What follows belongs to an exercise in optimizing a design on an open flow for small area; a production flow would make more cautious choices.
Function was checked by simulation only, so behaviour that the tests miss may differ from the original.
Some runs may be left out. An edit can pass the tests and still lose a function that they never use.
No activity file was given, so power comes from the tool's default toggle rates.

==> flow/design.v <==
module ram_memory
#(
    parameter BUS_WIDTH = 32,
    parameter ADDR_BASE = 0,
    parameter MEM_SIZE = 64
)
(
    input clk,
    input nreset,
    input write_en,
    input [BUS_WIDTH - 1 : 0]addr_write,
    input [BUS_WIDTH - 1 : 0]data_write,
    input [BUS_WIDTH - 1 : 0]addr_read,
    output [BUS_WIDTH - 1 : 0]data_read,
    output ready
);
reg [BUS_WIDTH - 1 : 0]ram_memory_reg[MEM_SIZE - 1 : 0];
reg ready_buffer;
wire [BUS_WIDTH - 1 : 0]addr_write_internal;
wire [BUS_WIDTH - 1 : 0]addr_read_internal;
assign ready = ready_buffer;
assign addr_write_internal = addr_write - ADDR_BASE;
assign addr_read_internal = addr_read - ADDR_BASE;
assign data_read = (addr_read_internal < MEM_SIZE)? ram_memory_reg[addr_read_internal] : 'd0;
integer index = 0;
always @(posedge clk or negedge nreset)
begin
    if(!nreset)
    begin
        ready_buffer <= 1'b0;
        for(index = 0; index < MEM_SIZE; index = index + 1)
        begin
            ram_memory_reg[index] <= 'd0;
        end
    end
    else
    begin
        ready_buffer <= 1'b1;
        if((addr_read_internal < MEM_SIZE) && (addr_write_internal < MEM_SIZE))
            ram_memory_reg[addr_write_internal] <= (write_en)? data_write : ram_memory_reg[addr_write_internal];
        else
            for(index = 0; index < MEM_SIZE; index = index + 1)
            begin
                ram_memory_reg[index] <= ram_memory_reg[index];
            end
    end
end
endmodule
==> flow/run.sh <==
#!/bin/bash
# synth_recipe.tcl (not shown) runs the flow's synth.tcl, then flattens the netlist and writes it again
# the make line also repeats each setting of config.mk as NAME=value (left out here)
make -C /OpenROAD-flow-scripts/flow DESIGN_CONFIG=/design/flow/config.mk WORK_HOME=/design/flow/orfs CLKGATE_MAP_FILE= SYNTH_SCRIPT=/design/flow/synth_recipe.tcl finish
==> flow/config.mk <==
export PLATFORM = sky130hd
export DESIGN_NAME = ram_memory
export DESIGN_NICKNAME = ram_memory
export VERILOG_FILES = /design/flow/design.v
export SDC_FILE = /design/flow/constraint.sdc
export NUM_CORES = 8
export LEC_CHECK = 0
export CAP_MARGIN = 20
export CORE_MARGIN = 2
export CORE_UTILIZATION = 40
export PLACE_DENSITY = 0.5
export SLEW_MARGIN = 20
==> flow/constraint.sdc <==
create_clock -name core_clock -period 8.0 [get_ports {clk}]
set_input_delay 1.6000 -clock core_clock [delete_from_list [all_inputs] [get_ports {clk}]]
set_output_delay 1.6000 -clock core_clock [all_outputs]
set_load 0.01 [all_outputs]
==> run_1/clk_routes.png <==
Bar = 200 um.
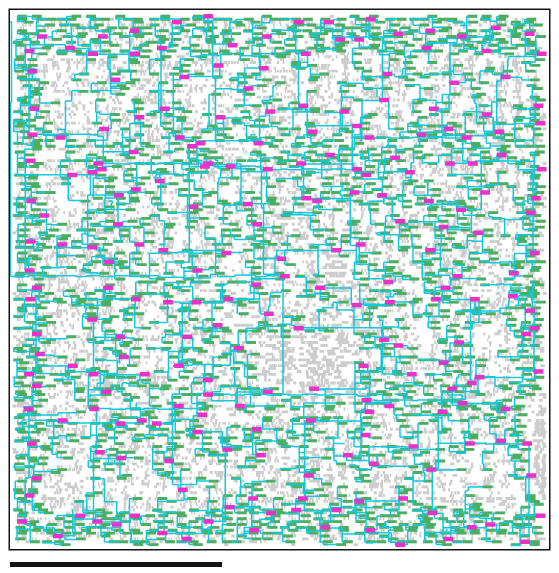
Magenta marks clock drivers, count 233. Cyan marks clock wires, length 30.1 mm. Green marks flip-flops, count 2049.
There are 234 routed clock nets.

==> run_1/congestion.png <==
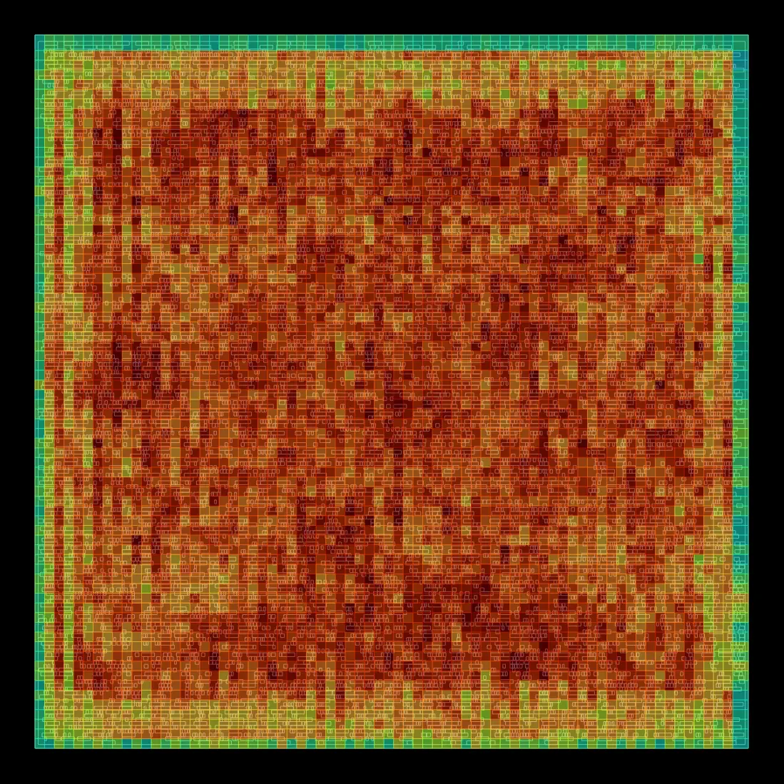
GR met2 Demand/Resource: 0.713
met3 Track Usage GR: 0.231
Global Route met1 Usage: 0.692
final routed wire length divided by cell count: 47.2 um

==> run_1/layer_met1.png <==
Bar = 200 um. Supply wires on this layer in gray.
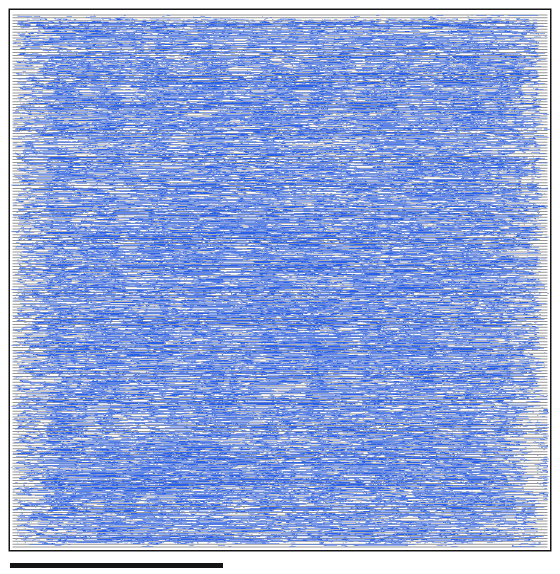
The layer carries 262 mm of wire. The layer holds 37% of the routed length. The wires run mostly horizontal. The longest straight run is 188 um. 10963 nets have wire on it.

==> impl_metrics.yaml, run 1 <==
floorplanning:
  die_width_um: 508
  fp.dieH_um: 508
  coreArea_um2: 252000
synthesis:
  synthAdderAreaFrac: 0
  mappedNetlistArea_um2: 102000
  post_synth_and_or_nand_nor_area_fraction: 0.250
  avgSynthCellArea_um2: 8.52
  ys.warnings.count: 2
  synth_area_leader_cell: "sky130_fd_sc_hd__dfrtp_1"
  netlist.area_leader.share: 0.505
  mappedNetlistNets: 12000
  top_cell_types_by_occurrence_after_synthesis: "2346 x sky130_fd_sc_hd__nand2_1, 2049 x sky130_fd_sc_hd__dfrtp_1, 1878 x sky130_fd_sc_hd__nand3_1"
  yosys.area_share.xor_xnor: 0
  ys_top_cells_by_area: "sky130_fd_sc_hd__dfrtp_1 51%, sky130_fd_sc_hd__nand3_1 9.3%, sky130_fd_sc_hd__nand2_1 8.7%"
critical_path:
  worst-endpoint-required_ns: 6.40
  worstSetupPathDepth: 10
  cp_endpoint_kind: "output port"
  timing.reg2reg.setup_slack_ns: 4.84
  crit_chain: "clkdlybuf4s50_1 -> nand2b_2 -> nor2_4 -> buf_12 -> a22oi_1 -> nand4_1 -> nor3_1 -> a31oi_1 -> buf_4 -> clkdlybuf4s50_1"
  critical_path.top_delay_family: "buffers and inverters"
  timing.critical_path.fanout_max: 13
  cpMostUsedCell: "sky130_fd_sc_hd__clkdlybuf4s50_1"
power:
  power.static_leakage_nw: 49.1
  p_clk_frac: 0.501
  cellInternalPower_mw: 17.4
placed_design:
  setup_ws_pre_cts_ns: 0.328
  dp_hpwl_mm: 421
drt:
  wl_met2_mm: 278
  dr_total_vias: 114000
  route.met3.wl_mm: 110
  dr.pass1.iters: 12
worst_hold_path:
  count_of_cells_along_the_worst_hold_path: 2
cts:
  clock_sink_count: 2049
  numCtsBuffers: 233
final_layout:
  seq_area_um2: 51300
  buffer_area_frac: 0.0549
  clk_share: 0.0704
  largest_register_ff_count: 2048
global_route:
  grt_use_total: 0.541
  first_global_vias: 103000
sta:
  postLayoutSetupSlackWorst_ns: 0.194
status:
  status: "timing/DRC/antenna clean"
--- run 2 (diff from run 1) ---
==> flow/design.v (replaced) <==
module ram_memory
#(
    parameter BUS_WIDTH = 32,
    parameter ADDR_BASE = 0,
    parameter MEM_SIZE = 64
)
(
    input clk,
    input nreset,
    input write_en,
    input [BUS_WIDTH - 1 : 0]addr_write,
    input [BUS_WIDTH - 1 : 0]data_write,
    input [BUS_WIDTH - 1 : 0]addr_read,
    output [BUS_WIDTH - 1 : 0]data_read,
    output ready
);
reg ready_buffer;
reg [MEM_SIZE - 1 : 0]valid;
wire [BUS_WIDTH - 1 : 0]addr_write_internal = addr_write - ADDR_BASE;
wire [BUS_WIDTH - 1 : 0]addr_read_internal = addr_read - ADDR_BASE;
wire read_in_range = addr_read_internal < MEM_SIZE;
wire write_in_range = addr_write_internal < MEM_SIZE;
wire write_ok = write_en & read_in_range & write_in_range;
assign ready = ready_buffer;
always @(posedge clk or negedge nreset)
begin
    if(!nreset)
        ready_buffer <= 1'b0;
    else
        ready_buffer <= 1'b1;
end
wire [MEM_SIZE - 1 : 0]read_select;
wire [BUS_WIDTH - 1 : 0]word_data[MEM_SIZE - 1 : 0];
genvar w;
generate
for(w = 0; w < MEM_SIZE; w = w + 1)
begin : word
    wire write_word = write_ok & (addr_write_internal == w);
    reg [BUS_WIDTH - 1 : 0]data;
    always @(posedge clk or negedge nreset)
    begin
        if(!nreset)
            valid[w] <= 1'b0;
        else if(write_word)
            valid[w] <= 1'b1;
    end
    always @(posedge clk)
    begin
        if(write_word)
            data <= data_write;
    end
    assign read_select[w] = read_in_range & (addr_read_internal == w) & valid[w];
    assign word_data[w] = data & {BUS_WIDTH{read_select[w]}};
end
endgenerate
reg [BUS_WIDTH - 1 : 0]read_value;
integer index;
always @(*)
begin
    read_value = 'd0;
    for(index = 0; index < MEM_SIZE; index = index + 1)
        read_value = read_value | word_data[index];
end
assign data_read = read_value;
endmodule
==> run 2 against run 1 <==
Compared with the run above: critical path depth did not move; routed wire length fell by 65%; largest power group is now registers; clock power fell by 17%; core utilization rose by 0.76 points; critical path type unchanged; first-iteration DRC count fell by 74%; flip-flop and latch count rose by 64; non-clock buffer count fell by 168; sequential share of layout area rose by 26 points; synthesized cell count fell by 64%; total power fell by 5.5%; global-route usage fell by 29 points.
==> impl_metrics.yaml, run 2 <==
synthesis:
  ys_top_cells_by_area: "sky130_fd_sc_hd__edfxtp_1 80%, sky130_fd_sc_hd__a22oi_1 6.6%, sky130_fd_sc_hd__dfrtp_1 2.1%"
  synth_area_leader_cell: "sky130_fd_sc_hd__edfxtp_1"
  ys.warnings.count: 1
  synth-compound-area-share: 0.124
  avgSynthCellArea_um2: 18.1
  synthAdderAreaFrac: 0
  yosys.area_share.xor_xnor: 0
  post_synth_and_or_nand_nor_area_fraction: 0.0423
  top_cell_types_by_occurrence_after_synthesis: "2048 x sky130_fd_sc_hd__edfxtp_1, 680 x sky130_fd_sc_hd__a22oi_1, 221 x sky130_fd_sc_hd__clkbuf_1"
  mappedNetlistArea_um2: 77200
  netlist.area_leader.share: 0.796
  mappedNetlistNets: 4371
sta:
  max_slew_margin: 0.144
  setup_tns_ns: 0
  setup_viol_count_final: 0
  number_of_max_slew_violations_in_the_final_report: 0
  clock-skew-final_ns: 0
  hold_slack_ns: 0.455
  postLayoutSetupSlackWorst_ns: 0.00645
power:
  cellInternalPower_mw: 17.7
  powerDensity_nw_per_um2: 246
  power.static_leakage_nw: 29.0
  p_clk_frac: 0.440
critical_path:
  worstReg2RegEnd: "valid[63]"
  critPathMaxStageDelay_ns: 0.94
  timing.critical_path.fanout_max: 22
  critical_path.top_delay_family: "simple AND/OR/NAND/NOR gates"
  crit_chain: "clkdlybuf4s50_1 -> and4b_1 -> and2_1 -> buf_4 -> a22oi_1 -> nand3_1 -> o21ai_0 -> nand3_1 -> or4_1 -> clkdlybuf4s50_1"
  worstSetupPathDepth: 10
  worst-endpoint-required_ns: 6.40
  timing.reg2reg.setup_slack_ns: 6.89
  cp_endpoint_kind: "output port"
drt:
  routed_wire_length_per_instance_um: 33.9
  wl_met2_mm: 116
  dr_total_vias: 44000
  dr.pass1.iters: 6
  route.met3.wl_mm: 18.9
final_layout:
  buffer_area_frac: 0.0427
  seq_area_um2: 63100
  multiInputGateArea_um2: 13400
  clk_share: 0.0761
  seq_cells: 2113
  clockBufferCount: 291
  largest_register_ff_count: 2048
status:
  status: "timing/DRC/antenna clean"
placed_design:
  gp_congestion: 0.871
  dp_hpwl_mm: 151
  setup_ws_pre_cts_ns: -0.176
floorplanning:
  fp.dieH_um: 443
  coreArea_um2: 192000
  floorplan.initialDensity: 0.402
  die_width_um: 443
worst_hold_path:
  count_of_cells_along_the_worst_hold_path: 1
global_route:
  grt_use_total: 0.249
  first_global_vias: 41900
  grt_util_met3: 0.0405
cts:
  worst_setup_hold_path_clk_slew_ns: 0.06
  numCtsBuffers: 218
==> run_2/clk_routes.png <==
Bar = 100 um.
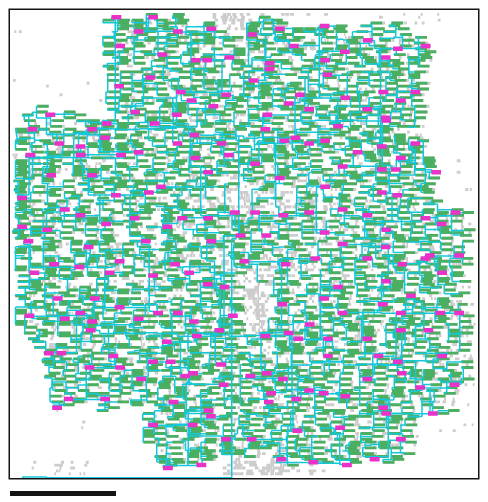
Cyan marks clock wires, length 24.5 mm. Green marks flip-flops, count 2113. Magenta marks clock drivers, count 218.
There are 219 routed clock nets.

==> run_2/congestion.png <==
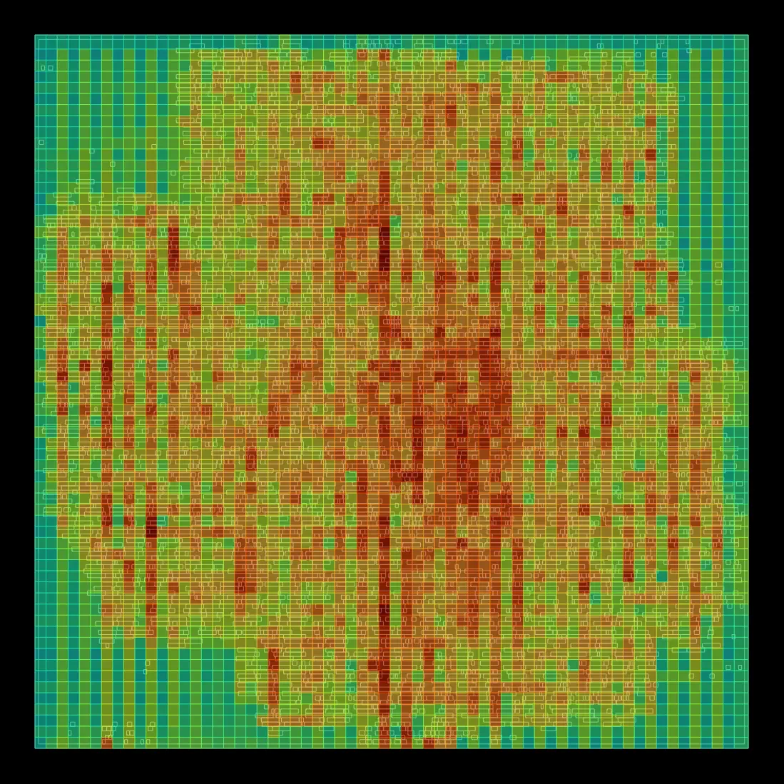
Global Route met1 Usage: 0.358
post-route core utilization: 0.471

==> run 3: a larger rewrite; changed files in full <==
removed: flow/run.sh
==> flow/design.v <==
module ram_memory
#(
    parameter BUS_WIDTH = 32,
    parameter ADDR_BASE = 0,
    parameter MEM_SIZE = 64
)
(
    input clk,
    input nreset,
    input write_en,
    input [BUS_WIDTH - 1 : 0]addr_write,
    input [BUS_WIDTH - 1 : 0]data_write,
    input [BUS_WIDTH - 1 : 0]addr_read,
    output [BUS_WIDTH - 1 : 0]data_read,
    output ready
);
reg ready_buffer;
reg phase;
reg [MEM_SIZE - 1 : 0]valid;
wire [BUS_WIDTH - 1 : 0]addr_write_internal = addr_write - ADDR_BASE;
wire [BUS_WIDTH - 1 : 0]addr_read_internal = addr_read - ADDR_BASE;
wire read_in_range = addr_read_internal < MEM_SIZE;
wire write_in_range = addr_write_internal < MEM_SIZE;
wire write_ok = write_en & read_in_range & write_in_range;
wire [BUS_WIDTH - 1 : 0]data_write_coded = data_write ^ {BUS_WIDTH{~phase}};
assign ready = ready_buffer;
always @(posedge clk or negedge nreset)
begin
    if(!nreset)
    begin
        ready_buffer <= 1'b0;
        phase <= 1'b0;
    end
    else
    begin
        ready_buffer <= 1'b1;
        phase <= ~phase;
    end
end
wire [MEM_SIZE - 1 : 0]read_select;
wire [BUS_WIDTH - 1 : 0]word_data[MEM_SIZE - 1 : 0];
genvar w;
generate
for(w = 0; w < MEM_SIZE; w = w + 1)
begin : word
    wire write_word = write_ok & (addr_write_internal == w);
    reg [BUS_WIDTH - 1 : 0]data;
    always @(posedge clk or negedge nreset)
    begin
        if(!nreset)
            valid[w] <= 1'b0;
        else if(write_word)
            valid[w] <= 1'b1;
    end
    always @(posedge clk)
    begin
        if(write_word)
            data <= data_write_coded;
        else
            data <= ~data;
    end
    assign read_select[w] = (addr_read_internal == w);
    assign word_data[w] = data & {BUS_WIDTH{read_select[w]}};
end
endgenerate
reg [BUS_WIDTH - 1 : 0]read_coded;
integer index;
always @(*)
begin
    read_coded = 'd0;
    for(index = 0; index < MEM_SIZE; index = index + 1)
        read_coded = read_coded | word_data[index];
end
wire read_valid = read_in_range & valid[addr_read_internal[5:0]];
assign data_read = (read_coded ^ {BUS_WIDTH{phase}}) & {BUS_WIDTH{read_valid}};
endmodule
==> flow/flow/run.sh <==
#!/bin/bash
# Own layout flow: the standard synthesis, then the logic between its registers
# replaced by a hand-mapped netlist (flow/gen_netlist.py, same registers, same
# names and cell types), then the standard layout steps on that netlist.
set -euo pipefail
cd "$(dirname "$0")/.."
R=orfs/results/${FLOW_PLATFORM}/ram_memory/base

bash standard.sh synth > synth_std.log 2>&1

cp $R/1_2_yosys.v std_synth.v
python3 flow/gen_netlist.py hand_netlist.v std_synth.v > gen_netlist.log 2>&1
cp hand_netlist.v $R/1_2_yosys.v
rm -f $R/1_synth.odb $R/1_synth.sdc

export CTS_ARGS="-sink_clustering_enable -repair_clock_nets -dont_use_dummy_load -buf_list {sky130_fd_sc_hd__clkbuf_8} -sink_clustering_size 16 -sink_clustering_max_diameter 60"
export BUFFER_PORTS_ARGS="-buffer_cell sky130_fd_sc_hd__buf_2"
bash standard.sh > layout.log 2>&1
==> flow/flow/gen_netlist.py <==
#!/usr/bin/env python3
"""Write the gate-level netlist of ram_memory (rtl/ram_memory.v) in sky130hd cells.

The registers are the ones the standard synthesis makes from the RTL, with the
same instance names and cell types; only the logic between them is mapped here
by hand:

  data flip-flop (word w, bit j):  D = o22ai(Q, we[w], dc[j], hold[w])
                                     = ~(we[w] ? dc[j] : Q)
      with dc[j] = data_write[j] ^ phase, hold[w] = ~we[w]
  read: per bit, a222oi/nand2 over the 64 words (one-hot word select),
        a nand4/nand2, nor3, nand2 tree, then data_read = valid & (raw ^ phase)

usage: gen_netlist.py OUT.v [STANDARD_SYNTH.v]
With the standard synthesis netlist, checks that it holds exactly the same
registers (instance name and cell type) and fails otherwise.
"""
import re
import sys

W = 32        # BUS_WIDTH
N = 64        # MEM_SIZE
AB = 6        # address bits used inside the array
P = "sky130_fd_sc_hd__"


class Net:
    def __init__(self):
        self.lines = []
        self.wires = []
        self.k = 0
        self.regs = {}

    def wire(self, name=None):
        if name is None:
            name = f"n{self.k}"
            self.k += 1
        self.wires.append(name)
        return name

    def cell(self, typ, inst, **pins):
        conn = ", ".join(f".{p}({v})" for p, v in pins.items())
        self.lines.append(f"  {P}{typ} {inst} ({conn});")

    def g(self, typ, out_pin="Y", name=None, **pins):
        o = self.wire(name)
        self.cell(typ, f"g{self.k}_{len(self.lines)}", **pins, **{out_pin: o})
        return o

    def reg(self, typ, inst, **pins):
        self.regs[inst] = typ
        self.cell(typ, esc(inst), **pins)


def esc(name):
    return "\\" + name + " "


def zero_test(net, bits):
    """1 when every bit in bits is 0."""
    z = []
    for i in range(0, len(bits), 4):
        grp = bits[i:i + 4]
        if len(grp) == 4:
            z.append(net.g("nor4_1", A=grp[0], B=grp[1], C=grp[2], D=grp[3]))
        elif len(grp) == 3:
            z.append(net.g("nor3_1", A=grp[0], B=grp[1], C=grp[2]))
        elif len(grp) == 2:
            z.append(net.g("nor2_1", A=grp[0], B=grp[1]))
        else:
            z.append(net.g("inv_1", A=grp[0]))
    return and_all(net, z)


def and_all(net, sig):
    """AND of sig (active high), through alternating nand4 and nor3 levels."""
    while True:
        if len(sig) == 1:
            return sig[0]
        low = []
        for i in range(0, len(sig), 4):
            grp = sig[i:i + 4]
            typ = {4: "nand4_1", 3: "nand3_1", 2: "nand2_1", 1: "inv_1"}[len(grp)]
            pins = dict(zip("ABCD", grp)) if len(grp) > 1 else {"A": grp[0]}
            low.append(net.g(typ, **pins))
        if len(low) == 1:
            return net.g("inv_1", A=low[0])
        sig = []
        for i in range(0, len(low), 3):
            grp = low[i:i + 3]
            typ = {3: "nor3_1", 2: "nor2_1", 1: "inv_1"}[len(grp)]
            pins = dict(zip("ABC", grp)) if len(grp) > 1 else {"A": grp[0]}
            sig.append(net.g(typ, **pins))


def or_tree_low(net, terms):
    """OR of the functions whose complements are terms (active low), active high."""
    sig = terms
    low = True   # sig holds active-low values
    while len(sig) > 1 or low:
        nxt = []
        if low:
            step = 4
            for i in range(0, len(sig), step):
                grp = sig[i:i + step]
                typ = {4: "nand4_1", 3: "nand3_1", 2: "nand2_1", 1: "inv_1"}[len(grp)]
                pins = dict(zip("ABCD", grp)) if len(grp) > 1 else {"A": grp[0]}
                nxt.append(net.g(typ, **pins))
        else:
            step = 3
            for i in range(0, len(sig), step):
                grp = sig[i:i + step]
                typ = {3: "nor3_1", 2: "nor2_1", 1: "inv_1"}[len(grp)]
                pins = dict(zip("ABC", grp)) if len(grp) > 1 else {"A": grp[0]}
                nxt.append(net.g(typ, **pins))
        sig = nxt
        low = not low
    return sig[0]


def mux_terms(net, sel, val):
    """Active-low terms whose AND is ~OR(sel[i] & val[i])."""
    terms = []
    n = len(sel)
    i = 0
    while i < n:
        k = min(3, n - i)
        if k == 3:
            terms.append(net.g("a222oi_1", A1=sel[i], A2=val[i], B1=sel[i + 1], B2=val[i + 1],
                               C1=sel[i + 2], C2=val[i + 2]))
        elif k == 2:
            terms.append(net.g("a22oi_1", A1=sel[i], A2=val[i], B1=sel[i + 1], B2=val[i + 1]))
        else:
            terms.append(net.g("nand2_1", A=sel[i], B=val[i]))
        i += k
    return terms


def predecode(net, bits, extra=None):
    """8 one-hot lines from 3 address bits (and extra, if given)."""
    inv = [net.g("inv_1", A=b) for b in bits]
    out = []
    for v in range(8):
        lits = [bits[t] if (v >> t) & 1 else inv[t] for t in range(3)]
        if extra is None:
            out.append(net.g("and3_1", out_pin="X", A=lits[0], B=lits[1], C=lits[2]))
        else:
            out.append(net.g("and4_1", out_pin="X", A=lits[0], B=lits[1], C=lits[2], D=extra))
    return out


def build():
    net = Net()
    aw = [f"addr_write[{i}]" for i in range(W)]
    ar = [f"addr_read[{i}]" for i in range(W)]
    dw = [f"data_write[{i}]" for i in range(W)]
    dr = [f"data_read[{i}]" for i in range(W)]

    # ready and phase
    one = net.wire()
    net.cell("conb_1", "tie_hi", HI=one)
    net.reg("dfrtp_1", "ready_buffer$_DFF_PN0_", CLK="clk", D=one, Q="ready", RESET_B="nreset")
    phase = net.wire("phase")
    phase_d = net.g("inv_1", A=phase)
    net.reg("dfrtp_1", "phase$_DFF_PN0_", CLK="clk", D=phase_d, Q=phase, RESET_B="nreset")
    phase_w = net.g("buf_4", out_pin="X", A=phase)
    phase_r = net.g("buf_4", out_pin="X", A=phase)

    # address range
    rd_in = zero_test(net, ar[AB:])
    wr_in = zero_test(net, aw[AB:])
    write_ok = net.g("and3_1", out_pin="X", A="write_en", B=rd_in, C=wr_in)

    # write decode: we[w] = write_ok & (addr_write[5:0] == w)
    wlo = predecode(net, aw[0:3], extra=write_ok)
    whi = predecode(net, aw[3:6])
    we, hold = [], []
    for w in range(N):
        e = net.g("and2_2", out_pin="X", A=wlo[w % 8], B=whi[w // 8])
        we.append(e)
        hold.append(net.g("inv_2", A=e))

    # written data in the next cycle's encoding, inverted by the o22ai
    dc = []
    for j in range(W):
        x = net.g("xor2_1", out_pin="X", A=dw[j], B=phase_w)
        dc.append(net.g("buf_4", out_pin="X", A=x))

    # registers
    q = [[None] * W for _ in range(N)]
    valid = []
    for w in range(N):
        v = net.wire(esc(f"valid[{w}]"))
        vd = net.g("or2_1", out_pin="X", A=v, B=we[w])
        net.reg("dfrtp_1", f"valid[{w}]$_DFFE_PN0P_", CLK="clk", D=vd, Q=v, RESET_B="nreset")
        valid.append(v)
        for j in range(W):
            qq = net.wire(esc(f"word[{w}].data[{j}]"))
            d = net.g("o22ai_1", A1=qq, A2=we[w], B1=dc[j], B2=hold[w])
            net.reg("dfxtp_1", f"word[{w}].data[{j}]$_DFF_P_", CLK="clk", D=d, Q=qq)
            q[w][j] = qq

    # read decode: one-hot select of addr_read[5:0]
    rlo = predecode(net, ar[0:3])
    rhi = predecode(net, ar[3:6])
    sel = [net.g("and2_2", out_pin="X", A=rlo[w % 8], B=rhi[w // 8]) for w in range(N)]

    # valid of the addressed word, and in range
    vraw = or_tree_low(net, mux_terms(net, sel, valid))
    rvalid_n = net.g("nand2_2", A=vraw, B=rd_in)

    for j in range(W):
        raw = or_tree_low(net, mux_terms(net, sel, [q[w][j] for w in range(N)]))
        xn = net.g("xnor2_1", A=raw, B=phase_r)          # ~(raw ^ phase)
        net.cell("nor2_1", f"out_{j}", A=xn, B=rvalid_n, Y=dr[j])

    return net


HEADER = """module ram_memory(clk, nreset, write_en, addr_write, data_write, addr_read, data_read, ready);
  input clk;
  input nreset;
  input write_en;
  input [31:0] addr_write;
  input [31:0] data_write;
  input [31:0] addr_read;
  output [31:0] data_read;
  output ready;
"""

REG = re.compile(r"^\s*(sky130_fd_sc_hd__\w+)\s+(\\\S+|\w+)\s*\(", re.M)


def std_regs(path):
    regs = {}
    for typ, inst in REG.findall(open(path).read()):
        short = typ[len(P):]
        if short.startswith(("df", "edf", "sdf", "dl")):
            regs[inst.lstrip("\\")] = short
    return regs


def main():
    net = build()
    if len(sys.argv) > 2:
        ref = std_regs(sys.argv[2])
        if ref != net.regs:
            miss = sorted(set(ref.items()) ^ set(net.regs.items()))[:10]
            sys.exit(f"registers differ from the standard synthesis: {miss}")
    with open(sys.argv[1], "w") as f:
        f.write(HEADER)
        for wname in net.wires:
            f.write(f"  wire {wname};\n")
        f.write("\n".join(net.lines))
        f.write("\nendmodule\n")


if __name__ == "__main__":
    main()
==> flow/standard.sh <==
#!/bin/bash
# synth_recipe.tcl (not shown) runs the flow's synth.tcl, then flattens the netlist and writes it again
# the make line also repeats each setting of config.mk as NAME=value (left out here)
make -C /OpenROAD-flow-scripts/flow DESIGN_CONFIG=/design/flow/config.mk WORK_HOME=/design/flow/orfs CLKGATE_MAP_FILE= SYNTH_SCRIPT=/design/flow/synth_recipe.tcl "${@:-finish}"
==> flow/config.mk <==
export PLATFORM = sky130hd
export DESIGN_NAME = ram_memory
export DESIGN_NICKNAME = ram_memory
export VERILOG_FILES = /design/flow/design.v
export SDC_FILE = /design/flow/constraint.sdc
export NUM_CORES = 8
export LEC_CHECK = 0
export CAP_MARGIN = 20
export CORE_MARGIN = 2
export CORE_UTILIZATION = 55
export GPL_TIMING_DRIVEN = 0
export PLACE_DENSITY = 0.65
export SETUP_SLACK_MARGIN = 0.2
export SLEW_MARGIN = 20
==> run_3/placement_by_type.png <==
Bar = 100 um.
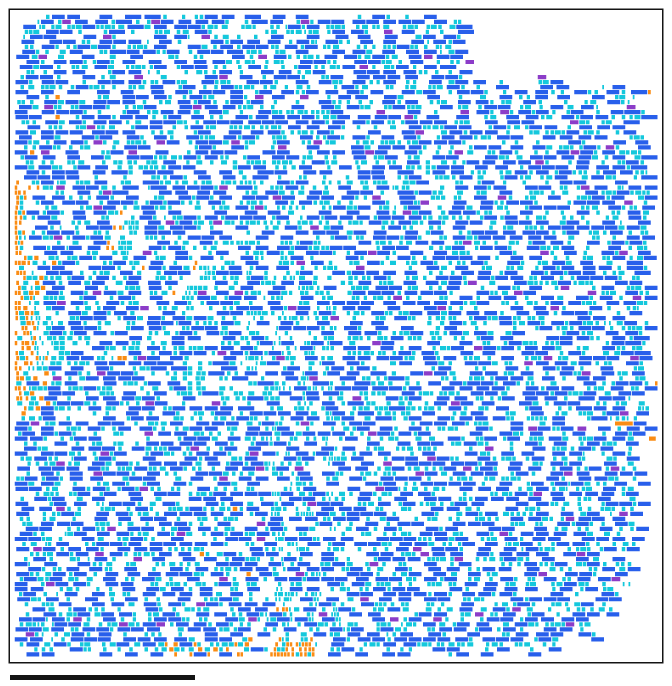
Cyan marks combinational and other logic, cells 3491, share of their area 35%. Blue marks sequential cells, cells 2114, share of their area 61%. Orange marks remaining buffers and delay cells, cells 169, share of their area 1.4%. Purple marks clock drivers, cells 153, share of their area 3.0%.
register fraction of the total cell area: 0.593
std cell rows: 128
post-route core utilization: 0.593

==> run_3/congestion.png <==
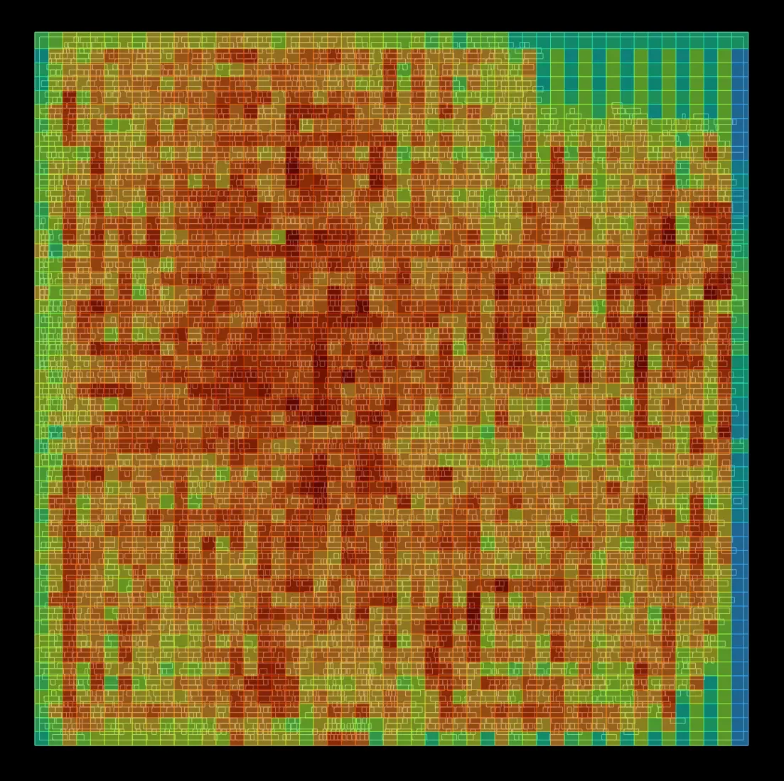
overall fraction of global-route tracks in use: 0.398
GR met2 Demand/Resource: 0.542
met3 Track Usage GR: 0.157
final routed wire length divided by cell count: 34.7 um
GR peak layer: met1

==> run 3 against run 2 <==
Compared with the run above: sequential share of layout area fell by 11 points; worst setup slack better by 0.14 ns; combinational power grew 32%; maximum frequency increased by 1.8%; global-route usage grew 15 points; area after synthesis fell by 13%; clock skew grew 0.055 ns; count of clock-buffer cells in the layout is 138 lower; flip-flop and latch count rose by 1; core utilization rose by 12 points; die area is 37% lower; total power down 28%; critical endpoint is now data_read[15]; largest cell class unchanged.
==> impl_metrics.yaml, run 3 <==
status:
  status: "timing/DRC/antenna clean"
critical_path:
  worst-endpoint-required_ns: 6.40
  critical_path_arrival_ns: 6.25
  critPathMaxStageDelay_ns: 0.94
  worstRegToRegCells: 4
  worstReg2RegEnd: "word[42].data[4]"
  worstSetupPathDepth: 11
  path_class: "in2out"
  timing.reg2reg.setup_slack_ns: 5.37
  cp_endpoint_kind: "output port"
  timing.critical_path.fanout_max: 33
  worst_setup_path_start_kind: "primary input"
  crit_chain: "buf_2 -> inv_1 -> and3_1 -> and2_2 -> a222oi_1 -> nand4_1 -> nor3_1 -> nand2_1 -> nand2_4 -> nor2_1 -> buf_2"
  critical_path.top_delay_family: "simple AND/OR/NAND/NOR gates"
  critPathSlowestCell: "sky130_fd_sc_hd__a222oi_1"
  critPathLaunch: "addr_read[1]"
drt:
  dr.pass1.iters: 14
  postRouteAntennaNets: 0
  wl_met2_mm: 108
  dr_total_vias: 59800
  met1Wirelength_mm: 104
  routed.top_layer: "met5"
  vias_per_cell: 7.90
  drt_drc_violations_left: 0
  route.met3.wl_mm: 40.5
sta:
  hold_viol_final: 0
  setup_tns_ns: 0
  postLayoutSetupSlackWorst_ns: 0.151
  tightest_slew_ns: 1.32
  number_of_max_slew_violations_in_the_final_report: 0
  max_slew_margin: 0.118
  post-route-min-period_ns: 7.85
  hold_slack_ns: 0.451
  clock-skew-final_ns: 0.0548
  setup_viol_count_final: 0
power:
  power.static_leakage_nw: 26.1
  powerClk_mw: 5.00
  ir_worst_vdd_uv: 180
  powerDensity_nw_per_um2: 222
  seq_power_share: 0.659
  p_clk_frac: 0.313
  largestPowerGroup: "registers"
  cellInternalPower_mw: 12.3
  power.share.combinational: 0.027
floorplanning:
  die_width_um: 353
  fp.dieArea_um2: 125000
  floorplan.initialDensity: 0.552
  fp.dieH_um: 353
  n_tap_cell: 1625
  coreArea_um2: 121000
global_route:
  globalRouteOverflowTotal: 0
  first_global_vias: 52900
  global_route_met1_usage: 0.563
  grt_pass1_wl_mm: 371
final_layout:
  layout.cells.most_common_list: "2048 x sky130_fd_sc_hd__o22ai_1, 2048 x sky130_fd_sc_hd__dfxtp_1, 693 x sky130_fd_sc_hd__a222oi_1"
  largestClassByArea: "sequential cells"
  seq_cells: 2114
  multi_input_gates: 3414
  buffer_area_frac: 0.0134
  largest_register_ff_count: 2048
  final_layout_size_suffix_gt1_frac: 0.0869
  clockBufferCount: 153
  n_all_buffers: 169
  diodes: 16
  multiInputGateArea_um2: 23900
  seq_area_um2: 42700
  clk_share: 0.0293
  filler_cell_count: 10400
placed_design:
  gp_congestion: 0.953
  dp_hpwl_mm: 142
  setup_ws_pre_cts_ns: 0.315
synthesis:
  mappedNetlistArea_um2: 67100
  ys.warnings.count: 1
  mappedNetlistNets: 5738
  avgSynthCellArea_um2: 11.9
worst_hold_path:
  min_to: "phase"
  min_path_type: "reg2reg"
  count_of_cells_along_the_worst_hold_path: 1
cts:
  insertion_delay_ns: 0.93
  cts.hold.buffers_added: 0
  clock_sink_count: 2114
  post_cts_resized: 0
  worst_setup_hold_path_clk_slew_ns: 0.10
  cts-root-buf: "sky130_fd_sc_hd__clkbuf_8"
  tritoncts: "yes"
  cts_setup_buffers: 0
  numCtsBuffers: 153
run:
  maxCapViolCount: 0
--- run 4 (diff from run 3) ---
--- a/flow/flow/run.sh
+++ b/flow/flow/run.sh
@@ -16,3 +16,3 @@
 export CTS_ARGS="-sink_clustering_enable -repair_clock_nets -dont_use_dummy_load -buf_list {sky130_fd_sc_hd__clkbuf_8} -sink_clustering_size 16 -sink_clustering_max_diameter 60"
-export BUFFER_PORTS_ARGS="-buffer_cell sky130_fd_sc_hd__buf_2"
+export BUFFER_PORTS_ARGS="-buffer_cell sky130_fd_sc_hd__buf_1"
 bash standard.sh > layout.log 2>&1
--- a/flow/flow/gen_netlist.py
+++ b/flow/flow/gen_netlist.py
@@ -10,4 +10,5 @@
       with dc[j] = data_write[j] ^ phase, hold[w] = ~we[w]
-  read: per bit, a222oi/nand2 over the 64 words (one-hot word select),
-        a nand4/nand2, nor3, nand2 tree, then data_read = valid & (raw ^ phase)
+  read: per bit, a222oi/nand2 over the 64 words (one-hot select of the
+        addressed word, only when in range and valid), a nand4/nand2, nor3,
+        nand2 tree, then data_read = raw ^ (phase & any word selected)
 
@@ -120,2 +121,23 @@
 
+def or_tree_high(net, sig):
+    """OR of sig (active high), through alternating nor4 and nand3 levels."""
+    while True:
+        low = []
+        for i in range(0, len(sig), 4):
+            grp = sig[i:i + 4]
+            typ = {4: "nor4_1", 3: "nor3_1", 2: "nor2_1", 1: "inv_1"}[len(grp)]
+            pins = dict(zip("ABCD", grp)) if len(grp) > 1 else {"A": grp[0]}
+            low.append(net.g(typ, **pins))
+        if len(low) == 1:
+            return net.g("inv_1", A=low[0])
+        sig = []
+        for i in range(0, len(low), 4):
+            grp = low[i:i + 4]
+            typ = {4: "nand4_1", 3: "nand3_1", 2: "nand2_1", 1: "inv_1"}[len(grp)]
+            pins = dict(zip("ABCD", grp)) if len(grp) > 1 else {"A": grp[0]}
+            sig.append(net.g(typ, **pins))
+        if len(sig) == 1:
+            return sig[0]
+
+
 def mux_terms(net, sel, val):
@@ -166,3 +188,2 @@
     phase_w = net.g("buf_4", out_pin="X", A=phase)
-    phase_r = net.g("buf_4", out_pin="X", A=phase)
 
@@ -202,10 +223,13 @@
 
-    # read decode: one-hot select of addr_read[5:0]
+    # read decode: one-hot select of addr_read[5:0], only in range and only
+    # for a word written since reset
     rlo = predecode(net, ar[0:3])
-    rhi = predecode(net, ar[3:6])
-    sel = [net.g("and2_2", out_pin="X", A=rlo[w % 8], B=rhi[w // 8]) for w in range(N)]
-
-    # valid of the addressed word, and in range
-    vraw = or_tree_low(net, mux_terms(net, sel, valid))
-    rvalid_n = net.g("nand2_2", A=vraw, B=rd_in)
+    rhi = predecode(net, ar[3:6], extra=rd_in)
+    sel = [net.g("and3_2", out_pin="X", A=rlo[w % 8], B=rhi[w // 8], C=valid[w])
+           for w in range(N)]
+
+    # phase, where a word is selected (else the read is 0)
+    any_sel = or_tree_high(net, sel)
+    phase_g = net.g("and2_1", out_pin="X", A=phase, B=any_sel)
+    phase_o = net.g("buf_4", out_pin="X", A=phase_g)
 
@@ -213,4 +237,3 @@
         raw = or_tree_low(net, mux_terms(net, sel, [q[w][j] for w in range(N)]))
-        xn = net.g("xnor2_1", A=raw, B=phase_r)          # ~(raw ^ phase)
-        net.cell("nor2_1", f"out_{j}", A=xn, B=rvalid_n, Y=dr[j])
+        net.cell("xor2_1", f"out_{j}", A=raw, B=phase_o, X=dr[j])
 
==> run 4 against run 3 <==
Compared with the run above: still clean; maximum frequency shrank 1.4%; critical path depth grew 1; worst setup slack lost 0.11 ns; register-to-register slack gained 0.23 ns; clock skew shrank 0.0053 ns; die area shrank 0.34%; sequential power is essentially flat; critical path type unchanged; largest cell class unchanged.
==> impl_metrics.yaml, run 4 <==
synthesis:
  mappedNetlistNets: 5697
  avgSynthCellArea_um2: 11.9
cts:
  post_cts_resized: 6
  cts_setup_buffers: 0
  worst_setup_hold_path_clk_slew_ns: 0.08
  cts.hold.buffers_added: 0
  numCtsBuffers: 153
  cts-root-buf: "sky130_fd_sc_hd__clkbuf_8"
  tritoncts: "yes"
final_layout:
  final_layout_size_suffix_gt1_frac: 0.0674
  seq_area_um2: 42700
  n_all_buffers: 169
  diodes: 4
  buffer_area_frac: 0.0112
  finish.utilization: 0.595
  multiInputGateArea_um2: 23700
  register_fraction_of_the_total_cell_area: 0.596
  clockBufferCount: 153
  layout.cells.most_common_list: "2048 x sky130_fd_sc_hd__o22ai_1, 2048 x sky130_fd_sc_hd__dfxtp_1, 672 x sky130_fd_sc_hd__a222oi_1"
  filler_cell_count: 10200
critical_path:
  worst-endpoint-required_ns: 6.40
  critPathSlowestCell: "sky130_fd_sc_hd__nor3_1"
  critPathMaxStageDelay_ns: 0.95
  path_class: "in2out"
  worstReg2RegEnd: "word[18].data[20]"
  timing.critical_path.fanout_max: 33
  worstSetupPathDepth: 12
  critPathLaunch: "addr_read[25]"
  worst_setup_path_start_kind: "primary input"
  crit_chain: "buf_1 -> nor4_1 -> nand3_1 -> nor2_2 -> and4_1 -> and3_2 -> a222oi_1 -> nand4_1 -> nor3_1 -> nand2_1 -> xor2_1 -> buf_1"
floorplanning:
  floorplan.rows: 127
  die_width_um: 353
  fp.dieArea_um2: 124000
  n_tap_cell: 1612
placed_design:
  gp_congestion: 0.885
sta:
  tightest_slew_ns: 1.22
  hold_viol_final: 0
  postLayoutSetupSlackWorst_ns: 0.0438
  number_of_max_slew_violations_in_the_final_report: 0
global_route:
  globalRouteOverflowTotal: 0
  global_route_met1_usage: 0.550
  grt_util_met3: 0.0954
  grt_pass1_wl_mm: 371
  first_global_vias: 55000
drt:
  dr.pass1.iters: 13
  routed_wire_length_per_instance_um: 34.2
  postRouteAntennaNets: 0
  routed.top_layer: "met5"
  wl_met2_mm: 107
  dr_total_vias: 59800
  vias_per_cell: 7.97
power:
  largestPowerGroup: "registers"
  power.share.combinational: 0.022
  seq_power_share: 0.664
  power.static_leakage_nw: 25.8
  powerDensity_nw_per_um2: 221
  p_clk_frac: 0.314
status:
  status: "timing/DRC/antenna clean"
worst_hold_path:
  min_path_type: "reg2reg"
  count_of_cells_along_the_worst_hold_path: 1
run:
  maxCapViolCount: 0
==> run_4/clk_routes.png <==
Bar = 100 um.
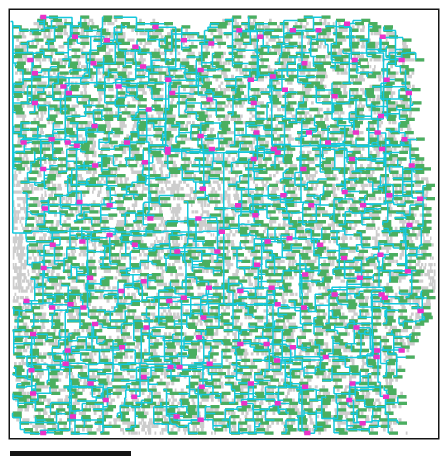
Magenta marks clock drivers, count 153. Green marks flip-flops, count 2114. Cyan marks clock wires, length 20.8 mm.
Position of the flops: spread over the die.
clock latency on the worst-skew pair: 0.95 ns
Post-Route Skew: 0.0495 ns
Clock net power: 4.97 mW

==> run_4/layer_met1.png <==
Bar = 100 um. Supply wires on this layer in gray.
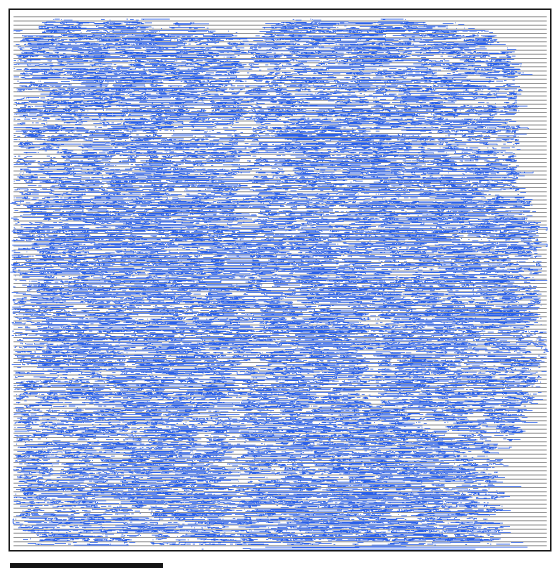
5811 nets have wire on it. The longest straight run is 171 um. The wires run mostly horizontal.

--- run 5 (diff from run 4) ---
--- a/flow/config.mk
+++ b/flow/config.mk
@@ -12,3 +12,3 @@
 export PLACE_DENSITY = 0.65
-export SETUP_SLACK_MARGIN = 0.2
+export SETUP_SLACK_MARGIN = 0.5
 export SLEW_MARGIN = 20
==> run_5/placement_by_type.png <==
Bar = 100 um.
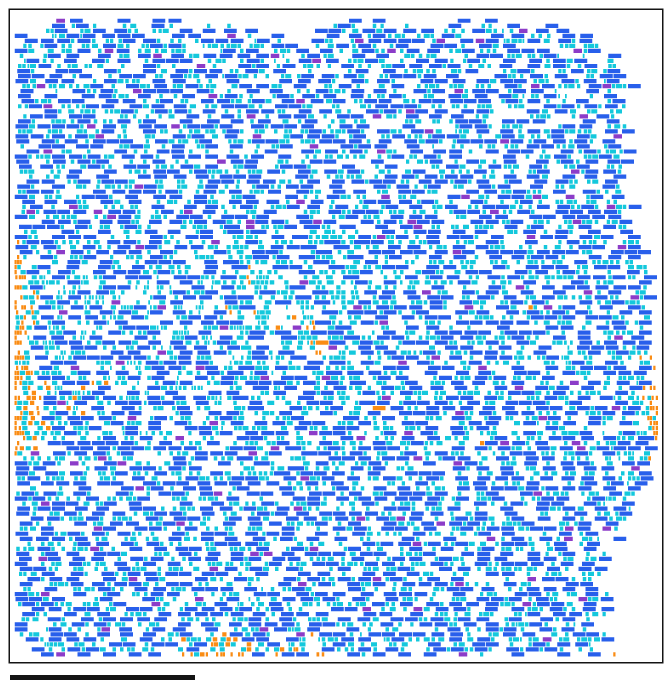
core area: 120000 um^2
final standard cell area without fillers: 71900 um^2
post-route core utilization: 0.597
register fraction of the total cell area: 0.593

==> run 5 against run 4 <==
Compared with the run above: clock power about the same; sequential power about the same; synthesized cell count unchanged; critical path type unchanged; first-iteration DRC count decreased by 0.77%; via count increased by 0.11%; total power about the same; routed wire length decreased by 0.14%; still clean; count of clock-buffer cells in the layout unchanged; critical endpoint is now data_read[15]; register-to-register slack about the same; global-route usage about the same.
==> impl_metrics.yaml, run 5 <==
power:
  power.static_leakage_nw: 25.8
  seq_power_share: 0.664
  p_total_mw: 15.8
  power.share.combinational: 0.022
  cellInternalPower_mw: 12.3
  powerDensity_nw_per_um2: 220
  largestPowerGroup: "registers"
  net-switching-power_mw: 3.53
  p_clk_frac: 0.314
  power_switching_share: 0.223
  powerClk_mw: 4.97
cts:
  insertion_delay_ns: 0.95
  post_cts_resized: 20
  numCtsBuffers: 153
  worst_setup_hold_path_clk_slew_ns: 0.08
  clock_sink_count: 2114
  cts-root-buf: "sky130_fd_sc_hd__clkbuf_8"
  cts.hold.buffers_added: 0
  cts-root-to-sink-buffers: 3
  cts_setup_buffers: 0
  tritoncts: "yes"
sta:
  setup_tns_ns: 0
  number_of_max_slew_violations_in_the_final_report: 0
  tightest_slew_ns: 1.24
  postLayoutSetupSlackWorst_ns: 0.507
  clock-skew-final_ns: 0.0504
  setup_viol_count_final: 0
  hold_viol_final: 0
  grt_setup_unrepaired: "false"
  max_slew_margin: 0.176
  max_clock_freq_ghz: 0.133
  post-route-min-period_ns: 7.49
  hold_slack_ns: 0.456
worst_hold_path:
  min_path_type: "reg2reg"
  min_to: "phase"
  count_of_cells_along_the_worst_hold_path: 1
placed_design:
  setup_ws_pre_cts_ns: -0.111
  io_buffer_count: 131
  dpl-instance-area_um2: 69400
  dp_hpwl_mm: 142
  placed_cells_incl_taps: 7345
  gp_congestion: 0.885
drt:
  postRouteAntennaNets: 0
  vias_per_cell: 7.98
  routed.top_layer: "met5"
  drt_iter0_drc: 11500
  route.met3.wl_mm: 32.5
  dr.pass1.iters: 15
  dr_total_vias: 59900
  wl_met2_mm: 107
final_layout:
  clk_share: 0.0293
  n_all_buffers: 169
  layout.cells.most_common_list: "2048 x sky130_fd_sc_hd__o22ai_1, 2048 x sky130_fd_sc_hd__dfxtp_1, 672 x sky130_fd_sc_hd__a222oi_1"
  largestClassByArea: "sequential cells"
  syn2layout_area_growth_pct: 7.52
  final_layout_size_suffix_gt1_frac: 0.0690
  filler_cell_count: 10200
  nets: 5987
  diodes: 7
  layout.cells.non_filler: 7505
  fraction_of_standard_cell_area_in_multi_input_logic: 0.334
  seq_area_um2: 42700
  multiInputGateArea_um2: 24000
  buffer_area_frac: 0.0112
  clockBufferCount: 153
  seq_cells: 2114
critical_path:
  timing.critical_path.fanout_max: 33
  timing.reg2reg.setup_slack_ns: 5.59
  cp_num_buf_inv: 2
  worst-endpoint-required_ns: 6.40
  worstReg2RegEnd: "word[4].data[16]"
  critPathLaunch: "addr_read[25]"
  critPathSlowestCell: "sky130_fd_sc_hd__a222oi_1"
  crit_chain: "clkbuf_2 -> nor4_1 -> nand3_1 -> nor2_4 -> and4_1 -> and3_4 -> a222oi_1 -> nand4_1 -> nor3_4 -> nand2_1 -> xor2_1 -> buf_1"
  critical_path_arrival_ns: 5.89
  worstSetupPathDepth: 12
  path_class: "in2out"
  cp_endpoint_kind: "output port"
  worst_setup_path_start_kind: "primary input"
  critPathMaxStageDelay_ns: 1.12
synthesis:
  mappedNetlistNets: 5697
  avgSynthCellArea_um2: 11.9
  mappedNetlistArea_um2: 66800
floorplanning:
  floorplan.rows: 127
  fp.dieArea_um2: 124000
  n_tap_cell: 1612
  die_width_um: 353
  fp.dieH_um: 353
global_route:
  globalRouteOverflowTotal: 0
  grt_max_degree: 65
  grt_pass1_wl_mm: 371
  first_global_vias: 55000
status:
  status: "timing/DRC/antenna clean"
run:
  maxCapViolCount: 0
==> run_5/congestion.png <==
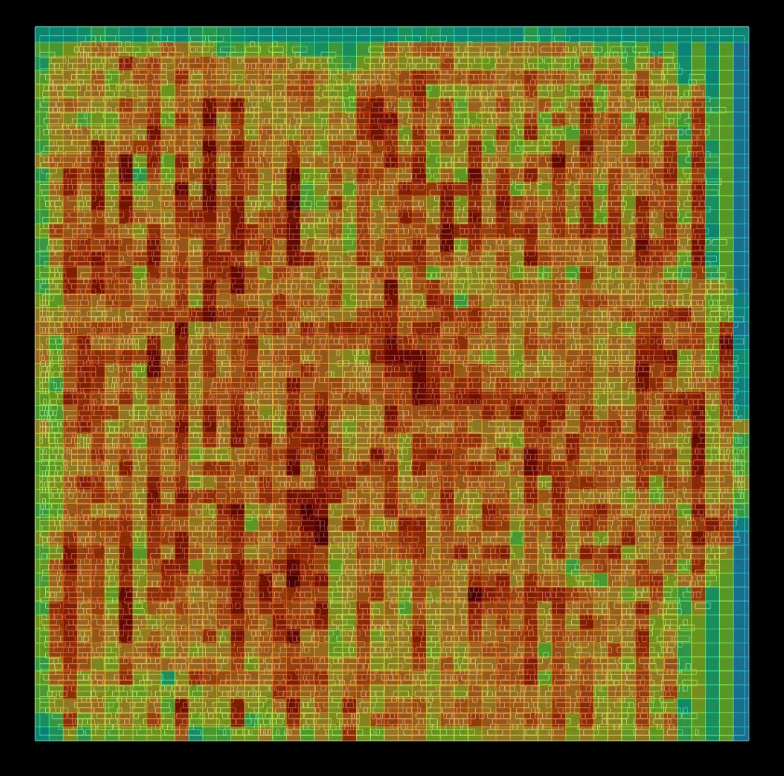
final routed wire length divided by cell count: 34.1 um
met3 Track Usage GR: 0.0925
GR met2 Demand/Resource: 0.556
GR peak layer: met2
Global Route met1 Usage: 0.553

--- run 6 (diff from run 5) ---
--- a/flow/flow/gen_netlist.py
+++ b/flow/flow/gen_netlist.py
@@ -96,22 +96,20 @@
 
-def or_tree_low(net, terms):
-    """OR of the functions whose complements are terms (active low), active high."""
+def or_tree_low(net, terms, sizes=(4, 2, 4, 2, 4)):
+    """OR of the functions whose complements are terms (active low), active high.
+    Alternating nand and nor levels, sizes[k] inputs per gate at level k."""
     sig = terms
     low = True   # sig holds active-low values
+    k = 0
     while len(sig) > 1 or low:
+        step = sizes[k]
+        k += 1
         nxt = []
-        if low:
-            step = 4
-            for i in range(0, len(sig), step):
-                grp = sig[i:i + step]
+        for i in range(0, len(sig), step):
+            grp = sig[i:i + step]
+            if low:
                 typ = {4: "nand4_1", 3: "nand3_1", 2: "nand2_1", 1: "inv_1"}[len(grp)]
-                pins = dict(zip("ABCD", grp)) if len(grp) > 1 else {"A": grp[0]}
-                nxt.append(net.g(typ, **pins))
-        else:
-            step = 3
-            for i in range(0, len(sig), step):
-                grp = sig[i:i + step]
-                typ = {3: "nor3_1", 2: "nor2_1", 1: "inv_1"}[len(grp)]
-                pins = dict(zip("ABC", grp)) if len(grp) > 1 else {"A": grp[0]}
-                nxt.append(net.g(typ, **pins))
+            else:
+                typ = {4: "nor4_1", 3: "nor3_1", 2: "nor2_1", 1: "inv_1"}[len(grp)]
+            pins = dict(zip("ABCD", grp)) if len(grp) > 1 else {"A": grp[0]}
+            nxt.append(net.g(typ, **pins))
         sig = nxt
--- a/flow/config.mk
+++ b/flow/config.mk
@@ -12,3 +12,3 @@
 export PLACE_DENSITY = 0.65
-export SETUP_SLACK_MARGIN = 0.5
+export SETUP_SLACK_MARGIN = 0.1
 export SLEW_MARGIN = 20
==> run_6/io_fan.png <==
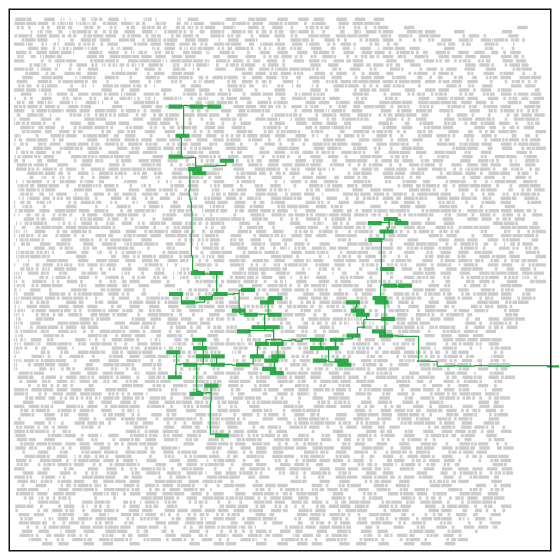
Green marks `nreset`, bits 1, direction input, edge east, end cells 66, buffers 3, wire 904 um.

==> run_6/layer_met1.png <==
Bar = 100 um. Supply wires on this layer in gray.
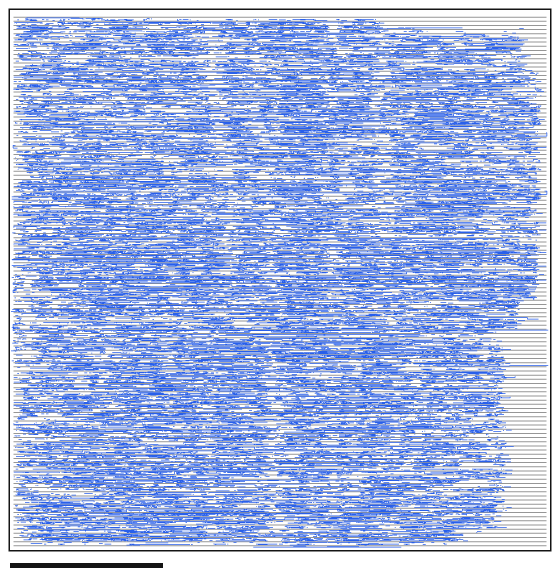
Final Routed Wirelength: 248 mm
via count: 58700
Global Route met1 Usage: 0.505

==> run 6 against run 5 <==
Compared with the run above: non-clock buffer count decreased by 2; global-route usage decreased by 1.6 points; synthesized cell count increased by 0.57%; maximum frequency decreased by 1.9%; sequential power about the same; register-to-register slack got worse by 0.06 ns; worst hold slack improved by 0.0043 ns; critical path depth increased by 2; worst setup slack got worse by 0.15 ns; critical endpoint is now data_read[3]; largest power group unchanged; highest routed layer unchanged.
==> impl_metrics.yaml, run 6 <==
final_layout:
  fraction_of_standard_cell_area_in_multi_input_logic: 0.332
  filler_cell_count: 10300
  buffer_area_frac: 0.0110
  n_all_buffers: 167
  seq_cells: 2114
  layout.cells.non_filler: 7542
  layout.cells.most_common_list: "2048 x sky130_fd_sc_hd__o22ai_1, 2048 x sky130_fd_sc_hd__dfxtp_1, 672 x sky130_fd_sc_hd__a222oi_1"
  multiInputGateArea_um2: 23800
  register_fraction_of_the_total_cell_area: 0.595
  diodes: 14
sta:
  post-route-min-period_ns: 7.64
  clock-skew-final_ns: 0.0717
  hold_viol_final: 0
  hold_slack_ns: 0.460
  max_clock_freq_ghz: 0.131
  grt_setup_unrepaired: "false"
  tightest_slew_ns: 1.20
  setup_viol_count_final: 0
  number_of_max_slew_violations_in_the_final_report: 0
  postLayoutSetupSlackWorst_ns: 0.360
power:
  powerClk_mw: 4.97
  p_clk_frac: 0.314
  cellInternalPower_mw: 12.3
  powerDensity_nw_per_um2: 221
  power_switching_share: 0.222
  seq_power_share: 0.664
  p_total_mw: 15.8
  power.share.combinational: 0.021
global_route:
  grt_pass1_wl_mm: 356
  first_global_vias: 54200
  grt_max_degree: 65
  globalRouteOverflowTotal: 0
  grt_util_met3: 0.116
synthesis:
  avgSynthCellArea_um2: 11.9
  mappedNetlistArea_um2: 66900
critical_path:
  path_class: "in2out"
  worstSetupPathDepth: 14
  timing.reg2reg.setup_slack_ns: 5.53
  critPathSlowestCell: "sky130_fd_sc_hd__and3_2"
  critPathLaunch: "addr_read[18]"
  worst-endpoint-required_ns: 6.40
  timing.critical_path.fanout_max: 33
  worstReg2RegEnd: "word[30].data[16]"
  worst_setup_path_start_kind: "primary input"
floorplanning:
  fp.dieH_um: 353
  n_tap_cell: 1612
  fp.dieArea_um2: 124000
  coreArea_um2: 120000
drt:
  routed.top_layer: "met5"
worst_hold_path:
  count_of_cells_along_the_worst_hold_path: 1
  min_to: "word[9].data[11]"
cts:
  cts-root-buf: "sky130_fd_sc_hd__clkbuf_8"
  post_cts_resized: 0
  tritoncts: "yes"
  clock_sink_count: 2114
  cts.hold.buffers_added: 0
  worst_setup_hold_path_clk_slew_ns: 0.06
  cts-root-to-sink-buffers: 3
placed_design:
  dpl-instance-area_um2: 69500
  setup_ws_pre_cts_ns: 0.484
  gp_congestion: 0.865
  placed_cells_incl_taps: 7375
status:
  status: "timing/DRC/antenna clean"
run:
  maxCapViolCount: 0
--- run 7 (diff from run 6) ---
--- a/flow/config.mk
+++ b/flow/config.mk
@@ -12,3 +12,3 @@
 export PLACE_DENSITY = 0.65
-export SETUP_SLACK_MARGIN = 0.1
+export SETUP_SLACK_MARGIN = 0.3
 export SLEW_MARGIN = 20
==> run 7 against run 6 <==
Compared with the run above: still clean; critical path depth stayed put; register-to-register slack hardly changed; clock power is essentially flat; largest cell class unchanged.
==> impl_metrics.yaml, run 7 <==
status:
  status: "timing/DRC/antenna clean"
sta:
  postLayoutSetupSlackWorst_ns: 0.695
  number_of_max_slew_violations_in_the_final_report: 0
  hold_viol_final: 0
  hold_slack_ns: 0.460
  clock-skew-final_ns: 0.0747
  setup_viol_count_final: 0
critical_path:
  path_class: "in2out"
  critPathLaunch: "addr_read[18]"
  worst-endpoint-required_ns: 6.40
  worst_setup_path_start_kind: "primary input"
  worstSetupPathDepth: 14
  worstReg2RegEnd: "word[30].data[16]"
  timing.reg2reg.setup_slack_ns: 5.53
power:
  power.share.combinational: 0.022
  powerClk_mw: 4.97
  power_switching_share: 0.222
  cellInternalPower_mw: 12.3
  powerDensity_nw_per_um2: 221
  seq_power_share: 0.665
  p_total_mw: 15.8
  p_clk_frac: 0.314
placed_design:
  placed_cells_incl_taps: 7375
  dpl-instance-area_um2: 69500
  gp_congestion: 0.865
cts:
  tritoncts: "yes"
  clock_sink_count: 2114
  cts-root-to-sink-buffers: 3
  cts.hold.buffers_added: 0
  post_cts_resized: 0
global_route:
  global_route_met1_usage: 0.505
  grt_util_met3: 0.116
  grt_max_degree: 65
  first_global_vias: 54200
floorplanning:
  coreArea_um2: 120000
  fp.dieH_um: 353
  fp.dieArea_um2: 124000
synthesis:
  avgSynthCellArea_um2: 11.9
worst_hold_path:
  min_to: "word[9].data[11]"
  count_of_cells_along_the_worst_hold_path: 1
final_layout:
  layout.cells.most_common_list: "2048 x sky130_fd_sc_hd__o22ai_1, 2048 x sky130_fd_sc_hd__dfxtp_1, 672 x sky130_fd_sc_hd__a222oi_1"
  n_all_buffers: 167
  seq_cells: 2114
  buffer_area_frac: 0.0110
  multiInputGateArea_um2: 23900
  diodes: 14
==> run_7/layer_met1.png <==
Bar = 100 um. Supply wires on this layer in gray.
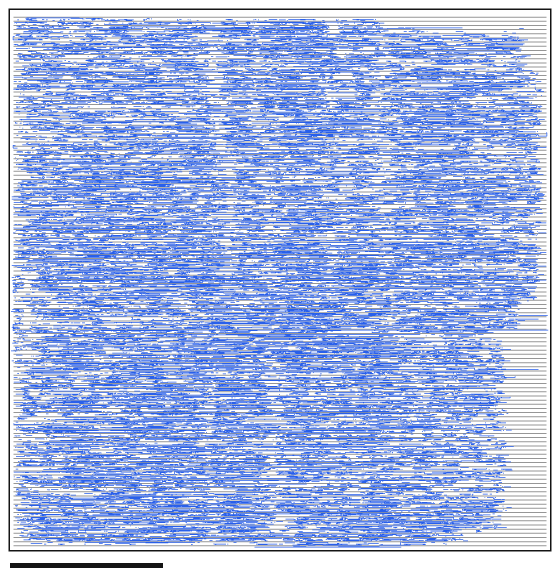
The wires run mostly horizontal. The layer holds 40% of the routed length.

==> run_7/io_fan.png <==
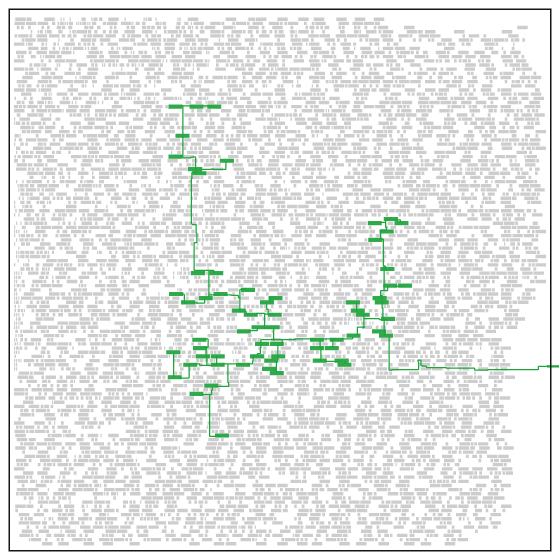
Green marks `nreset`, bits 1, direction input, edge east, end cells 66, buffers 3, wire 930 um.

--- run 8 (diff from run 7) ---
--- a/flow/flow/run.sh
+++ b/flow/flow/run.sh
@@ -15,3 +15,3 @@
 
-export CTS_ARGS="-sink_clustering_enable -repair_clock_nets -dont_use_dummy_load -buf_list {sky130_fd_sc_hd__clkbuf_8} -sink_clustering_size 16 -sink_clustering_max_diameter 60"
+export CTS_ARGS="-sink_clustering_enable -repair_clock_nets -dont_use_dummy_load -buf_list {sky130_fd_sc_hd__clkbuf_8} -sink_clustering_size 18 -sink_clustering_max_diameter 60"
 export BUFFER_PORTS_ARGS="-buffer_cell sky130_fd_sc_hd__buf_1"
--- a/flow/config.mk
+++ b/flow/config.mk
@@ -9,6 +9,6 @@
 export CORE_MARGIN = 2
-export CORE_UTILIZATION = 55
+export CORE_UTILIZATION = 75
 export GPL_TIMING_DRIVEN = 0
-export PLACE_DENSITY = 0.65
-export SETUP_SLACK_MARGIN = 0.3
+export PLACE_DENSITY = 0.85
+export SETUP_SLACK_MARGIN = 0.1
 export SLEW_MARGIN = 20
==> run 8 against run 7 <==
Compared with the run above: highest routed layer unchanged; cell count decreased by 6.2%; critical endpoint is now data_read[22]; non-clock buffer count unchanged; critical path type unchanged; worst setup slack got worse by 0.31 ns; via count increased by 3.5%; largest cell class unchanged; combinational power increased by 2%.
==> impl_metrics.yaml, run 8 <==
sta:
  setup_viol_count_final: 0
  hold_slack_ns: 0.462
  max_slew_margin: 0.244
  setup_tns_ns: 0
  clock-skew-final_ns: 0.0311
  hold_viol_final: 0
  final.period_utilization: 0.952
  postLayoutSetupSlackWorst_ns: 0.384
  number_of_max_slew_violations_in_the_final_report: 0
cts:
  tritoncts: "yes"
  cts-root-to-sink-buffers: 3
  post_cts_resized: 0
  cts_setup_buffers: 0
  cts.hold.buffers_added: 0
  clock_sink_count: 2114
final_layout:
  nets: 6001
  buffer_area_frac: 0.0111
  register_fraction_of_the_total_cell_area: 0.602
  n_all_buffers: 167
  clk_share: 0.0266
  largestClassByArea: "sequential cells"
  syn2layout_area_growth_pct: 5.83
  clockBufferCount: 137
  diodes: 9
  filler_cell_count: 5633
  multiInputGateArea_um2: 23700
  layout.cells.most_common_list: "2048 x sky130_fd_sc_hd__o22ai_1, 2048 x sky130_fd_sc_hd__dfxtp_1, 672 x sky130_fd_sc_hd__a222oi_1"
  seq_cells: 2114
worst_hold_path:
  min_to: "word[47].data[3]"
  count_of_cells_along_the_worst_hold_path: 1
critical_path:
  crit_chain: "buf_1 -> nor4_1 -> nand4_1 -> nor2_1 -> and4_1 -> and3_2 -> nor4_1 -> nand4_1 -> nor4_1 -> inv_1 -> and2_1 -> buf_4 -> xor2_1 -> buf_1"
  timing.critical_path.fanout_max: 33
  critPathMaxStageDelay_ns: 0.83
  worst-endpoint-required_ns: 6.40
  critPathLaunch: "addr_read[10]"
  critical_path.top_delay_family: "simple AND/OR/NAND/NOR gates"
  path_class: "in2out"
  worstReg2RegEnd: "word[29].data[9]"
  worstSetupPathDepth: 14
  timing.reg2reg.setup_slack_ns: 5.42
  worst_setup_path_start_kind: "primary input"
  critPathSlowestCell: "sky130_fd_sc_hd__and3_2"
power:
  power.share.combinational: 0.022
  pg_comb_mw: 0.348
  power_switching_share: 0.219
  powerSeq_mw: 10.5
  powerClk_mw: 4.69
  seq_power_share: 0.676
  p_total_mw: 15.6
  cellInternalPower_mw: 12.1
  powerDensity_nw_per_um2: 220
  p_clk_frac: 0.301
floorplanning:
  n_tap_cell: 1165
  coreArea_um2: 88400
  fp.dieArea_um2: 91600
  fp.dieH_um: 303
global_route:
  global_route_met1_usage: 0.641
  first_global_vias: 55000
  grt_max_degree: 65
  globalRoute.busiestLayer: "met2"
placed_design:
  setup_ws_pre_cts_ns: 0.655
  dpl-instance-area_um2: 68900
  placed_cells_incl_taps: 6928
  gp_congestion: 0.962
run:
  maxCapViolCount: 0
drt:
  vias_per_cell: 8.59
  drt_iter0_drc: 14800
  wirelength_mm: 237
  drt_drc_violations_left: 0
synthesis:
  avgSynthCellArea_um2: 11.9
  syn-instance-count: 5630
status:
  status: "timing/DRC/antenna clean"
==> run_8/congestion.png <==
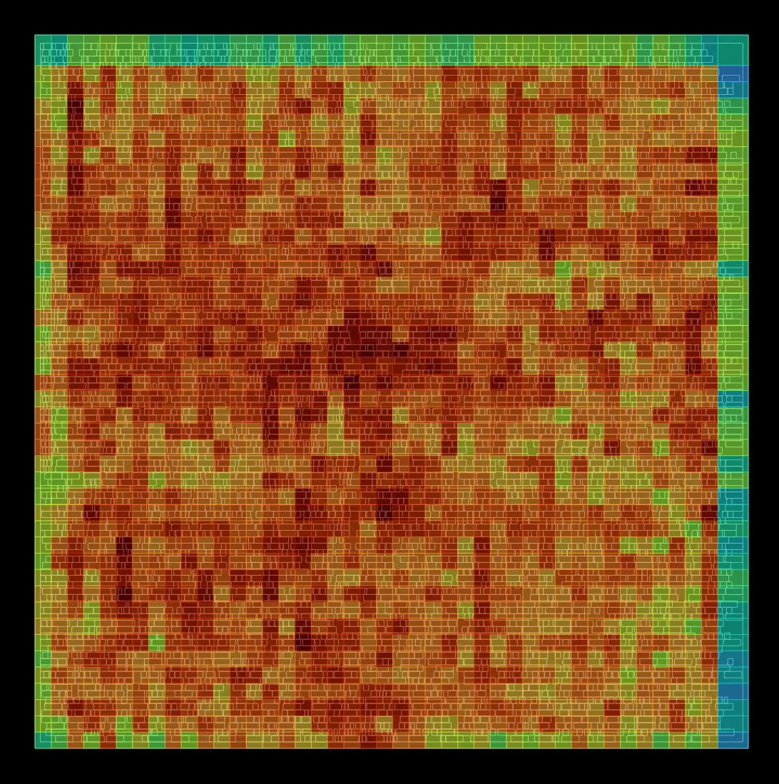
met3 Track Usage GR: 0.201
overall fraction of global-route tracks in use: 0.492
GR met2 Demand/Resource: 0.683
post-route core utilization: 0.801

==> run_8/io_fan.png <==
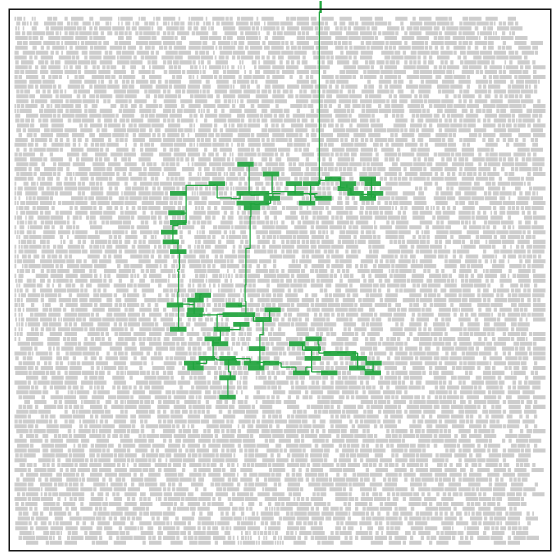
port buffer count: 131
I/O Pins: 132

--- run 9 (diff from run 8) ---
--- a/flow/config.mk
+++ b/flow/config.mk
@@ -9,5 +9,5 @@
 export CORE_MARGIN = 2
-export CORE_UTILIZATION = 75
+export CORE_UTILIZATION = 65
 export GPL_TIMING_DRIVEN = 0
-export PLACE_DENSITY = 0.85
+export PLACE_DENSITY = 0.75
 export SETUP_SLACK_MARGIN = 0.1
==> run 9 against run 8 <==
Compared with the run above: still clean on timing, DRC and antenna; flip-flop and latch count stayed put; maximum frequency is 0.24% lower; core utilization is 10 points lower; largest power group unchanged.
==> impl_metrics.yaml, run 9 <==
status:
  status: "timing/DRC/antenna clean"
final_layout:
  layout.cells.most_common_list: "2048 x sky130_fd_sc_hd__o22ai_1, 2048 x sky130_fd_sc_hd__dfxtp_1, 672 x sky130_fd_sc_hd__a222oi_1"
  nets: 6003
  layout.non_clock_inverters: 78
  filler_cell_count: 7905
  largestClassByArea: "sequential cells"
  register_fraction_of_the_total_cell_area: 0.600
  n_all_buffers: 167
  buffer_area_frac: 0.0112
  seq_area_um2: 42700
  multiInputGateArea_um2: 23700
  syn2layout_area_growth_pct: 6.27
  clk_share: 0.0269
  diodes: 11
  finish.utilization: 0.698
  seq_cells: 2114
  fraction_of_standard_cell_area_in_multi_input_logic: 0.334
  clockBufferCount: 139
sta:
  final.period_utilization: 0.954
  postLayoutSetupSlackWorst_ns: 0.366
  setup_viol_count_final: 0
  hold_viol_final: 0
  grt_setup_unrepaired: "false"
  max_slew_margin: 0.286
  number_of_max_slew_violations_in_the_final_report: 0
  max_clock_freq_ghz: 0.131
  setup_tns_ns: 0
  hold_slack_ns: 0.450
  clock-skew-final_ns: 0.0515
drt:
  dr_total_vias: 59600
  drt_iter0_drc: 12100
  wirelength_mm: 240
  route.met3.wl_mm: 36.2
  vias_per_cell: 8.18
  met1Wirelength_mm: 88.8
  drt_drc_violations_left: 0
power:
  powerClk_mw: 4.71
  powerDensity_nw_per_um2: 219
  p_clk_frac: 0.303
  cellInternalPower_mw: 12.2
  seq_power_share: 0.676
  power.share.combinational: 0.021
  pg_comb_mw: 0.334
  power.static_leakage_nw: 25.7
  largestPowerGroup: "registers"
  p_total_mw: 15.6
  power_switching_share: 0.218
  powerSeq_mw: 10.5
floorplanning:
  io_pins: 132
  fp.dieH_um: 325
  fp.dieArea_um2: 106000
  n_tap_cell: 1368
  coreArea_um2: 102000
critical_path:
  cp_num_buf_inv: 4
  worstRegToRegCells: 4
  crit_chain: "buf_1 -> nor4_1 -> nand4_1 -> nor2_2 -> and4_1 -> and3_2 -> nor4_1 -> nand4_1 -> nor4_1 -> inv_1 -> and2_1 -> buf_4 -> xor2_1 -> buf_1"
  critPathMaxStageDelay_ns: 0.85
  cpMostUsedCell: "sky130_fd_sc_hd__nor4_1"
  critPathSlowestCell: "sky130_fd_sc_hd__and3_2"
  worstSetupPathDepth: 14
  worst_r2r_startpoint: "phase"
  worst_setup_path_start_kind: "primary input"
  worstReg2RegEnd: "word[37].data[13]"
  crit_end: "data_read[10]"
  timing.reg2reg.setup_slack_ns: 5.39
  worst-endpoint-required_ns: 6.40
  path_class: "in2out"
  critical_path_arrival_ns: 6.03
  critPathLaunch: "addr_read[14]"
  timing.critical_path.fanout_max: 33
  critical_path.top_delay_family: "simple AND/OR/NAND/NOR gates"
global_route:
  globalRoute.busiestLayer: "met2"
  first_global_vias: 55400
  global_route_met1_usage: 0.565
  grt_util_met3: 0.161
  met2_usage: 0.625
  grt_max_degree: 65
  grt_use_total: 0.432
  antenna_violations_before_repair: 21
synthesis:
  avgSynthCellArea_um2: 11.9
  syn-instance-count: 5630
  mappedNetlistArea_um2: 66900
cts:
  cts_setup_buffers: 0
  cts-root-to-sink-buffers: 3
  worst_setup_hold_path_clk_slew_ns: 0.11
  post_cts_resized: 0
  cts.hold.buffers_added: 0
  tritoncts: "yes"
  clock_sink_count: 2114
placed_design:
  gp_congestion: 0.902
  setup_ws_pre_cts_ns: 0.470
  dpl-instance-area_um2: 69200
  placed_cells_incl_taps: 7131
  io_buffer_count: 131
run:
  maxCapViolCount: 0
worst_hold_path:
  count_of_cells_along_the_worst_hold_path: 1
  min_to: "phase"
==> run_9/placement_by_type.png <==
Bar = 100 um.
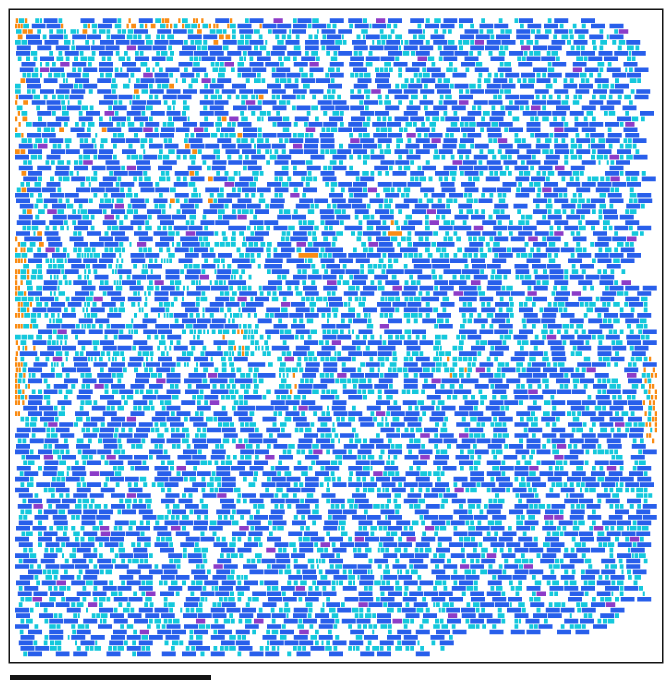
Cyan marks combinational and other logic, cells 3482, share of their area 35%. Orange marks remaining buffers and delay cells, cells 167, share of their area 1.1%. Purple marks clock drivers, cells 139, share of their area 2.8%. Blue marks sequential cells, cells 2114, share of their area 61%.

==> run_9/io_fan.png <==
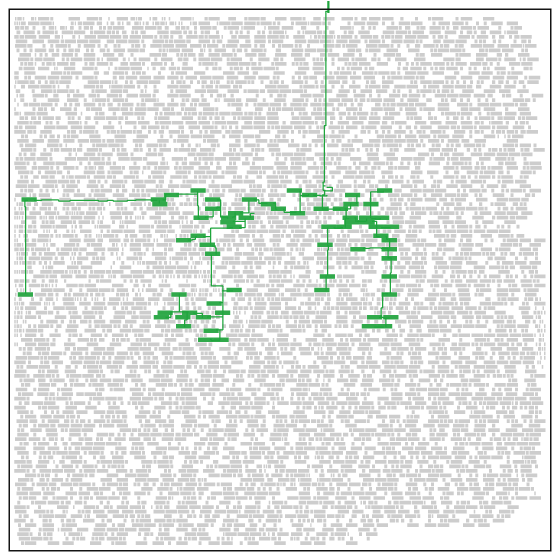
Green marks `nreset`, bits 1, direction input, edge north, end cells 66, buffers 3, wire 849 um.

--- run 10 (diff from run 9) ---
--- a/flow/flow/run.sh
+++ b/flow/flow/run.sh
@@ -15,3 +15,3 @@
 
-export CTS_ARGS="-sink_clustering_enable -repair_clock_nets -dont_use_dummy_load -buf_list {sky130_fd_sc_hd__clkbuf_8} -sink_clustering_size 18 -sink_clustering_max_diameter 60"
+export CTS_ARGS="-sink_clustering_enable -repair_clock_nets -dont_use_dummy_load -buf_list {sky130_fd_sc_hd__buf_4} -sink_clustering_size 10 -sink_clustering_max_diameter 60"
 export BUFFER_PORTS_ARGS="-buffer_cell sky130_fd_sc_hd__buf_1"
==> run_10/placement_by_type.png <==
Bar = 100 um.
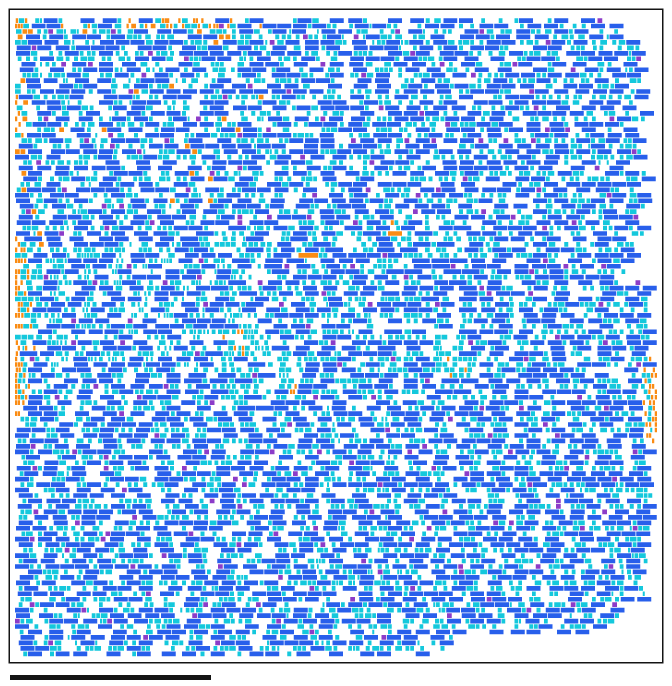
Orange marks remaining buffers and delay cells, cells 167, share of their area 1.2%. Purple marks clock drivers, cells 229, share of their area 2.5%. Cyan marks combinational and other logic, cells 3482, share of their area 35%. Blue marks sequential cells, cells 2114, share of their area 62%.
std cell rows: 117
register fraction of the total cell area: 0.601
post-route core utilization: 0.696
core area: 102000 um^2

==> run 10 against run 9 <==
Compared with the run above: register-to-register slack about the same; non-clock buffer count unchanged; via count grew 0.84%; clock power about the same; area after synthesis is the same; design area decreased by 0.24%; largest power group unchanged.
==> impl_metrics.yaml, run 10 <==
placed_design:
  gp_congestion: 0.902
  io_buffer_count: 131
  dpl-instance-area_um2: 69200
  dp_hpwl_mm: 131
  setup_ws_pre_cts_ns: 0.470
  placed_cells_incl_taps: 7131
critical_path:
  worstSetupPathDepth: 14
  timing.critical_path.fanout_max: 33
  worstRegToRegCells: 4
  timing.reg2reg.setup_slack_ns: 5.40
  cp_num_buf_inv: 4
  critPathSlowestCell: "sky130_fd_sc_hd__and3_2"
  crit_end: "data_read[30]"
  path_class: "in2out"
  worstReg2RegEnd: "word[30].data[13]"
  critPathMaxStageDelay_ns: 0.86
  worst_setup_path_start_kind: "primary input"
  crit_chain: "buf_1 -> nor4_1 -> nand4_1 -> nor2_2 -> and4_1 -> and3_2 -> nor4_1 -> nand4_1 -> nor4_1 -> inv_1 -> and2_1 -> buf_4 -> xor2_1 -> buf_1"
  worst-endpoint-required_ns: 6.40
  critPathLaunch: "addr_read[14]"
  cpMostUsedCell: "sky130_fd_sc_hd__nor4_1"
  worst_r2r_startpoint: "phase"
  critical_path_arrival_ns: 6.12
  critical_path.top_delay_family: "simple AND/OR/NAND/NOR gates"
power:
  p_clk_frac: 0.303
  largestPowerGroup: "registers"
  powerDensity_nw_per_um2: 219
  powerSeq_mw: 10.5
  cellInternalPower_mw: 12.0
  powerClk_mw: 4.71
  net-switching-power_mw: 3.53
  power.static_leakage_nw: 25.8
  pg_comb_mw: 0.334
  seq_power_share: 0.676
  p_total_mw: 15.6
  power.share.combinational: 0.021
  power_switching_share: 0.227
sta:
  hold_viol_final: 0
  grt_setup_unrepaired: "false"
  number_of_max_slew_violations_in_the_final_report: 0
  setup_tns_ns: 0
  clock-skew-final_ns: 0.0525
  postLayoutSetupSlackWorst_ns: 0.282
  max_slew_margin: 0.300
  max_clock_freq_ghz: 0.130
  setup_viol_count_final: 0
  hold_slack_ns: 0.444
  final.period_utilization: 0.965
worst_hold_path:
  min_to: "phase"
  count_of_cells_along_the_worst_hold_path: 1
  min_path_type: "reg2reg"
synthesis:
  mappedNetlistArea_um2: 66900
  avgSynthCellArea_um2: 11.9
  mappedNetlistNets: 5729
  ys.warnings.count: 1
  syn-instance-count: 5630
global_route:
  first_global_vias: 56300
  grt_max_degree: 65
  globalRoute.busiestLayer: "met2"
  antenna_violations_before_repair: 21
  grt_pass1_wl_mm: 352
final_layout:
  nets: 6093
  multiInputGateArea_um2: 23700
  clk_share: 0.0242
  buffer_area_frac: 0.0112
  final_layout_size_suffix_gt1_frac: 0.0766
  layout.non_clock_inverters: 78
  seq_area_um2: 42700
  n_all_buffers: 167
  fraction_of_standard_cell_area_in_multi_input_logic: 0.334
  design_area_um2: 70900
  multi_input_gates: 3404
  syn2layout_area_growth_pct: 6.01
  largestClassByArea: "sequential cells"
  seq_cells: 2114
  layout.cells.most_common_list: "2048 x sky130_fd_sc_hd__o22ai_1, 2048 x sky130_fd_sc_hd__dfxtp_1, 672 x sky130_fd_sc_hd__a222oi_1"
  diodes: 20
  clockBufferCount: 229
  filler_cell_count: 7975
  layout.cells.non_filler: 7380
run:
  maxCapViolCount: 0
cts:
  tritoncts: "yes"
  htree_levels: 4
  worst_setup_hold_path_clk_slew_ns: 0.10
  cts-root-to-sink-buffers: 3
  clock_sink_count: 2114
  cts_setup_buffers: 0
  post_cts_resized: 0
  cts.hold.buffers_added: 0
drt:
  drt_iter0_drc: 12100
  vias_per_cell: 8.14
  drt_drc_violations_left: 0
  route.met3.wl_mm: 36.8
  wirelength_mm: 241
  met1Wirelength_mm: 89.2
  dr_total_vias: 60100
floorplanning:
  fp.dieH_um: 325
  io_pins: 132
  fp.dieArea_um2: 106000
  die_width_um: 325
  n_tap_cell: 1368
status:
  status: "timing/DRC/antenna clean"
==> run_10/congestion.png <==
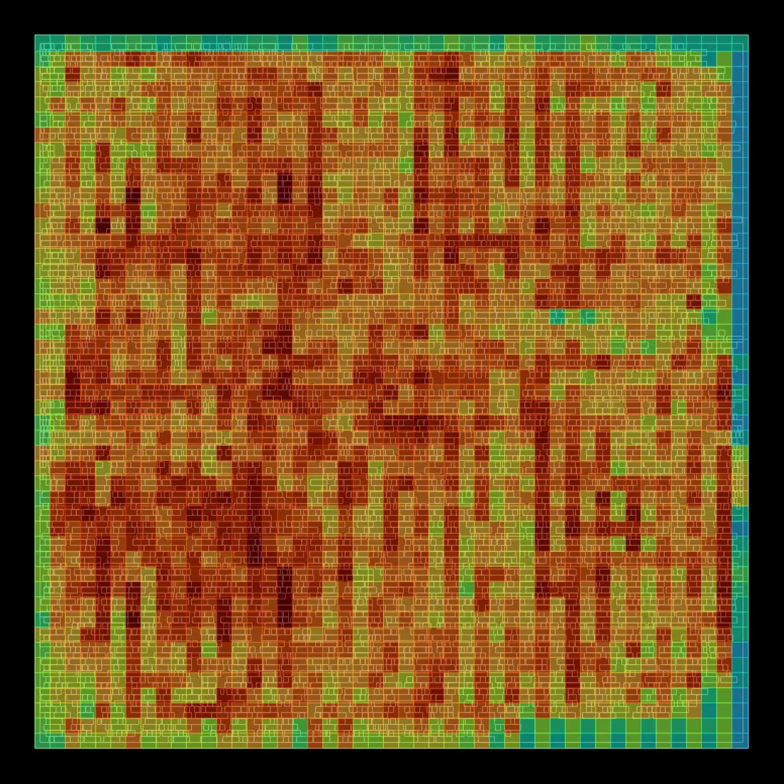
overall fraction of global-route tracks in use: 0.434
Global Route met1 Usage: 0.563
met3 Track Usage GR: 0.167
final routed wire length divided by cell count: 32.7 um
GR met2 Demand/Resource: 0.628

--- run 11 (diff from run 10) ---
--- a/flow/flow/run.sh
+++ b/flow/flow/run.sh
@@ -15,3 +15,3 @@
 
-export CTS_ARGS="-sink_clustering_enable -repair_clock_nets -dont_use_dummy_load -buf_list {sky130_fd_sc_hd__buf_4} -sink_clustering_size 10 -sink_clustering_max_diameter 60"
+export CTS_ARGS="-sink_clustering_enable -repair_clock_nets -dont_use_dummy_load -buf_list {sky130_fd_sc_hd__buf_4} -sink_clustering_size 11 -sink_clustering_max_diameter 60"
 export BUFFER_PORTS_ARGS="-buffer_cell sky130_fd_sc_hd__buf_1"
==> run_11/layer_met1.png <==
Bar = 100 um. Supply wires on this layer in gray.
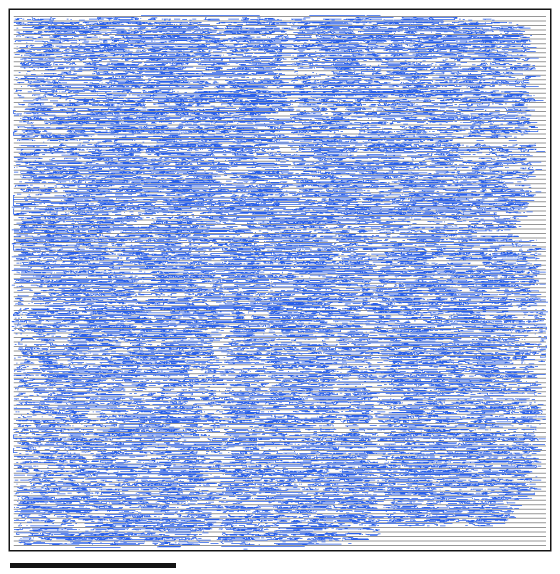
The layer holds 37% of the routed length. 5916 nets have wire on it. The layer carries 89.4 mm of wire.
via count: 60000
Global Route met1 Usage: 0.568

==> run_11/clk_routes.png <==
Bar = 100 um.
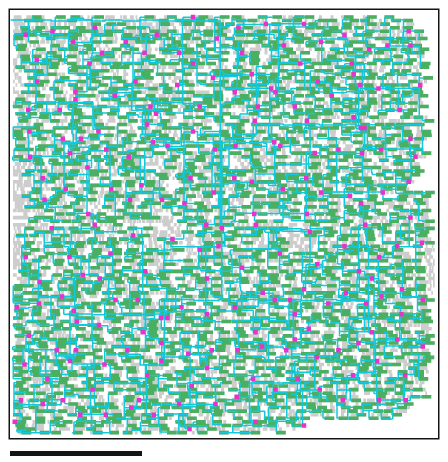
Green marks flip-flops, count 2114. Magenta marks clock drivers, count 210. Cyan marks clock wires, length 20.2 mm.
There are 211 routed clock nets. Position of the flops: spread over the die.

==> run 11 against run 10 <==
Compared with the run above: still clean; sequential power barely moved; non-clock buffer count unchanged; core utilization shrank 0.15 points; global-route usage decreased by 0.058 points; combinational power barely moved; cell count down 0.31%; flip-flop and latch count did not move; die area did not move; synthesized cell count unchanged; via count is 0.14% lower; total power down 1.1%; highest routed layer unchanged.
==> impl_metrics.yaml, run 11 <==
placed_design:
  dpl-instance-area_um2: 69200
  setup_ws_pre_cts_ns: 0.470
  placed_cells_incl_taps: 7131
  dp_hpwl_mm: 131
  io_buffer_count: 131
  gp_congestion: 0.902
global_route:
  grt_use_total: 0.434
  grt_max_degree: 65
  globalRoute.busiestLayer: "met2"
critical_path:
  worstSetupPathDepth: 14
  cp_num_buf_inv: 4
  critPathMaxStageDelay_ns: 0.83
  worst_setup_path_start_kind: "primary input"
  worst_r2r_startpoint: "phase"
  critPathSlowestCell: "sky130_fd_sc_hd__and3_2"
  critical_path.top_delay_family: "simple AND/OR/NAND/NOR gates"
  critPathLaunch: "addr_read[14]"
  worstRegToRegCells: 4
  worst-endpoint-required_ns: 6.40
  crit_end: "data_read[13]"
  critical_path_arrival_ns: 6.04
  cpMostUsedCell: "sky130_fd_sc_hd__nor4_1"
  path_class: "in2out"
  timing.reg2reg.setup_slack_ns: 5.43
synthesis:
  mappedNetlistNets: 5729
  avgSynthCellArea_um2: 11.9
  ys.warnings.count: 1
  syn-instance-count: 5630
  mappedNetlistArea_um2: 66900
drt:
  route.met3.wl_mm: 36.7
  met1Wirelength_mm: 89.4
  drt_iter0_drc: 12500
  vias_per_cell: 8.16
  drt_drc_violations_left: 0
  routed_wire_length_per_instance_um: 32.8
  wirelength_mm: 241
final_layout:
  register_fraction_of_the_total_cell_area: 0.602
  n_all_buffers: 167
  seq_cells: 2114
  buffer_area_frac: 0.0112
  diodes: 16
  finish.utilization: 0.695
  fraction_of_standard_cell_area_in_multi_input_logic: 0.335
  multiInputGateArea_um2: 23700
  layout.non_clock_inverters: 78
  clk_share: 0.0223
  seq_area_um2: 42700
  largestClassByArea: "sequential cells"
  clockBufferCount: 210
  filler_cell_count: 7985
  syn2layout_area_growth_pct: 5.78
  nets: 6074
  design_area_um2: 70800
  layout.cells.most_common_list: "2048 x sky130_fd_sc_hd__o22ai_1, 2048 x sky130_fd_sc_hd__dfxtp_1, 672 x sky130_fd_sc_hd__a222oi_1"
  layout.cells.non_filler: 7357
power:
  largestPowerGroup: "registers"
  seq_power_share: 0.684
  p_total_mw: 15.4
  powerDensity_nw_per_um2: 217
  powerSeq_mw: 10.5
  power.share.combinational: 0.022
  powerClk_mw: 4.54
  cellInternalPower_mw: 11.9
sta:
  number_of_max_slew_violations_in_the_final_report: 0
  setup_viol_count_final: 0
  setup_tns_ns: 0
  postLayoutSetupSlackWorst_ns: 0.365
  clock-skew-final_ns: 0.0536
  grt_setup_unrepaired: "false"
  hold_slack_ns: 0.461
  final.period_utilization: 0.954
floorplanning:
  io_pins: 132
  n_tap_cell: 1368
  die_width_um: 325
  fp.dieH_um: 325
  floorplan.rows: 117
cts:
  cts-root-to-sink-buffers: 3
  post_cts_resized: 0
  htree_levels: 4
  worst_setup_hold_path_clk_slew_ns: 0.10
  tritoncts: "yes"
run:
  maxCapViolCount: 0
worst_hold_path:
  min_path_type: "reg2reg"
status:
  status: "timing/DRC/antenna clean"
--- run 12 (diff from run 11) ---
--- a/flow/flow/gen_netlist.py
+++ b/flow/flow/gen_netlist.py
@@ -96,3 +96,3 @@
 
-def or_tree_low(net, terms, sizes=(4, 2, 4, 2, 4)):
+def or_tree_low(net, terms, sizes=(4, 3, 2, 4, 2)):
     """OR of the functions whose complements are terms (active low), active high.
==> run_12/io_fan.png <==
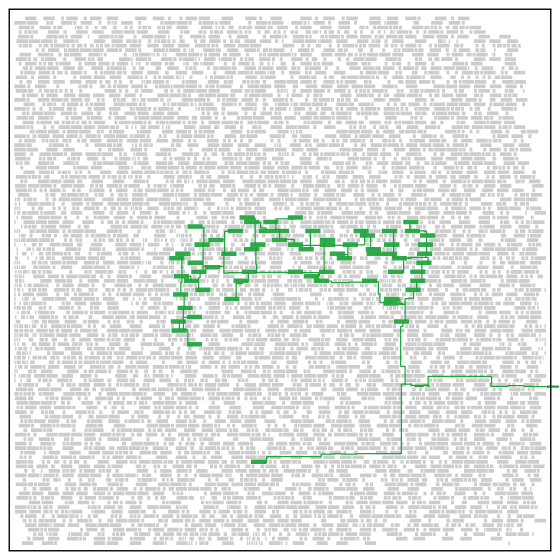
Green marks `nreset`, bits 1, direction input, edge east, end cells 66, buffers 3, wire 915 um.

==> run 12 against run 11 <==
Compared with the run above: routed wire length is 0.89% higher; clock power hardly changed; total power is 0.25% higher; largest power group unchanged.
==> impl_metrics.yaml, run 12 <==
global_route:
  globalRoute.busiestLayer: "met1"
  grt_max_degree: 65
  grt_use_total: 0.436
  global_route_met1_usage: 0.614
  grt_pass1_wl_mm: 353
  first_global_vias: 55300
synthesis:
  ys.warnings.count: 1
  mappedNetlistArea_um2: 66800
  avgSynthCellArea_um2: 11.9
  syn-instance-count: 5598
  mappedNetlistNets: 5697
final_layout:
  n_all_buffers: 167
  largestClassByArea: "sequential cells"
  layout.non_clock_inverters: 78
  syn2layout_area_growth_pct: 6.06
  nets: 6042
  layout.cells.non_filler: 7324
  filler_cell_count: 7850
  design_area_um2: 70900
  clockBufferCount: 210
  finish.utilization: 0.696
  buffer_area_frac: 0.0111
  diodes: 15
  layout.cells.most_common_list: "2048 x sky130_fd_sc_hd__o22ai_1, 2048 x sky130_fd_sc_hd__dfxtp_1, 672 x sky130_fd_sc_hd__a222oi_1"
  seq_area_um2: 42700
  seq_cells: 2114
  multi_input_gates: 3372
  register_fraction_of_the_total_cell_area: 0.602
  multiInputGateArea_um2: 23800
  clk_share: 0.0222
  fraction_of_standard_cell_area_in_multi_input_logic: 0.336
  final_layout_size_suffix_gt1_frac: 0.0742
critical_path:
  crit_end: "data_read[18]"
  critical_path.top_delay_family: "simple AND/OR/NAND/NOR gates"
  critPathLaunch: "addr_read[20]"
  critPathSlowestCell: "sky130_fd_sc_hd__nor3_1"
  worstRegToRegCells: 4
  worst_setup_path_start_kind: "primary input"
  timing.critical_path.fanout_max: 33
  worstReg2RegEnd: "word[38].data[0]"
  cp_endpoint_kind: "output port"
  worst-endpoint-required_ns: 6.40
  worst_r2r_startpoint: "phase"
  worstSetupPathDepth: 12
  critical_path_arrival_ns: 6.31
  path_class: "in2out"
  critPathMaxStageDelay_ns: 0.77
  cp_num_buf_inv: 2
  timing.reg2reg.setup_slack_ns: 5.30
placed_design:
  setup_ws_pre_cts_ns: 0.0842
  dpl-instance-area_um2: 69100
  placed_cells_incl_taps: 7099
  gp_congestion: 0.945
  dp_hpwl_mm: 134
  io_buffer_count: 131
cts:
  htree_levels: 4
  post_cts_resized: 1
  cts-root-to-sink-buffers: 3
  tritoncts: "yes"
  insertion_delay_ns: 1.09
  cts-root-buf: "sky130_fd_sc_hd__buf_4"
  cts_setup_buffers: 0
  clock_sink_count: 2114
  worst_setup_hold_path_clk_slew_ns: 0.10
power:
  cellInternalPower_mw: 11.9
  largestPowerGroup: "registers"
  powerSeq_mw: 10.5
  p_total_mw: 15.4
  power_switching_share: 0.227
  pg_comb_mw: 0.336
  powerClk_mw: 4.57
  power.static_leakage_nw: 25.7
  seq_power_share: 0.682
  p_clk_frac: 0.296
  power.share.combinational: 0.022
  powerDensity_nw_per_um2: 218
drt:
  route.met3.wl_mm: 39.4
  routed.top_layer: "met5"
  drt_drc_violations_left: 0
  met1Wirelength_mm: 92.3
  drt_iter0_drc: 13200
  wirelength_mm: 243
  postRouteAntennaNets: 0
  routed_wire_length_per_instance_um: 33.2
  vias_per_cell: 8.25
  dr_total_vias: 60400
worst_hold_path:
  min_path_type: "in2async"
sta:
  tightest_slew_ns: 1.09
  hold_slack_ns: 0.457
  postLayoutSetupSlackWorst_ns: 0.0897
  number_of_max_slew_violations_in_the_final_report: 0
  setup_viol_count_final: 0
  grt_setup_unrepaired: "false"
  final.period_utilization: 0.989
  clock-skew-final_ns: 0.0706
  setup_tns_ns: 0
status:
  status: "timing/DRC/antenna clean"
floorplanning:
  die_width_um: 325
  fp.dieH_um: 325
  n_tap_cell: 1368
  floorplan.rows: 117
  io_pins: 132
  fp.dieArea_um2: 105000
run:
  maxCapViolCount: 0
==> run_12/clk_routes.png <==
Bar = 100 um.
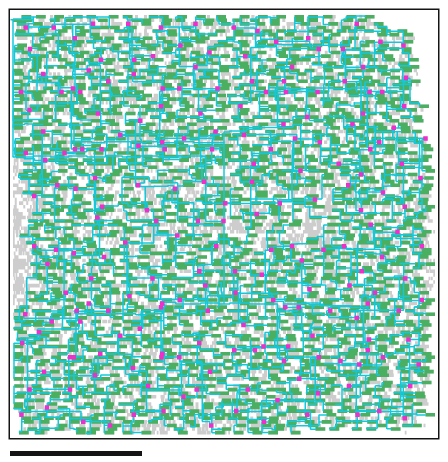
Cyan marks clock wires, length 20.4 mm. Green marks flip-flops, count 2114. Magenta marks clock drivers, count 210.
Position of the flops: spread over the die.

--- run 13 (diff from run 12) ---
--- a/flow/design.v
+++ b/flow/design.v
@@ -73,3 +73,3 @@
 end
-wire read_valid = read_in_range & valid[addr_read_internal[5:0]];
+wire read_valid = read_in_range & valid[addr_read_internal];
 assign data_read = (read_coded ^ {BUS_WIDTH{phase}}) & {BUS_WIDTH{read_valid}};
--- a/flow/flow/gen_netlist.py
+++ b/flow/flow/gen_netlist.py
@@ -96,3 +96,3 @@
 
-def or_tree_low(net, terms, sizes=(4, 3, 2, 4, 2)):
+def or_tree_low(net, terms, sizes=(4, 2, 4, 2, 4)):
     """OR of the functions whose complements are terms (active low), active high.
==> run_13/io_fan.png <==
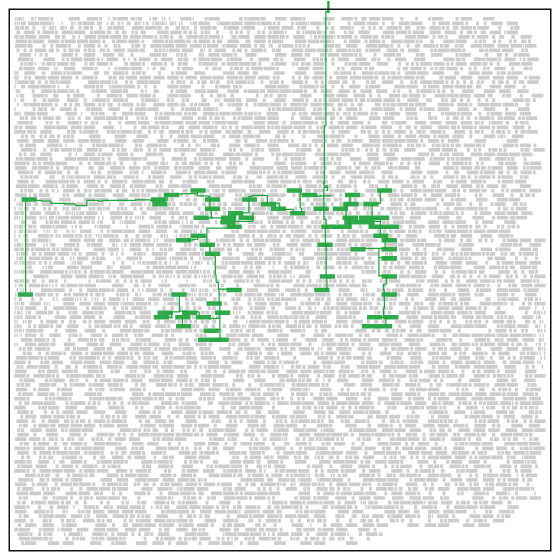
Green marks `nreset`, bits 1, direction input, edge north, end cells 66, buffers 3, wire 858 um.

==> run 13 against run 12 <==
Compared with the run above: register-to-register slack better by 0.13 ns; largest cell class unchanged; global-route usage shrank 0.26 points; clock power about the same; synthesized cell count increased by 0.57%; die area up 0.12%; core utilization is 0.094 points lower; highest routed layer unchanged; design area shrank 0.14%; largest power group unchanged.
==> impl_metrics.yaml, run 13 <==
drt:
  drt_drc_violations_left: 0
  dr_total_vias: 60000
  met1Wirelength_mm: 89.4
  route.met3.wl_mm: 36.7
  wirelength_mm: 241
  vias_per_cell: 8.16
  routed_wire_length_per_instance_um: 32.8
  routed.top_layer: "met5"
  postRouteAntennaNets: 0
  drt_iter0_drc: 12500
cts:
  insertion_delay_ns: 1.00
  cts-root-to-sink-buffers: 3
  cts_setup_buffers: 0
  tritoncts: "yes"
  clock_sink_count: 2114
  htree_levels: 4
  cts-root-buf: "sky130_fd_sc_hd__buf_4"
  post_cts_resized: 0
  worst_setup_hold_path_clk_slew_ns: 0.10
placed_design:
  dpl-instance-area_um2: 69200
  dp_hpwl_mm: 131
  io_buffer_count: 131
  setup_ws_pre_cts_ns: 0.470
  placed_cells_incl_taps: 7131
  gp_congestion: 0.902
power:
  powerSeq_mw: 10.5
  powerDensity_nw_per_um2: 217
  p_clk_frac: 0.295
  cellInternalPower_mw: 11.9
  pg_comb_mw: 0.334
  seq_power_share: 0.684
  power.static_leakage_nw: 25.7
  power.share.combinational: 0.022
  p_total_mw: 15.4
  power_switching_share: 0.226
  powerClk_mw: 4.54
  largestPowerGroup: "registers"
critical_path:
  worstReg2RegEnd: "word[39].data[13]"
  critPathMaxStageDelay_ns: 0.83
  path_class: "in2out"
  critical_path_arrival_ns: 6.04
  crit_end: "data_read[13]"
  critPathSlowestCell: "sky130_fd_sc_hd__and3_2"
  worst_setup_path_start_kind: "primary input"
  critPathLaunch: "addr_read[14]"
  worst_r2r_startpoint: "phase"
  cp_num_buf_inv: 4
  timing.critical_path.fanout_max: 33
  worst-endpoint-required_ns: 6.40
  cp_endpoint_kind: "output port"
  worstRegToRegCells: 4
  timing.reg2reg.setup_slack_ns: 5.43
  critical_path.top_delay_family: "simple AND/OR/NAND/NOR gates"
  worstSetupPathDepth: 14
final_layout:
  design_area_um2: 70800
  buffer_area_frac: 0.0112
  largest_register_ff_count: 2048
  register_fraction_of_the_total_cell_area: 0.602
  finish.utilization: 0.695
  fraction_of_standard_cell_area_in_multi_input_logic: 0.335
  seq_area_um2: 42700
  multi_input_gates: 3404
  final_layout_size_suffix_gt1_frac: 0.0737
  clockBufferCount: 210
  seq_cells: 2114
  n_all_buffers: 167
  multiInputGateArea_um2: 23700
  largestClassByArea: "sequential cells"
  layout.cells.most_common_list: "2048 x sky130_fd_sc_hd__o22ai_1, 2048 x sky130_fd_sc_hd__dfxtp_1, 672 x sky130_fd_sc_hd__a222oi_1"
  diodes: 16
  syn2layout_area_growth_pct: 5.78
  layout.cells.non_filler: 7357
  layout.non_clock_inverters: 78
  nets: 6074
  clk_share: 0.0223
  filler_cell_count: 7985
floorplanning:
  fp.dieH_um: 325
  die_width_um: 325
  fp.dieArea_um2: 106000
  floorplan.rows: 117
  io_pins: 132
  n_tap_cell: 1368
worst_hold_path:
  min_path_type: "reg2reg"
  count_of_cells_along_the_worst_hold_path: 1
sta:
  final.period_utilization: 0.954
  clock-skew-final_ns: 0.0536
  hold_slack_ns: 0.461
  tightest_slew_ns: 1.07
  grt_setup_unrepaired: "false"
  postLayoutSetupSlackWorst_ns: 0.365
  number_of_max_slew_violations_in_the_final_report: 0
  setup_tns_ns: 0
  setup_viol_count_final: 0
  post-route-min-period_ns: 7.64
synthesis:
  mappedNetlistArea_um2: 66900
  mappedNetlistNets: 5729
  avgSynthCellArea_um2: 11.9
  ys.warnings.count: 1
  syn-instance-count: 5630
status:
  status: "timing/DRC/antenna clean"
run:
  maxCapViolCount: 0
global_route:
  first_global_vias: 56000
  grt_pass1_wl_mm: 351
  globalRoute.busiestLayer: "met2"
  grt_util_met3: 0.158
  grt_max_degree: 65
  grt_use_total: 0.434
  global_route_met1_usage: 0.568
==> run_13/placement_by_type.png <==
Bar = 100 um.
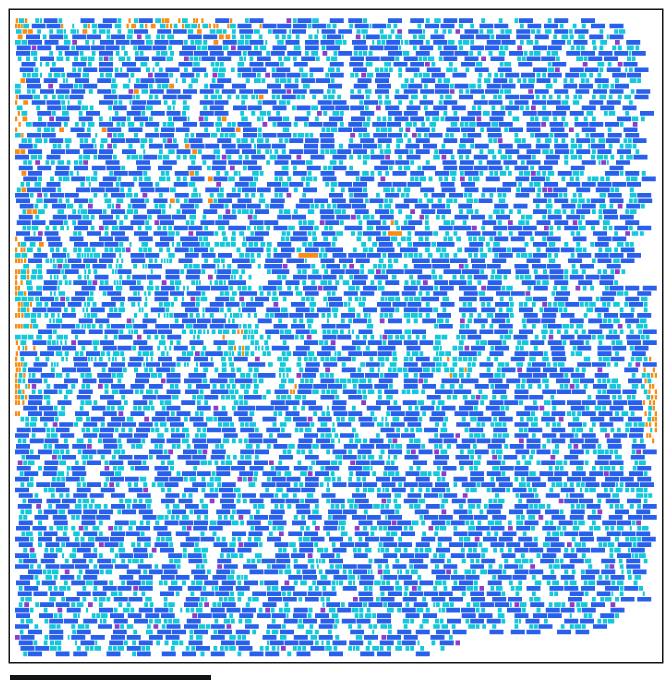
Orange marks remaining buffers and delay cells, cells 167, share of their area 1.2%. Blue marks sequential cells, cells 2114, share of their area 62%. Purple marks clock drivers, cells 210, share of their area 2.3%. Cyan marks combinational and other logic, cells 3482, share of their area 35%.

==> run_13/congestion.png <==
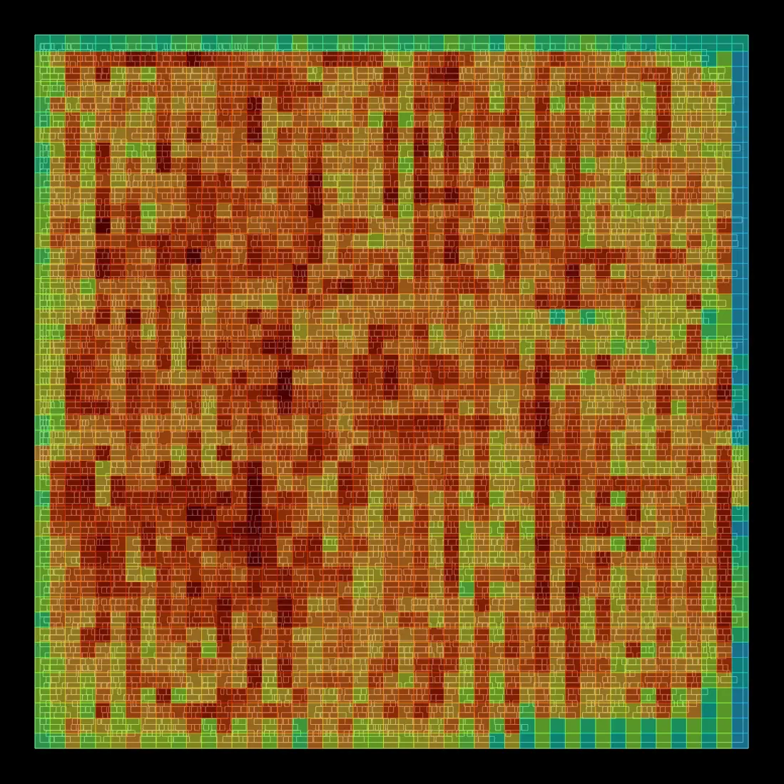

--- run 14 (diff from run 13) ---
--- a/flow/flow/run.sh
+++ b/flow/flow/run.sh
@@ -15,3 +15,3 @@
 
-export CTS_ARGS="-sink_clustering_enable -repair_clock_nets -dont_use_dummy_load -buf_list {sky130_fd_sc_hd__buf_4} -sink_clustering_size 11 -sink_clustering_max_diameter 60"
+export CTS_ARGS="-sink_clustering_enable -repair_clock_nets -dont_use_dummy_load -buf_list {sky130_fd_sc_hd__buf_4} -sink_clustering_size 12 -sink_clustering_max_diameter 40"
 export BUFFER_PORTS_ARGS="-buffer_cell sky130_fd_sc_hd__buf_1"
--- a/flow/config.mk
+++ b/flow/config.mk
@@ -9,5 +9,5 @@
 export CORE_MARGIN = 2
-export CORE_UTILIZATION = 65
+export CORE_UTILIZATION = 75
 export GPL_TIMING_DRIVEN = 0
-export PLACE_DENSITY = 0.75
+export PLACE_DENSITY = 0.85
 export SETUP_SLACK_MARGIN = 0.1
==> run_14/congestion.png <==
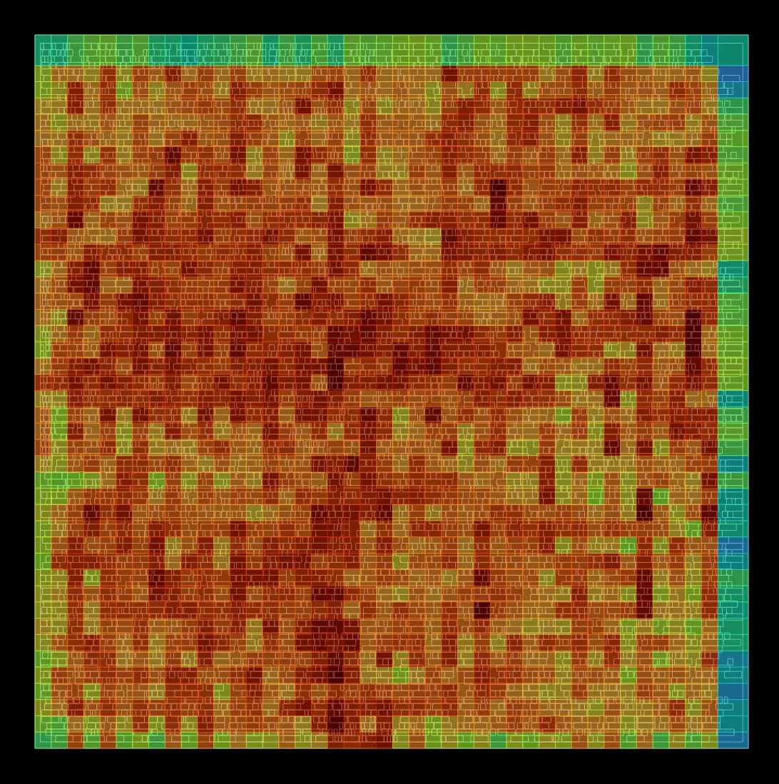
final routed wire length divided by cell count: 33.1 um
met3 Track Usage GR: 0.201
post-route core utilization: 0.798
Global Route met1 Usage: 0.642
GR met2 Demand/Resource: 0.680

==> run 14 against run 13 <==
Compared with the run above: die area decreased by 13%; still clean; first-iteration DRC count increased by 19%; cell count decreased by 2.8%; critical path type unchanged.
==> impl_metrics.yaml, run 14 <==
status:
  status: "timing/DRC/antenna clean"
critical_path:
  worstRegToRegCells: 4
  worst_r2r_startpoint: "phase"
  worstSetupPathDepth: 14
  critPathMaxStageDelay_ns: 0.83
  critical_path_arrival_ns: 6.06
  crit_end: "data_read[10]"
  critPathSlowestCell: "sky130_fd_sc_hd__and3_2"
  timing.critical_path.fanout_max: 33
  worst-endpoint-required_ns: 6.40
  worst_setup_path_start_kind: "primary input"
  critPathLaunch: "addr_read[6]"
  timing.reg2reg.setup_slack_ns: 5.37
  path_class: "in2out"
power:
  pg_comb_mw: 0.347
  power_switching_share: 0.224
  power.share.combinational: 0.023
  largestPowerGroup: "registers"
  seq_power_share: 0.687
  powerDensity_nw_per_um2: 217
  p_total_mw: 15.3
synthesis:
  mappedNetlistNets: 5729
  syn-instance-count: 5630
  avgSynthCellArea_um2: 11.9
  mappedNetlistArea_um2: 66900
  ys.warnings.count: 1
drt:
  drt_iter0_drc: 14900
  postRouteAntennaNets: 0
  routed.top_layer: "met5"
  met1Wirelength_mm: 81.8
  wirelength_mm: 237
  route.met3.wl_mm: 41.1
  vias_per_cell: 8.53
  drt_drc_violations_left: 0
  dr_total_vias: 61000
sta:
  post-route-min-period_ns: 7.66
  setup_viol_count_final: 0
  setup_tns_ns: 0
  hold_slack_ns: 0.431
  grt_setup_unrepaired: "false"
  tightest_slew_ns: 1.16
  postLayoutSetupSlackWorst_ns: 0.341
placed_design:
  placed_cells_incl_taps: 6928
  gp_congestion: 0.962
  io_buffer_count: 131
final_layout:
  clk_share: 0.0217
  design_area_um2: 70500
  seq_area_um2: 42700
  n_all_buffers: 167
  final_layout_size_suffix_gt1_frac: 0.0726
  diodes: 19
  register_fraction_of_the_total_cell_area: 0.605
  seq_cells: 2114
  largest_register_ff_count: 2048
  filler_cell_count: 5751
  syn2layout_area_growth_pct: 5.33
  layout.cells.most_common_list: "2048 x sky130_fd_sc_hd__o22ai_1, 2048 x sky130_fd_sc_hd__dfxtp_1, 672 x sky130_fd_sc_hd__a222oi_1"
  layout.cells.non_filler: 7151
  layout.non_clock_inverters: 78
  largestClassByArea: "sequential cells"
  multi_input_gates: 3404
global_route:
  grt_pass1_wl_mm: 341
  globalRoute.busiestLayer: "met2"
  grt_use_total: 0.493
  first_global_vias: 55600
cts:
  cts-root-to-sink-buffers: 3
  htree_levels: 4
  cts-root-buf: "sky130_fd_sc_hd__buf_4"
  cts_setup_buffers: 0
  worst_setup_hold_path_clk_slew_ns: 0.11
floorplanning:
  floorplan.rows: 109
  fp.dieH_um: 303
  io_pins: 132
  fp.dieArea_um2: 91600
  n_tap_cell: 1165
worst_hold_path:
  min_path_type: "in2async"
==> run_14/clk_routes.png <==
Bar = 100 um.
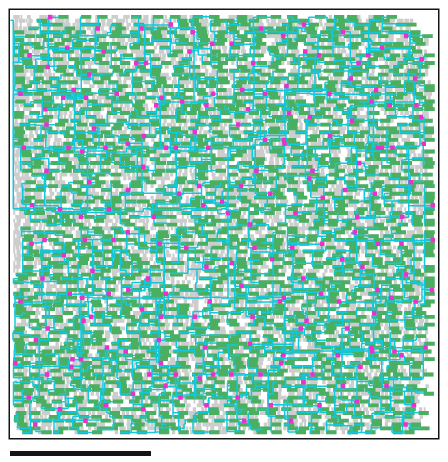
Magenta marks clock drivers, count 204. Green marks flip-flops, count 2114. Cyan marks clock wires, length 19100 um.
There are 205 routed clock nets.
Post-Route Skew: 0.0556 ns
Clock power frac: 0.291
clock latency on the worst-skew pair: 1.06 ns

--- run 15 (diff from run 14) ---
--- a/flow/design.v
+++ b/flow/design.v
@@ -73,3 +73,3 @@
 end
-wire read_valid = read_in_range & valid[addr_read_internal];
+wire read_valid = read_in_range & valid[addr_read_internal[5:0]];
 assign data_read = (read_coded ^ {BUS_WIDTH{phase}}) & {BUS_WIDTH{read_valid}};
==> run_15/layer_met1.png <==
Bar = 100 um. Supply wires on this layer in gray.
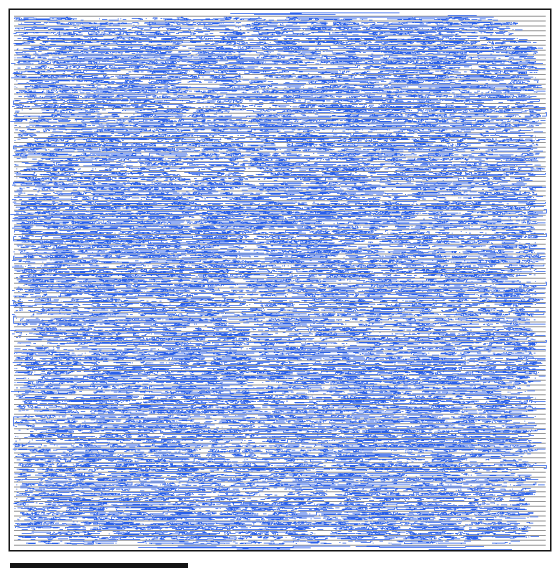
Final Routed Wirelength: 237 mm
via count: 61000

==> run_15/io_fan.png <==
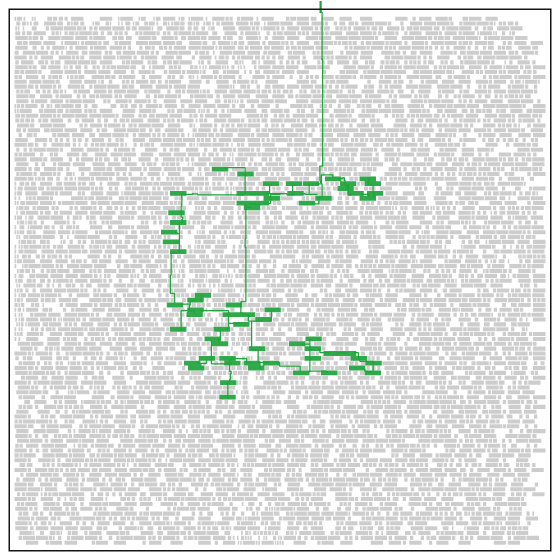
Green marks `nreset`, bits 1, direction input, edge north, end cells 66, buffers 3, wire 761 um.

==> run 15 against run 14 <==
Compared with the run above: sequential share of layout area is the same; clock skew is the same; routed wire length is the same; global-route usage is the same; first-iteration DRC count is the same; count of clock-buffer cells in the layout is the same; flip-flop and latch count is the same; still clean; combinational power is essentially flat; worst hold slack is the same.
==> impl_metrics.yaml, run 15 <==
final_layout:
  largestClassByArea: "sequential cells"
  largest_register_ff_count: 2048
  layout.cells.most_common_list: "2048 x sky130_fd_sc_hd__o22ai_1, 2048 x sky130_fd_sc_hd__dfxtp_1, 672 x sky130_fd_sc_hd__a222oi_1"
  final_layout_size_suffix_gt1_frac: 0.0726
  seq_area_um2: 42700
  finish.utilization: 0.798
  layout.cells.non_filler: 7151
  seq_cells: 2114
  multi_input_gates: 3404
  filler_cell_count: 5751
  diodes: 19
  layout.non_clock_inverters: 78
  syn2layout_area_growth_pct: 5.33
  clk_share: 0.0217
drt:
  route.met3.wl_mm: 41.1
  postRouteAntennaNets: 0
  routed.top_layer: "met5"
  routed_wire_length_per_instance_um: 33.1
  vias_per_cell: 8.53
  met1Wirelength_mm: 81.8
global_route:
  grt_pass1_wl_mm: 341
  first_global_vias: 55600
  global_route_met1_usage: 0.642
  grt_use_total: 0.493
  met2_usage: 0.680
  grt_util_met3: 0.201
critical_path:
  critPathLaunch: "addr_read[6]"
  critPathSlowestCell: "sky130_fd_sc_hd__and3_2"
  worst_r2r_startpoint: "phase"
  worstSetupPathDepth: 14
  critical_path_arrival_ns: 6.06
  worstRegToRegCells: 4
  timing.reg2reg.setup_slack_ns: 5.37
  critPathMaxStageDelay_ns: 0.83
  worst_setup_path_start_kind: "primary input"
  timing.critical_path.fanout_max: 33
  crit_end: "data_read[10]"
  path_class: "in2out"
synthesis:
  mappedNetlistNets: 5729
  mappedNetlistArea_um2: 66900
  ys.warnings.count: 1
  syn-instance-count: 5630
sta:
  hold_slack_ns: 0.431
  setup_tns_ns: 0
  tightest_slew_ns: 1.16
  clock-skew-final_ns: 0.0556
  postLayoutSetupSlackWorst_ns: 0.341
  setup_viol_count_final: 0
  grt_setup_unrepaired: "false"
  post-route-min-period_ns: 7.66
floorplanning:
  floorplan.rows: 109
  n_tap_cell: 1165
  fp.dieH_um: 303
  io_pins: 132
cts:
  worst_setup_hold_path_clk_slew_ns: 0.11
  cts-root-to-sink-buffers: 3
  cts_setup_buffers: 0
  insertion_delay_ns: 1.06
power:
  pg_comb_mw: 0.347
  powerDensity_nw_per_um2: 217
  p_clk_frac: 0.291
  power.share.combinational: 0.023
  seq_power_share: 0.687
  power_switching_share: 0.224
  largestPowerGroup: "registers"
  p_total_mw: 15.3
status:
  status: "timing/DRC/antenna clean"
worst_hold_path:
  min_path_type: "in2async"
placed_design:
  gp_congestion: 0.962
  placed_cells_incl_taps: 6928

what the ideal ports hide:
The results above use ideal ports. As a check the final layouts listed here were re-extracted and re-timed, cells and wires unchanged. Step 1 assumes that a clkbuf_16 drives the clock port and a buf_2 every other input. Step 2 also shifts input and output timing later by t, the mid clock arrival at the registers, as if the neighbouring blocks saw the same clock. Slacks: no drivers / after step 1 / after step 2; pairs: no drivers / after step 1.
run	shift t [ns]	slack for setup (ns)	worst setup path after step 2	latest minus earliest clock arrival (ns)
run 1	1.002	0.194 / -0.006 / -0.006	input to output	0.043 / 0.043
run 2	0.917	0.006 / -0.128 / -0.128	input to output	0.051 / 0.051
run 3	1.000	0.151 / 0.077 / 0.077	input to output	0.073 / 0.073
run 4	0.993	0.044 / 0.000 / 0.000	input to output	0.080 / 0.080
run 5	0.996	0.507 / 0.466 / 0.466	input to output	0.077 / 0.077
run 6	0.993	0.360 / 0.163 / 0.163	input to output	0.077 / 0.078
run 7	0.990	0.695 / 0.501 / 0.501	input to output	0.079 / 0.079
run 8	0.941	0.384 / 0.350 / 0.350	input to output	0.053 / 0.054
run 9	0.939	0.366 / 0.340 / 0.340	input to output	0.063 / 0.064
run 10	1.140	0.282 / 0.256 / 0.256	input to output	0.075 / 0.076
run 11	1.071	0.365 / 0.339 / 0.339	input to output	0.101 / 0.101
run 12	1.131	0.090 / 0.050 / 0.050	input to output	0.085 / 0.085
run 13	1.071	0.365 / 0.339 / 0.339	input to output	0.101 / 0.101
run 14	1.114	0.341 / 0.320 / 0.320	input to output	0.062 / 0.062
run 15	1.114	0.341 / 0.320 / 0.320	input to output	0.062 / 0.062
Met with ideal ports but missed after step 2: setup timing in run 1 and run 2. For run 1, which loses most, drivers alone change the setup slack by -0.200 ns; drivers and shift together by -0.200 ns.
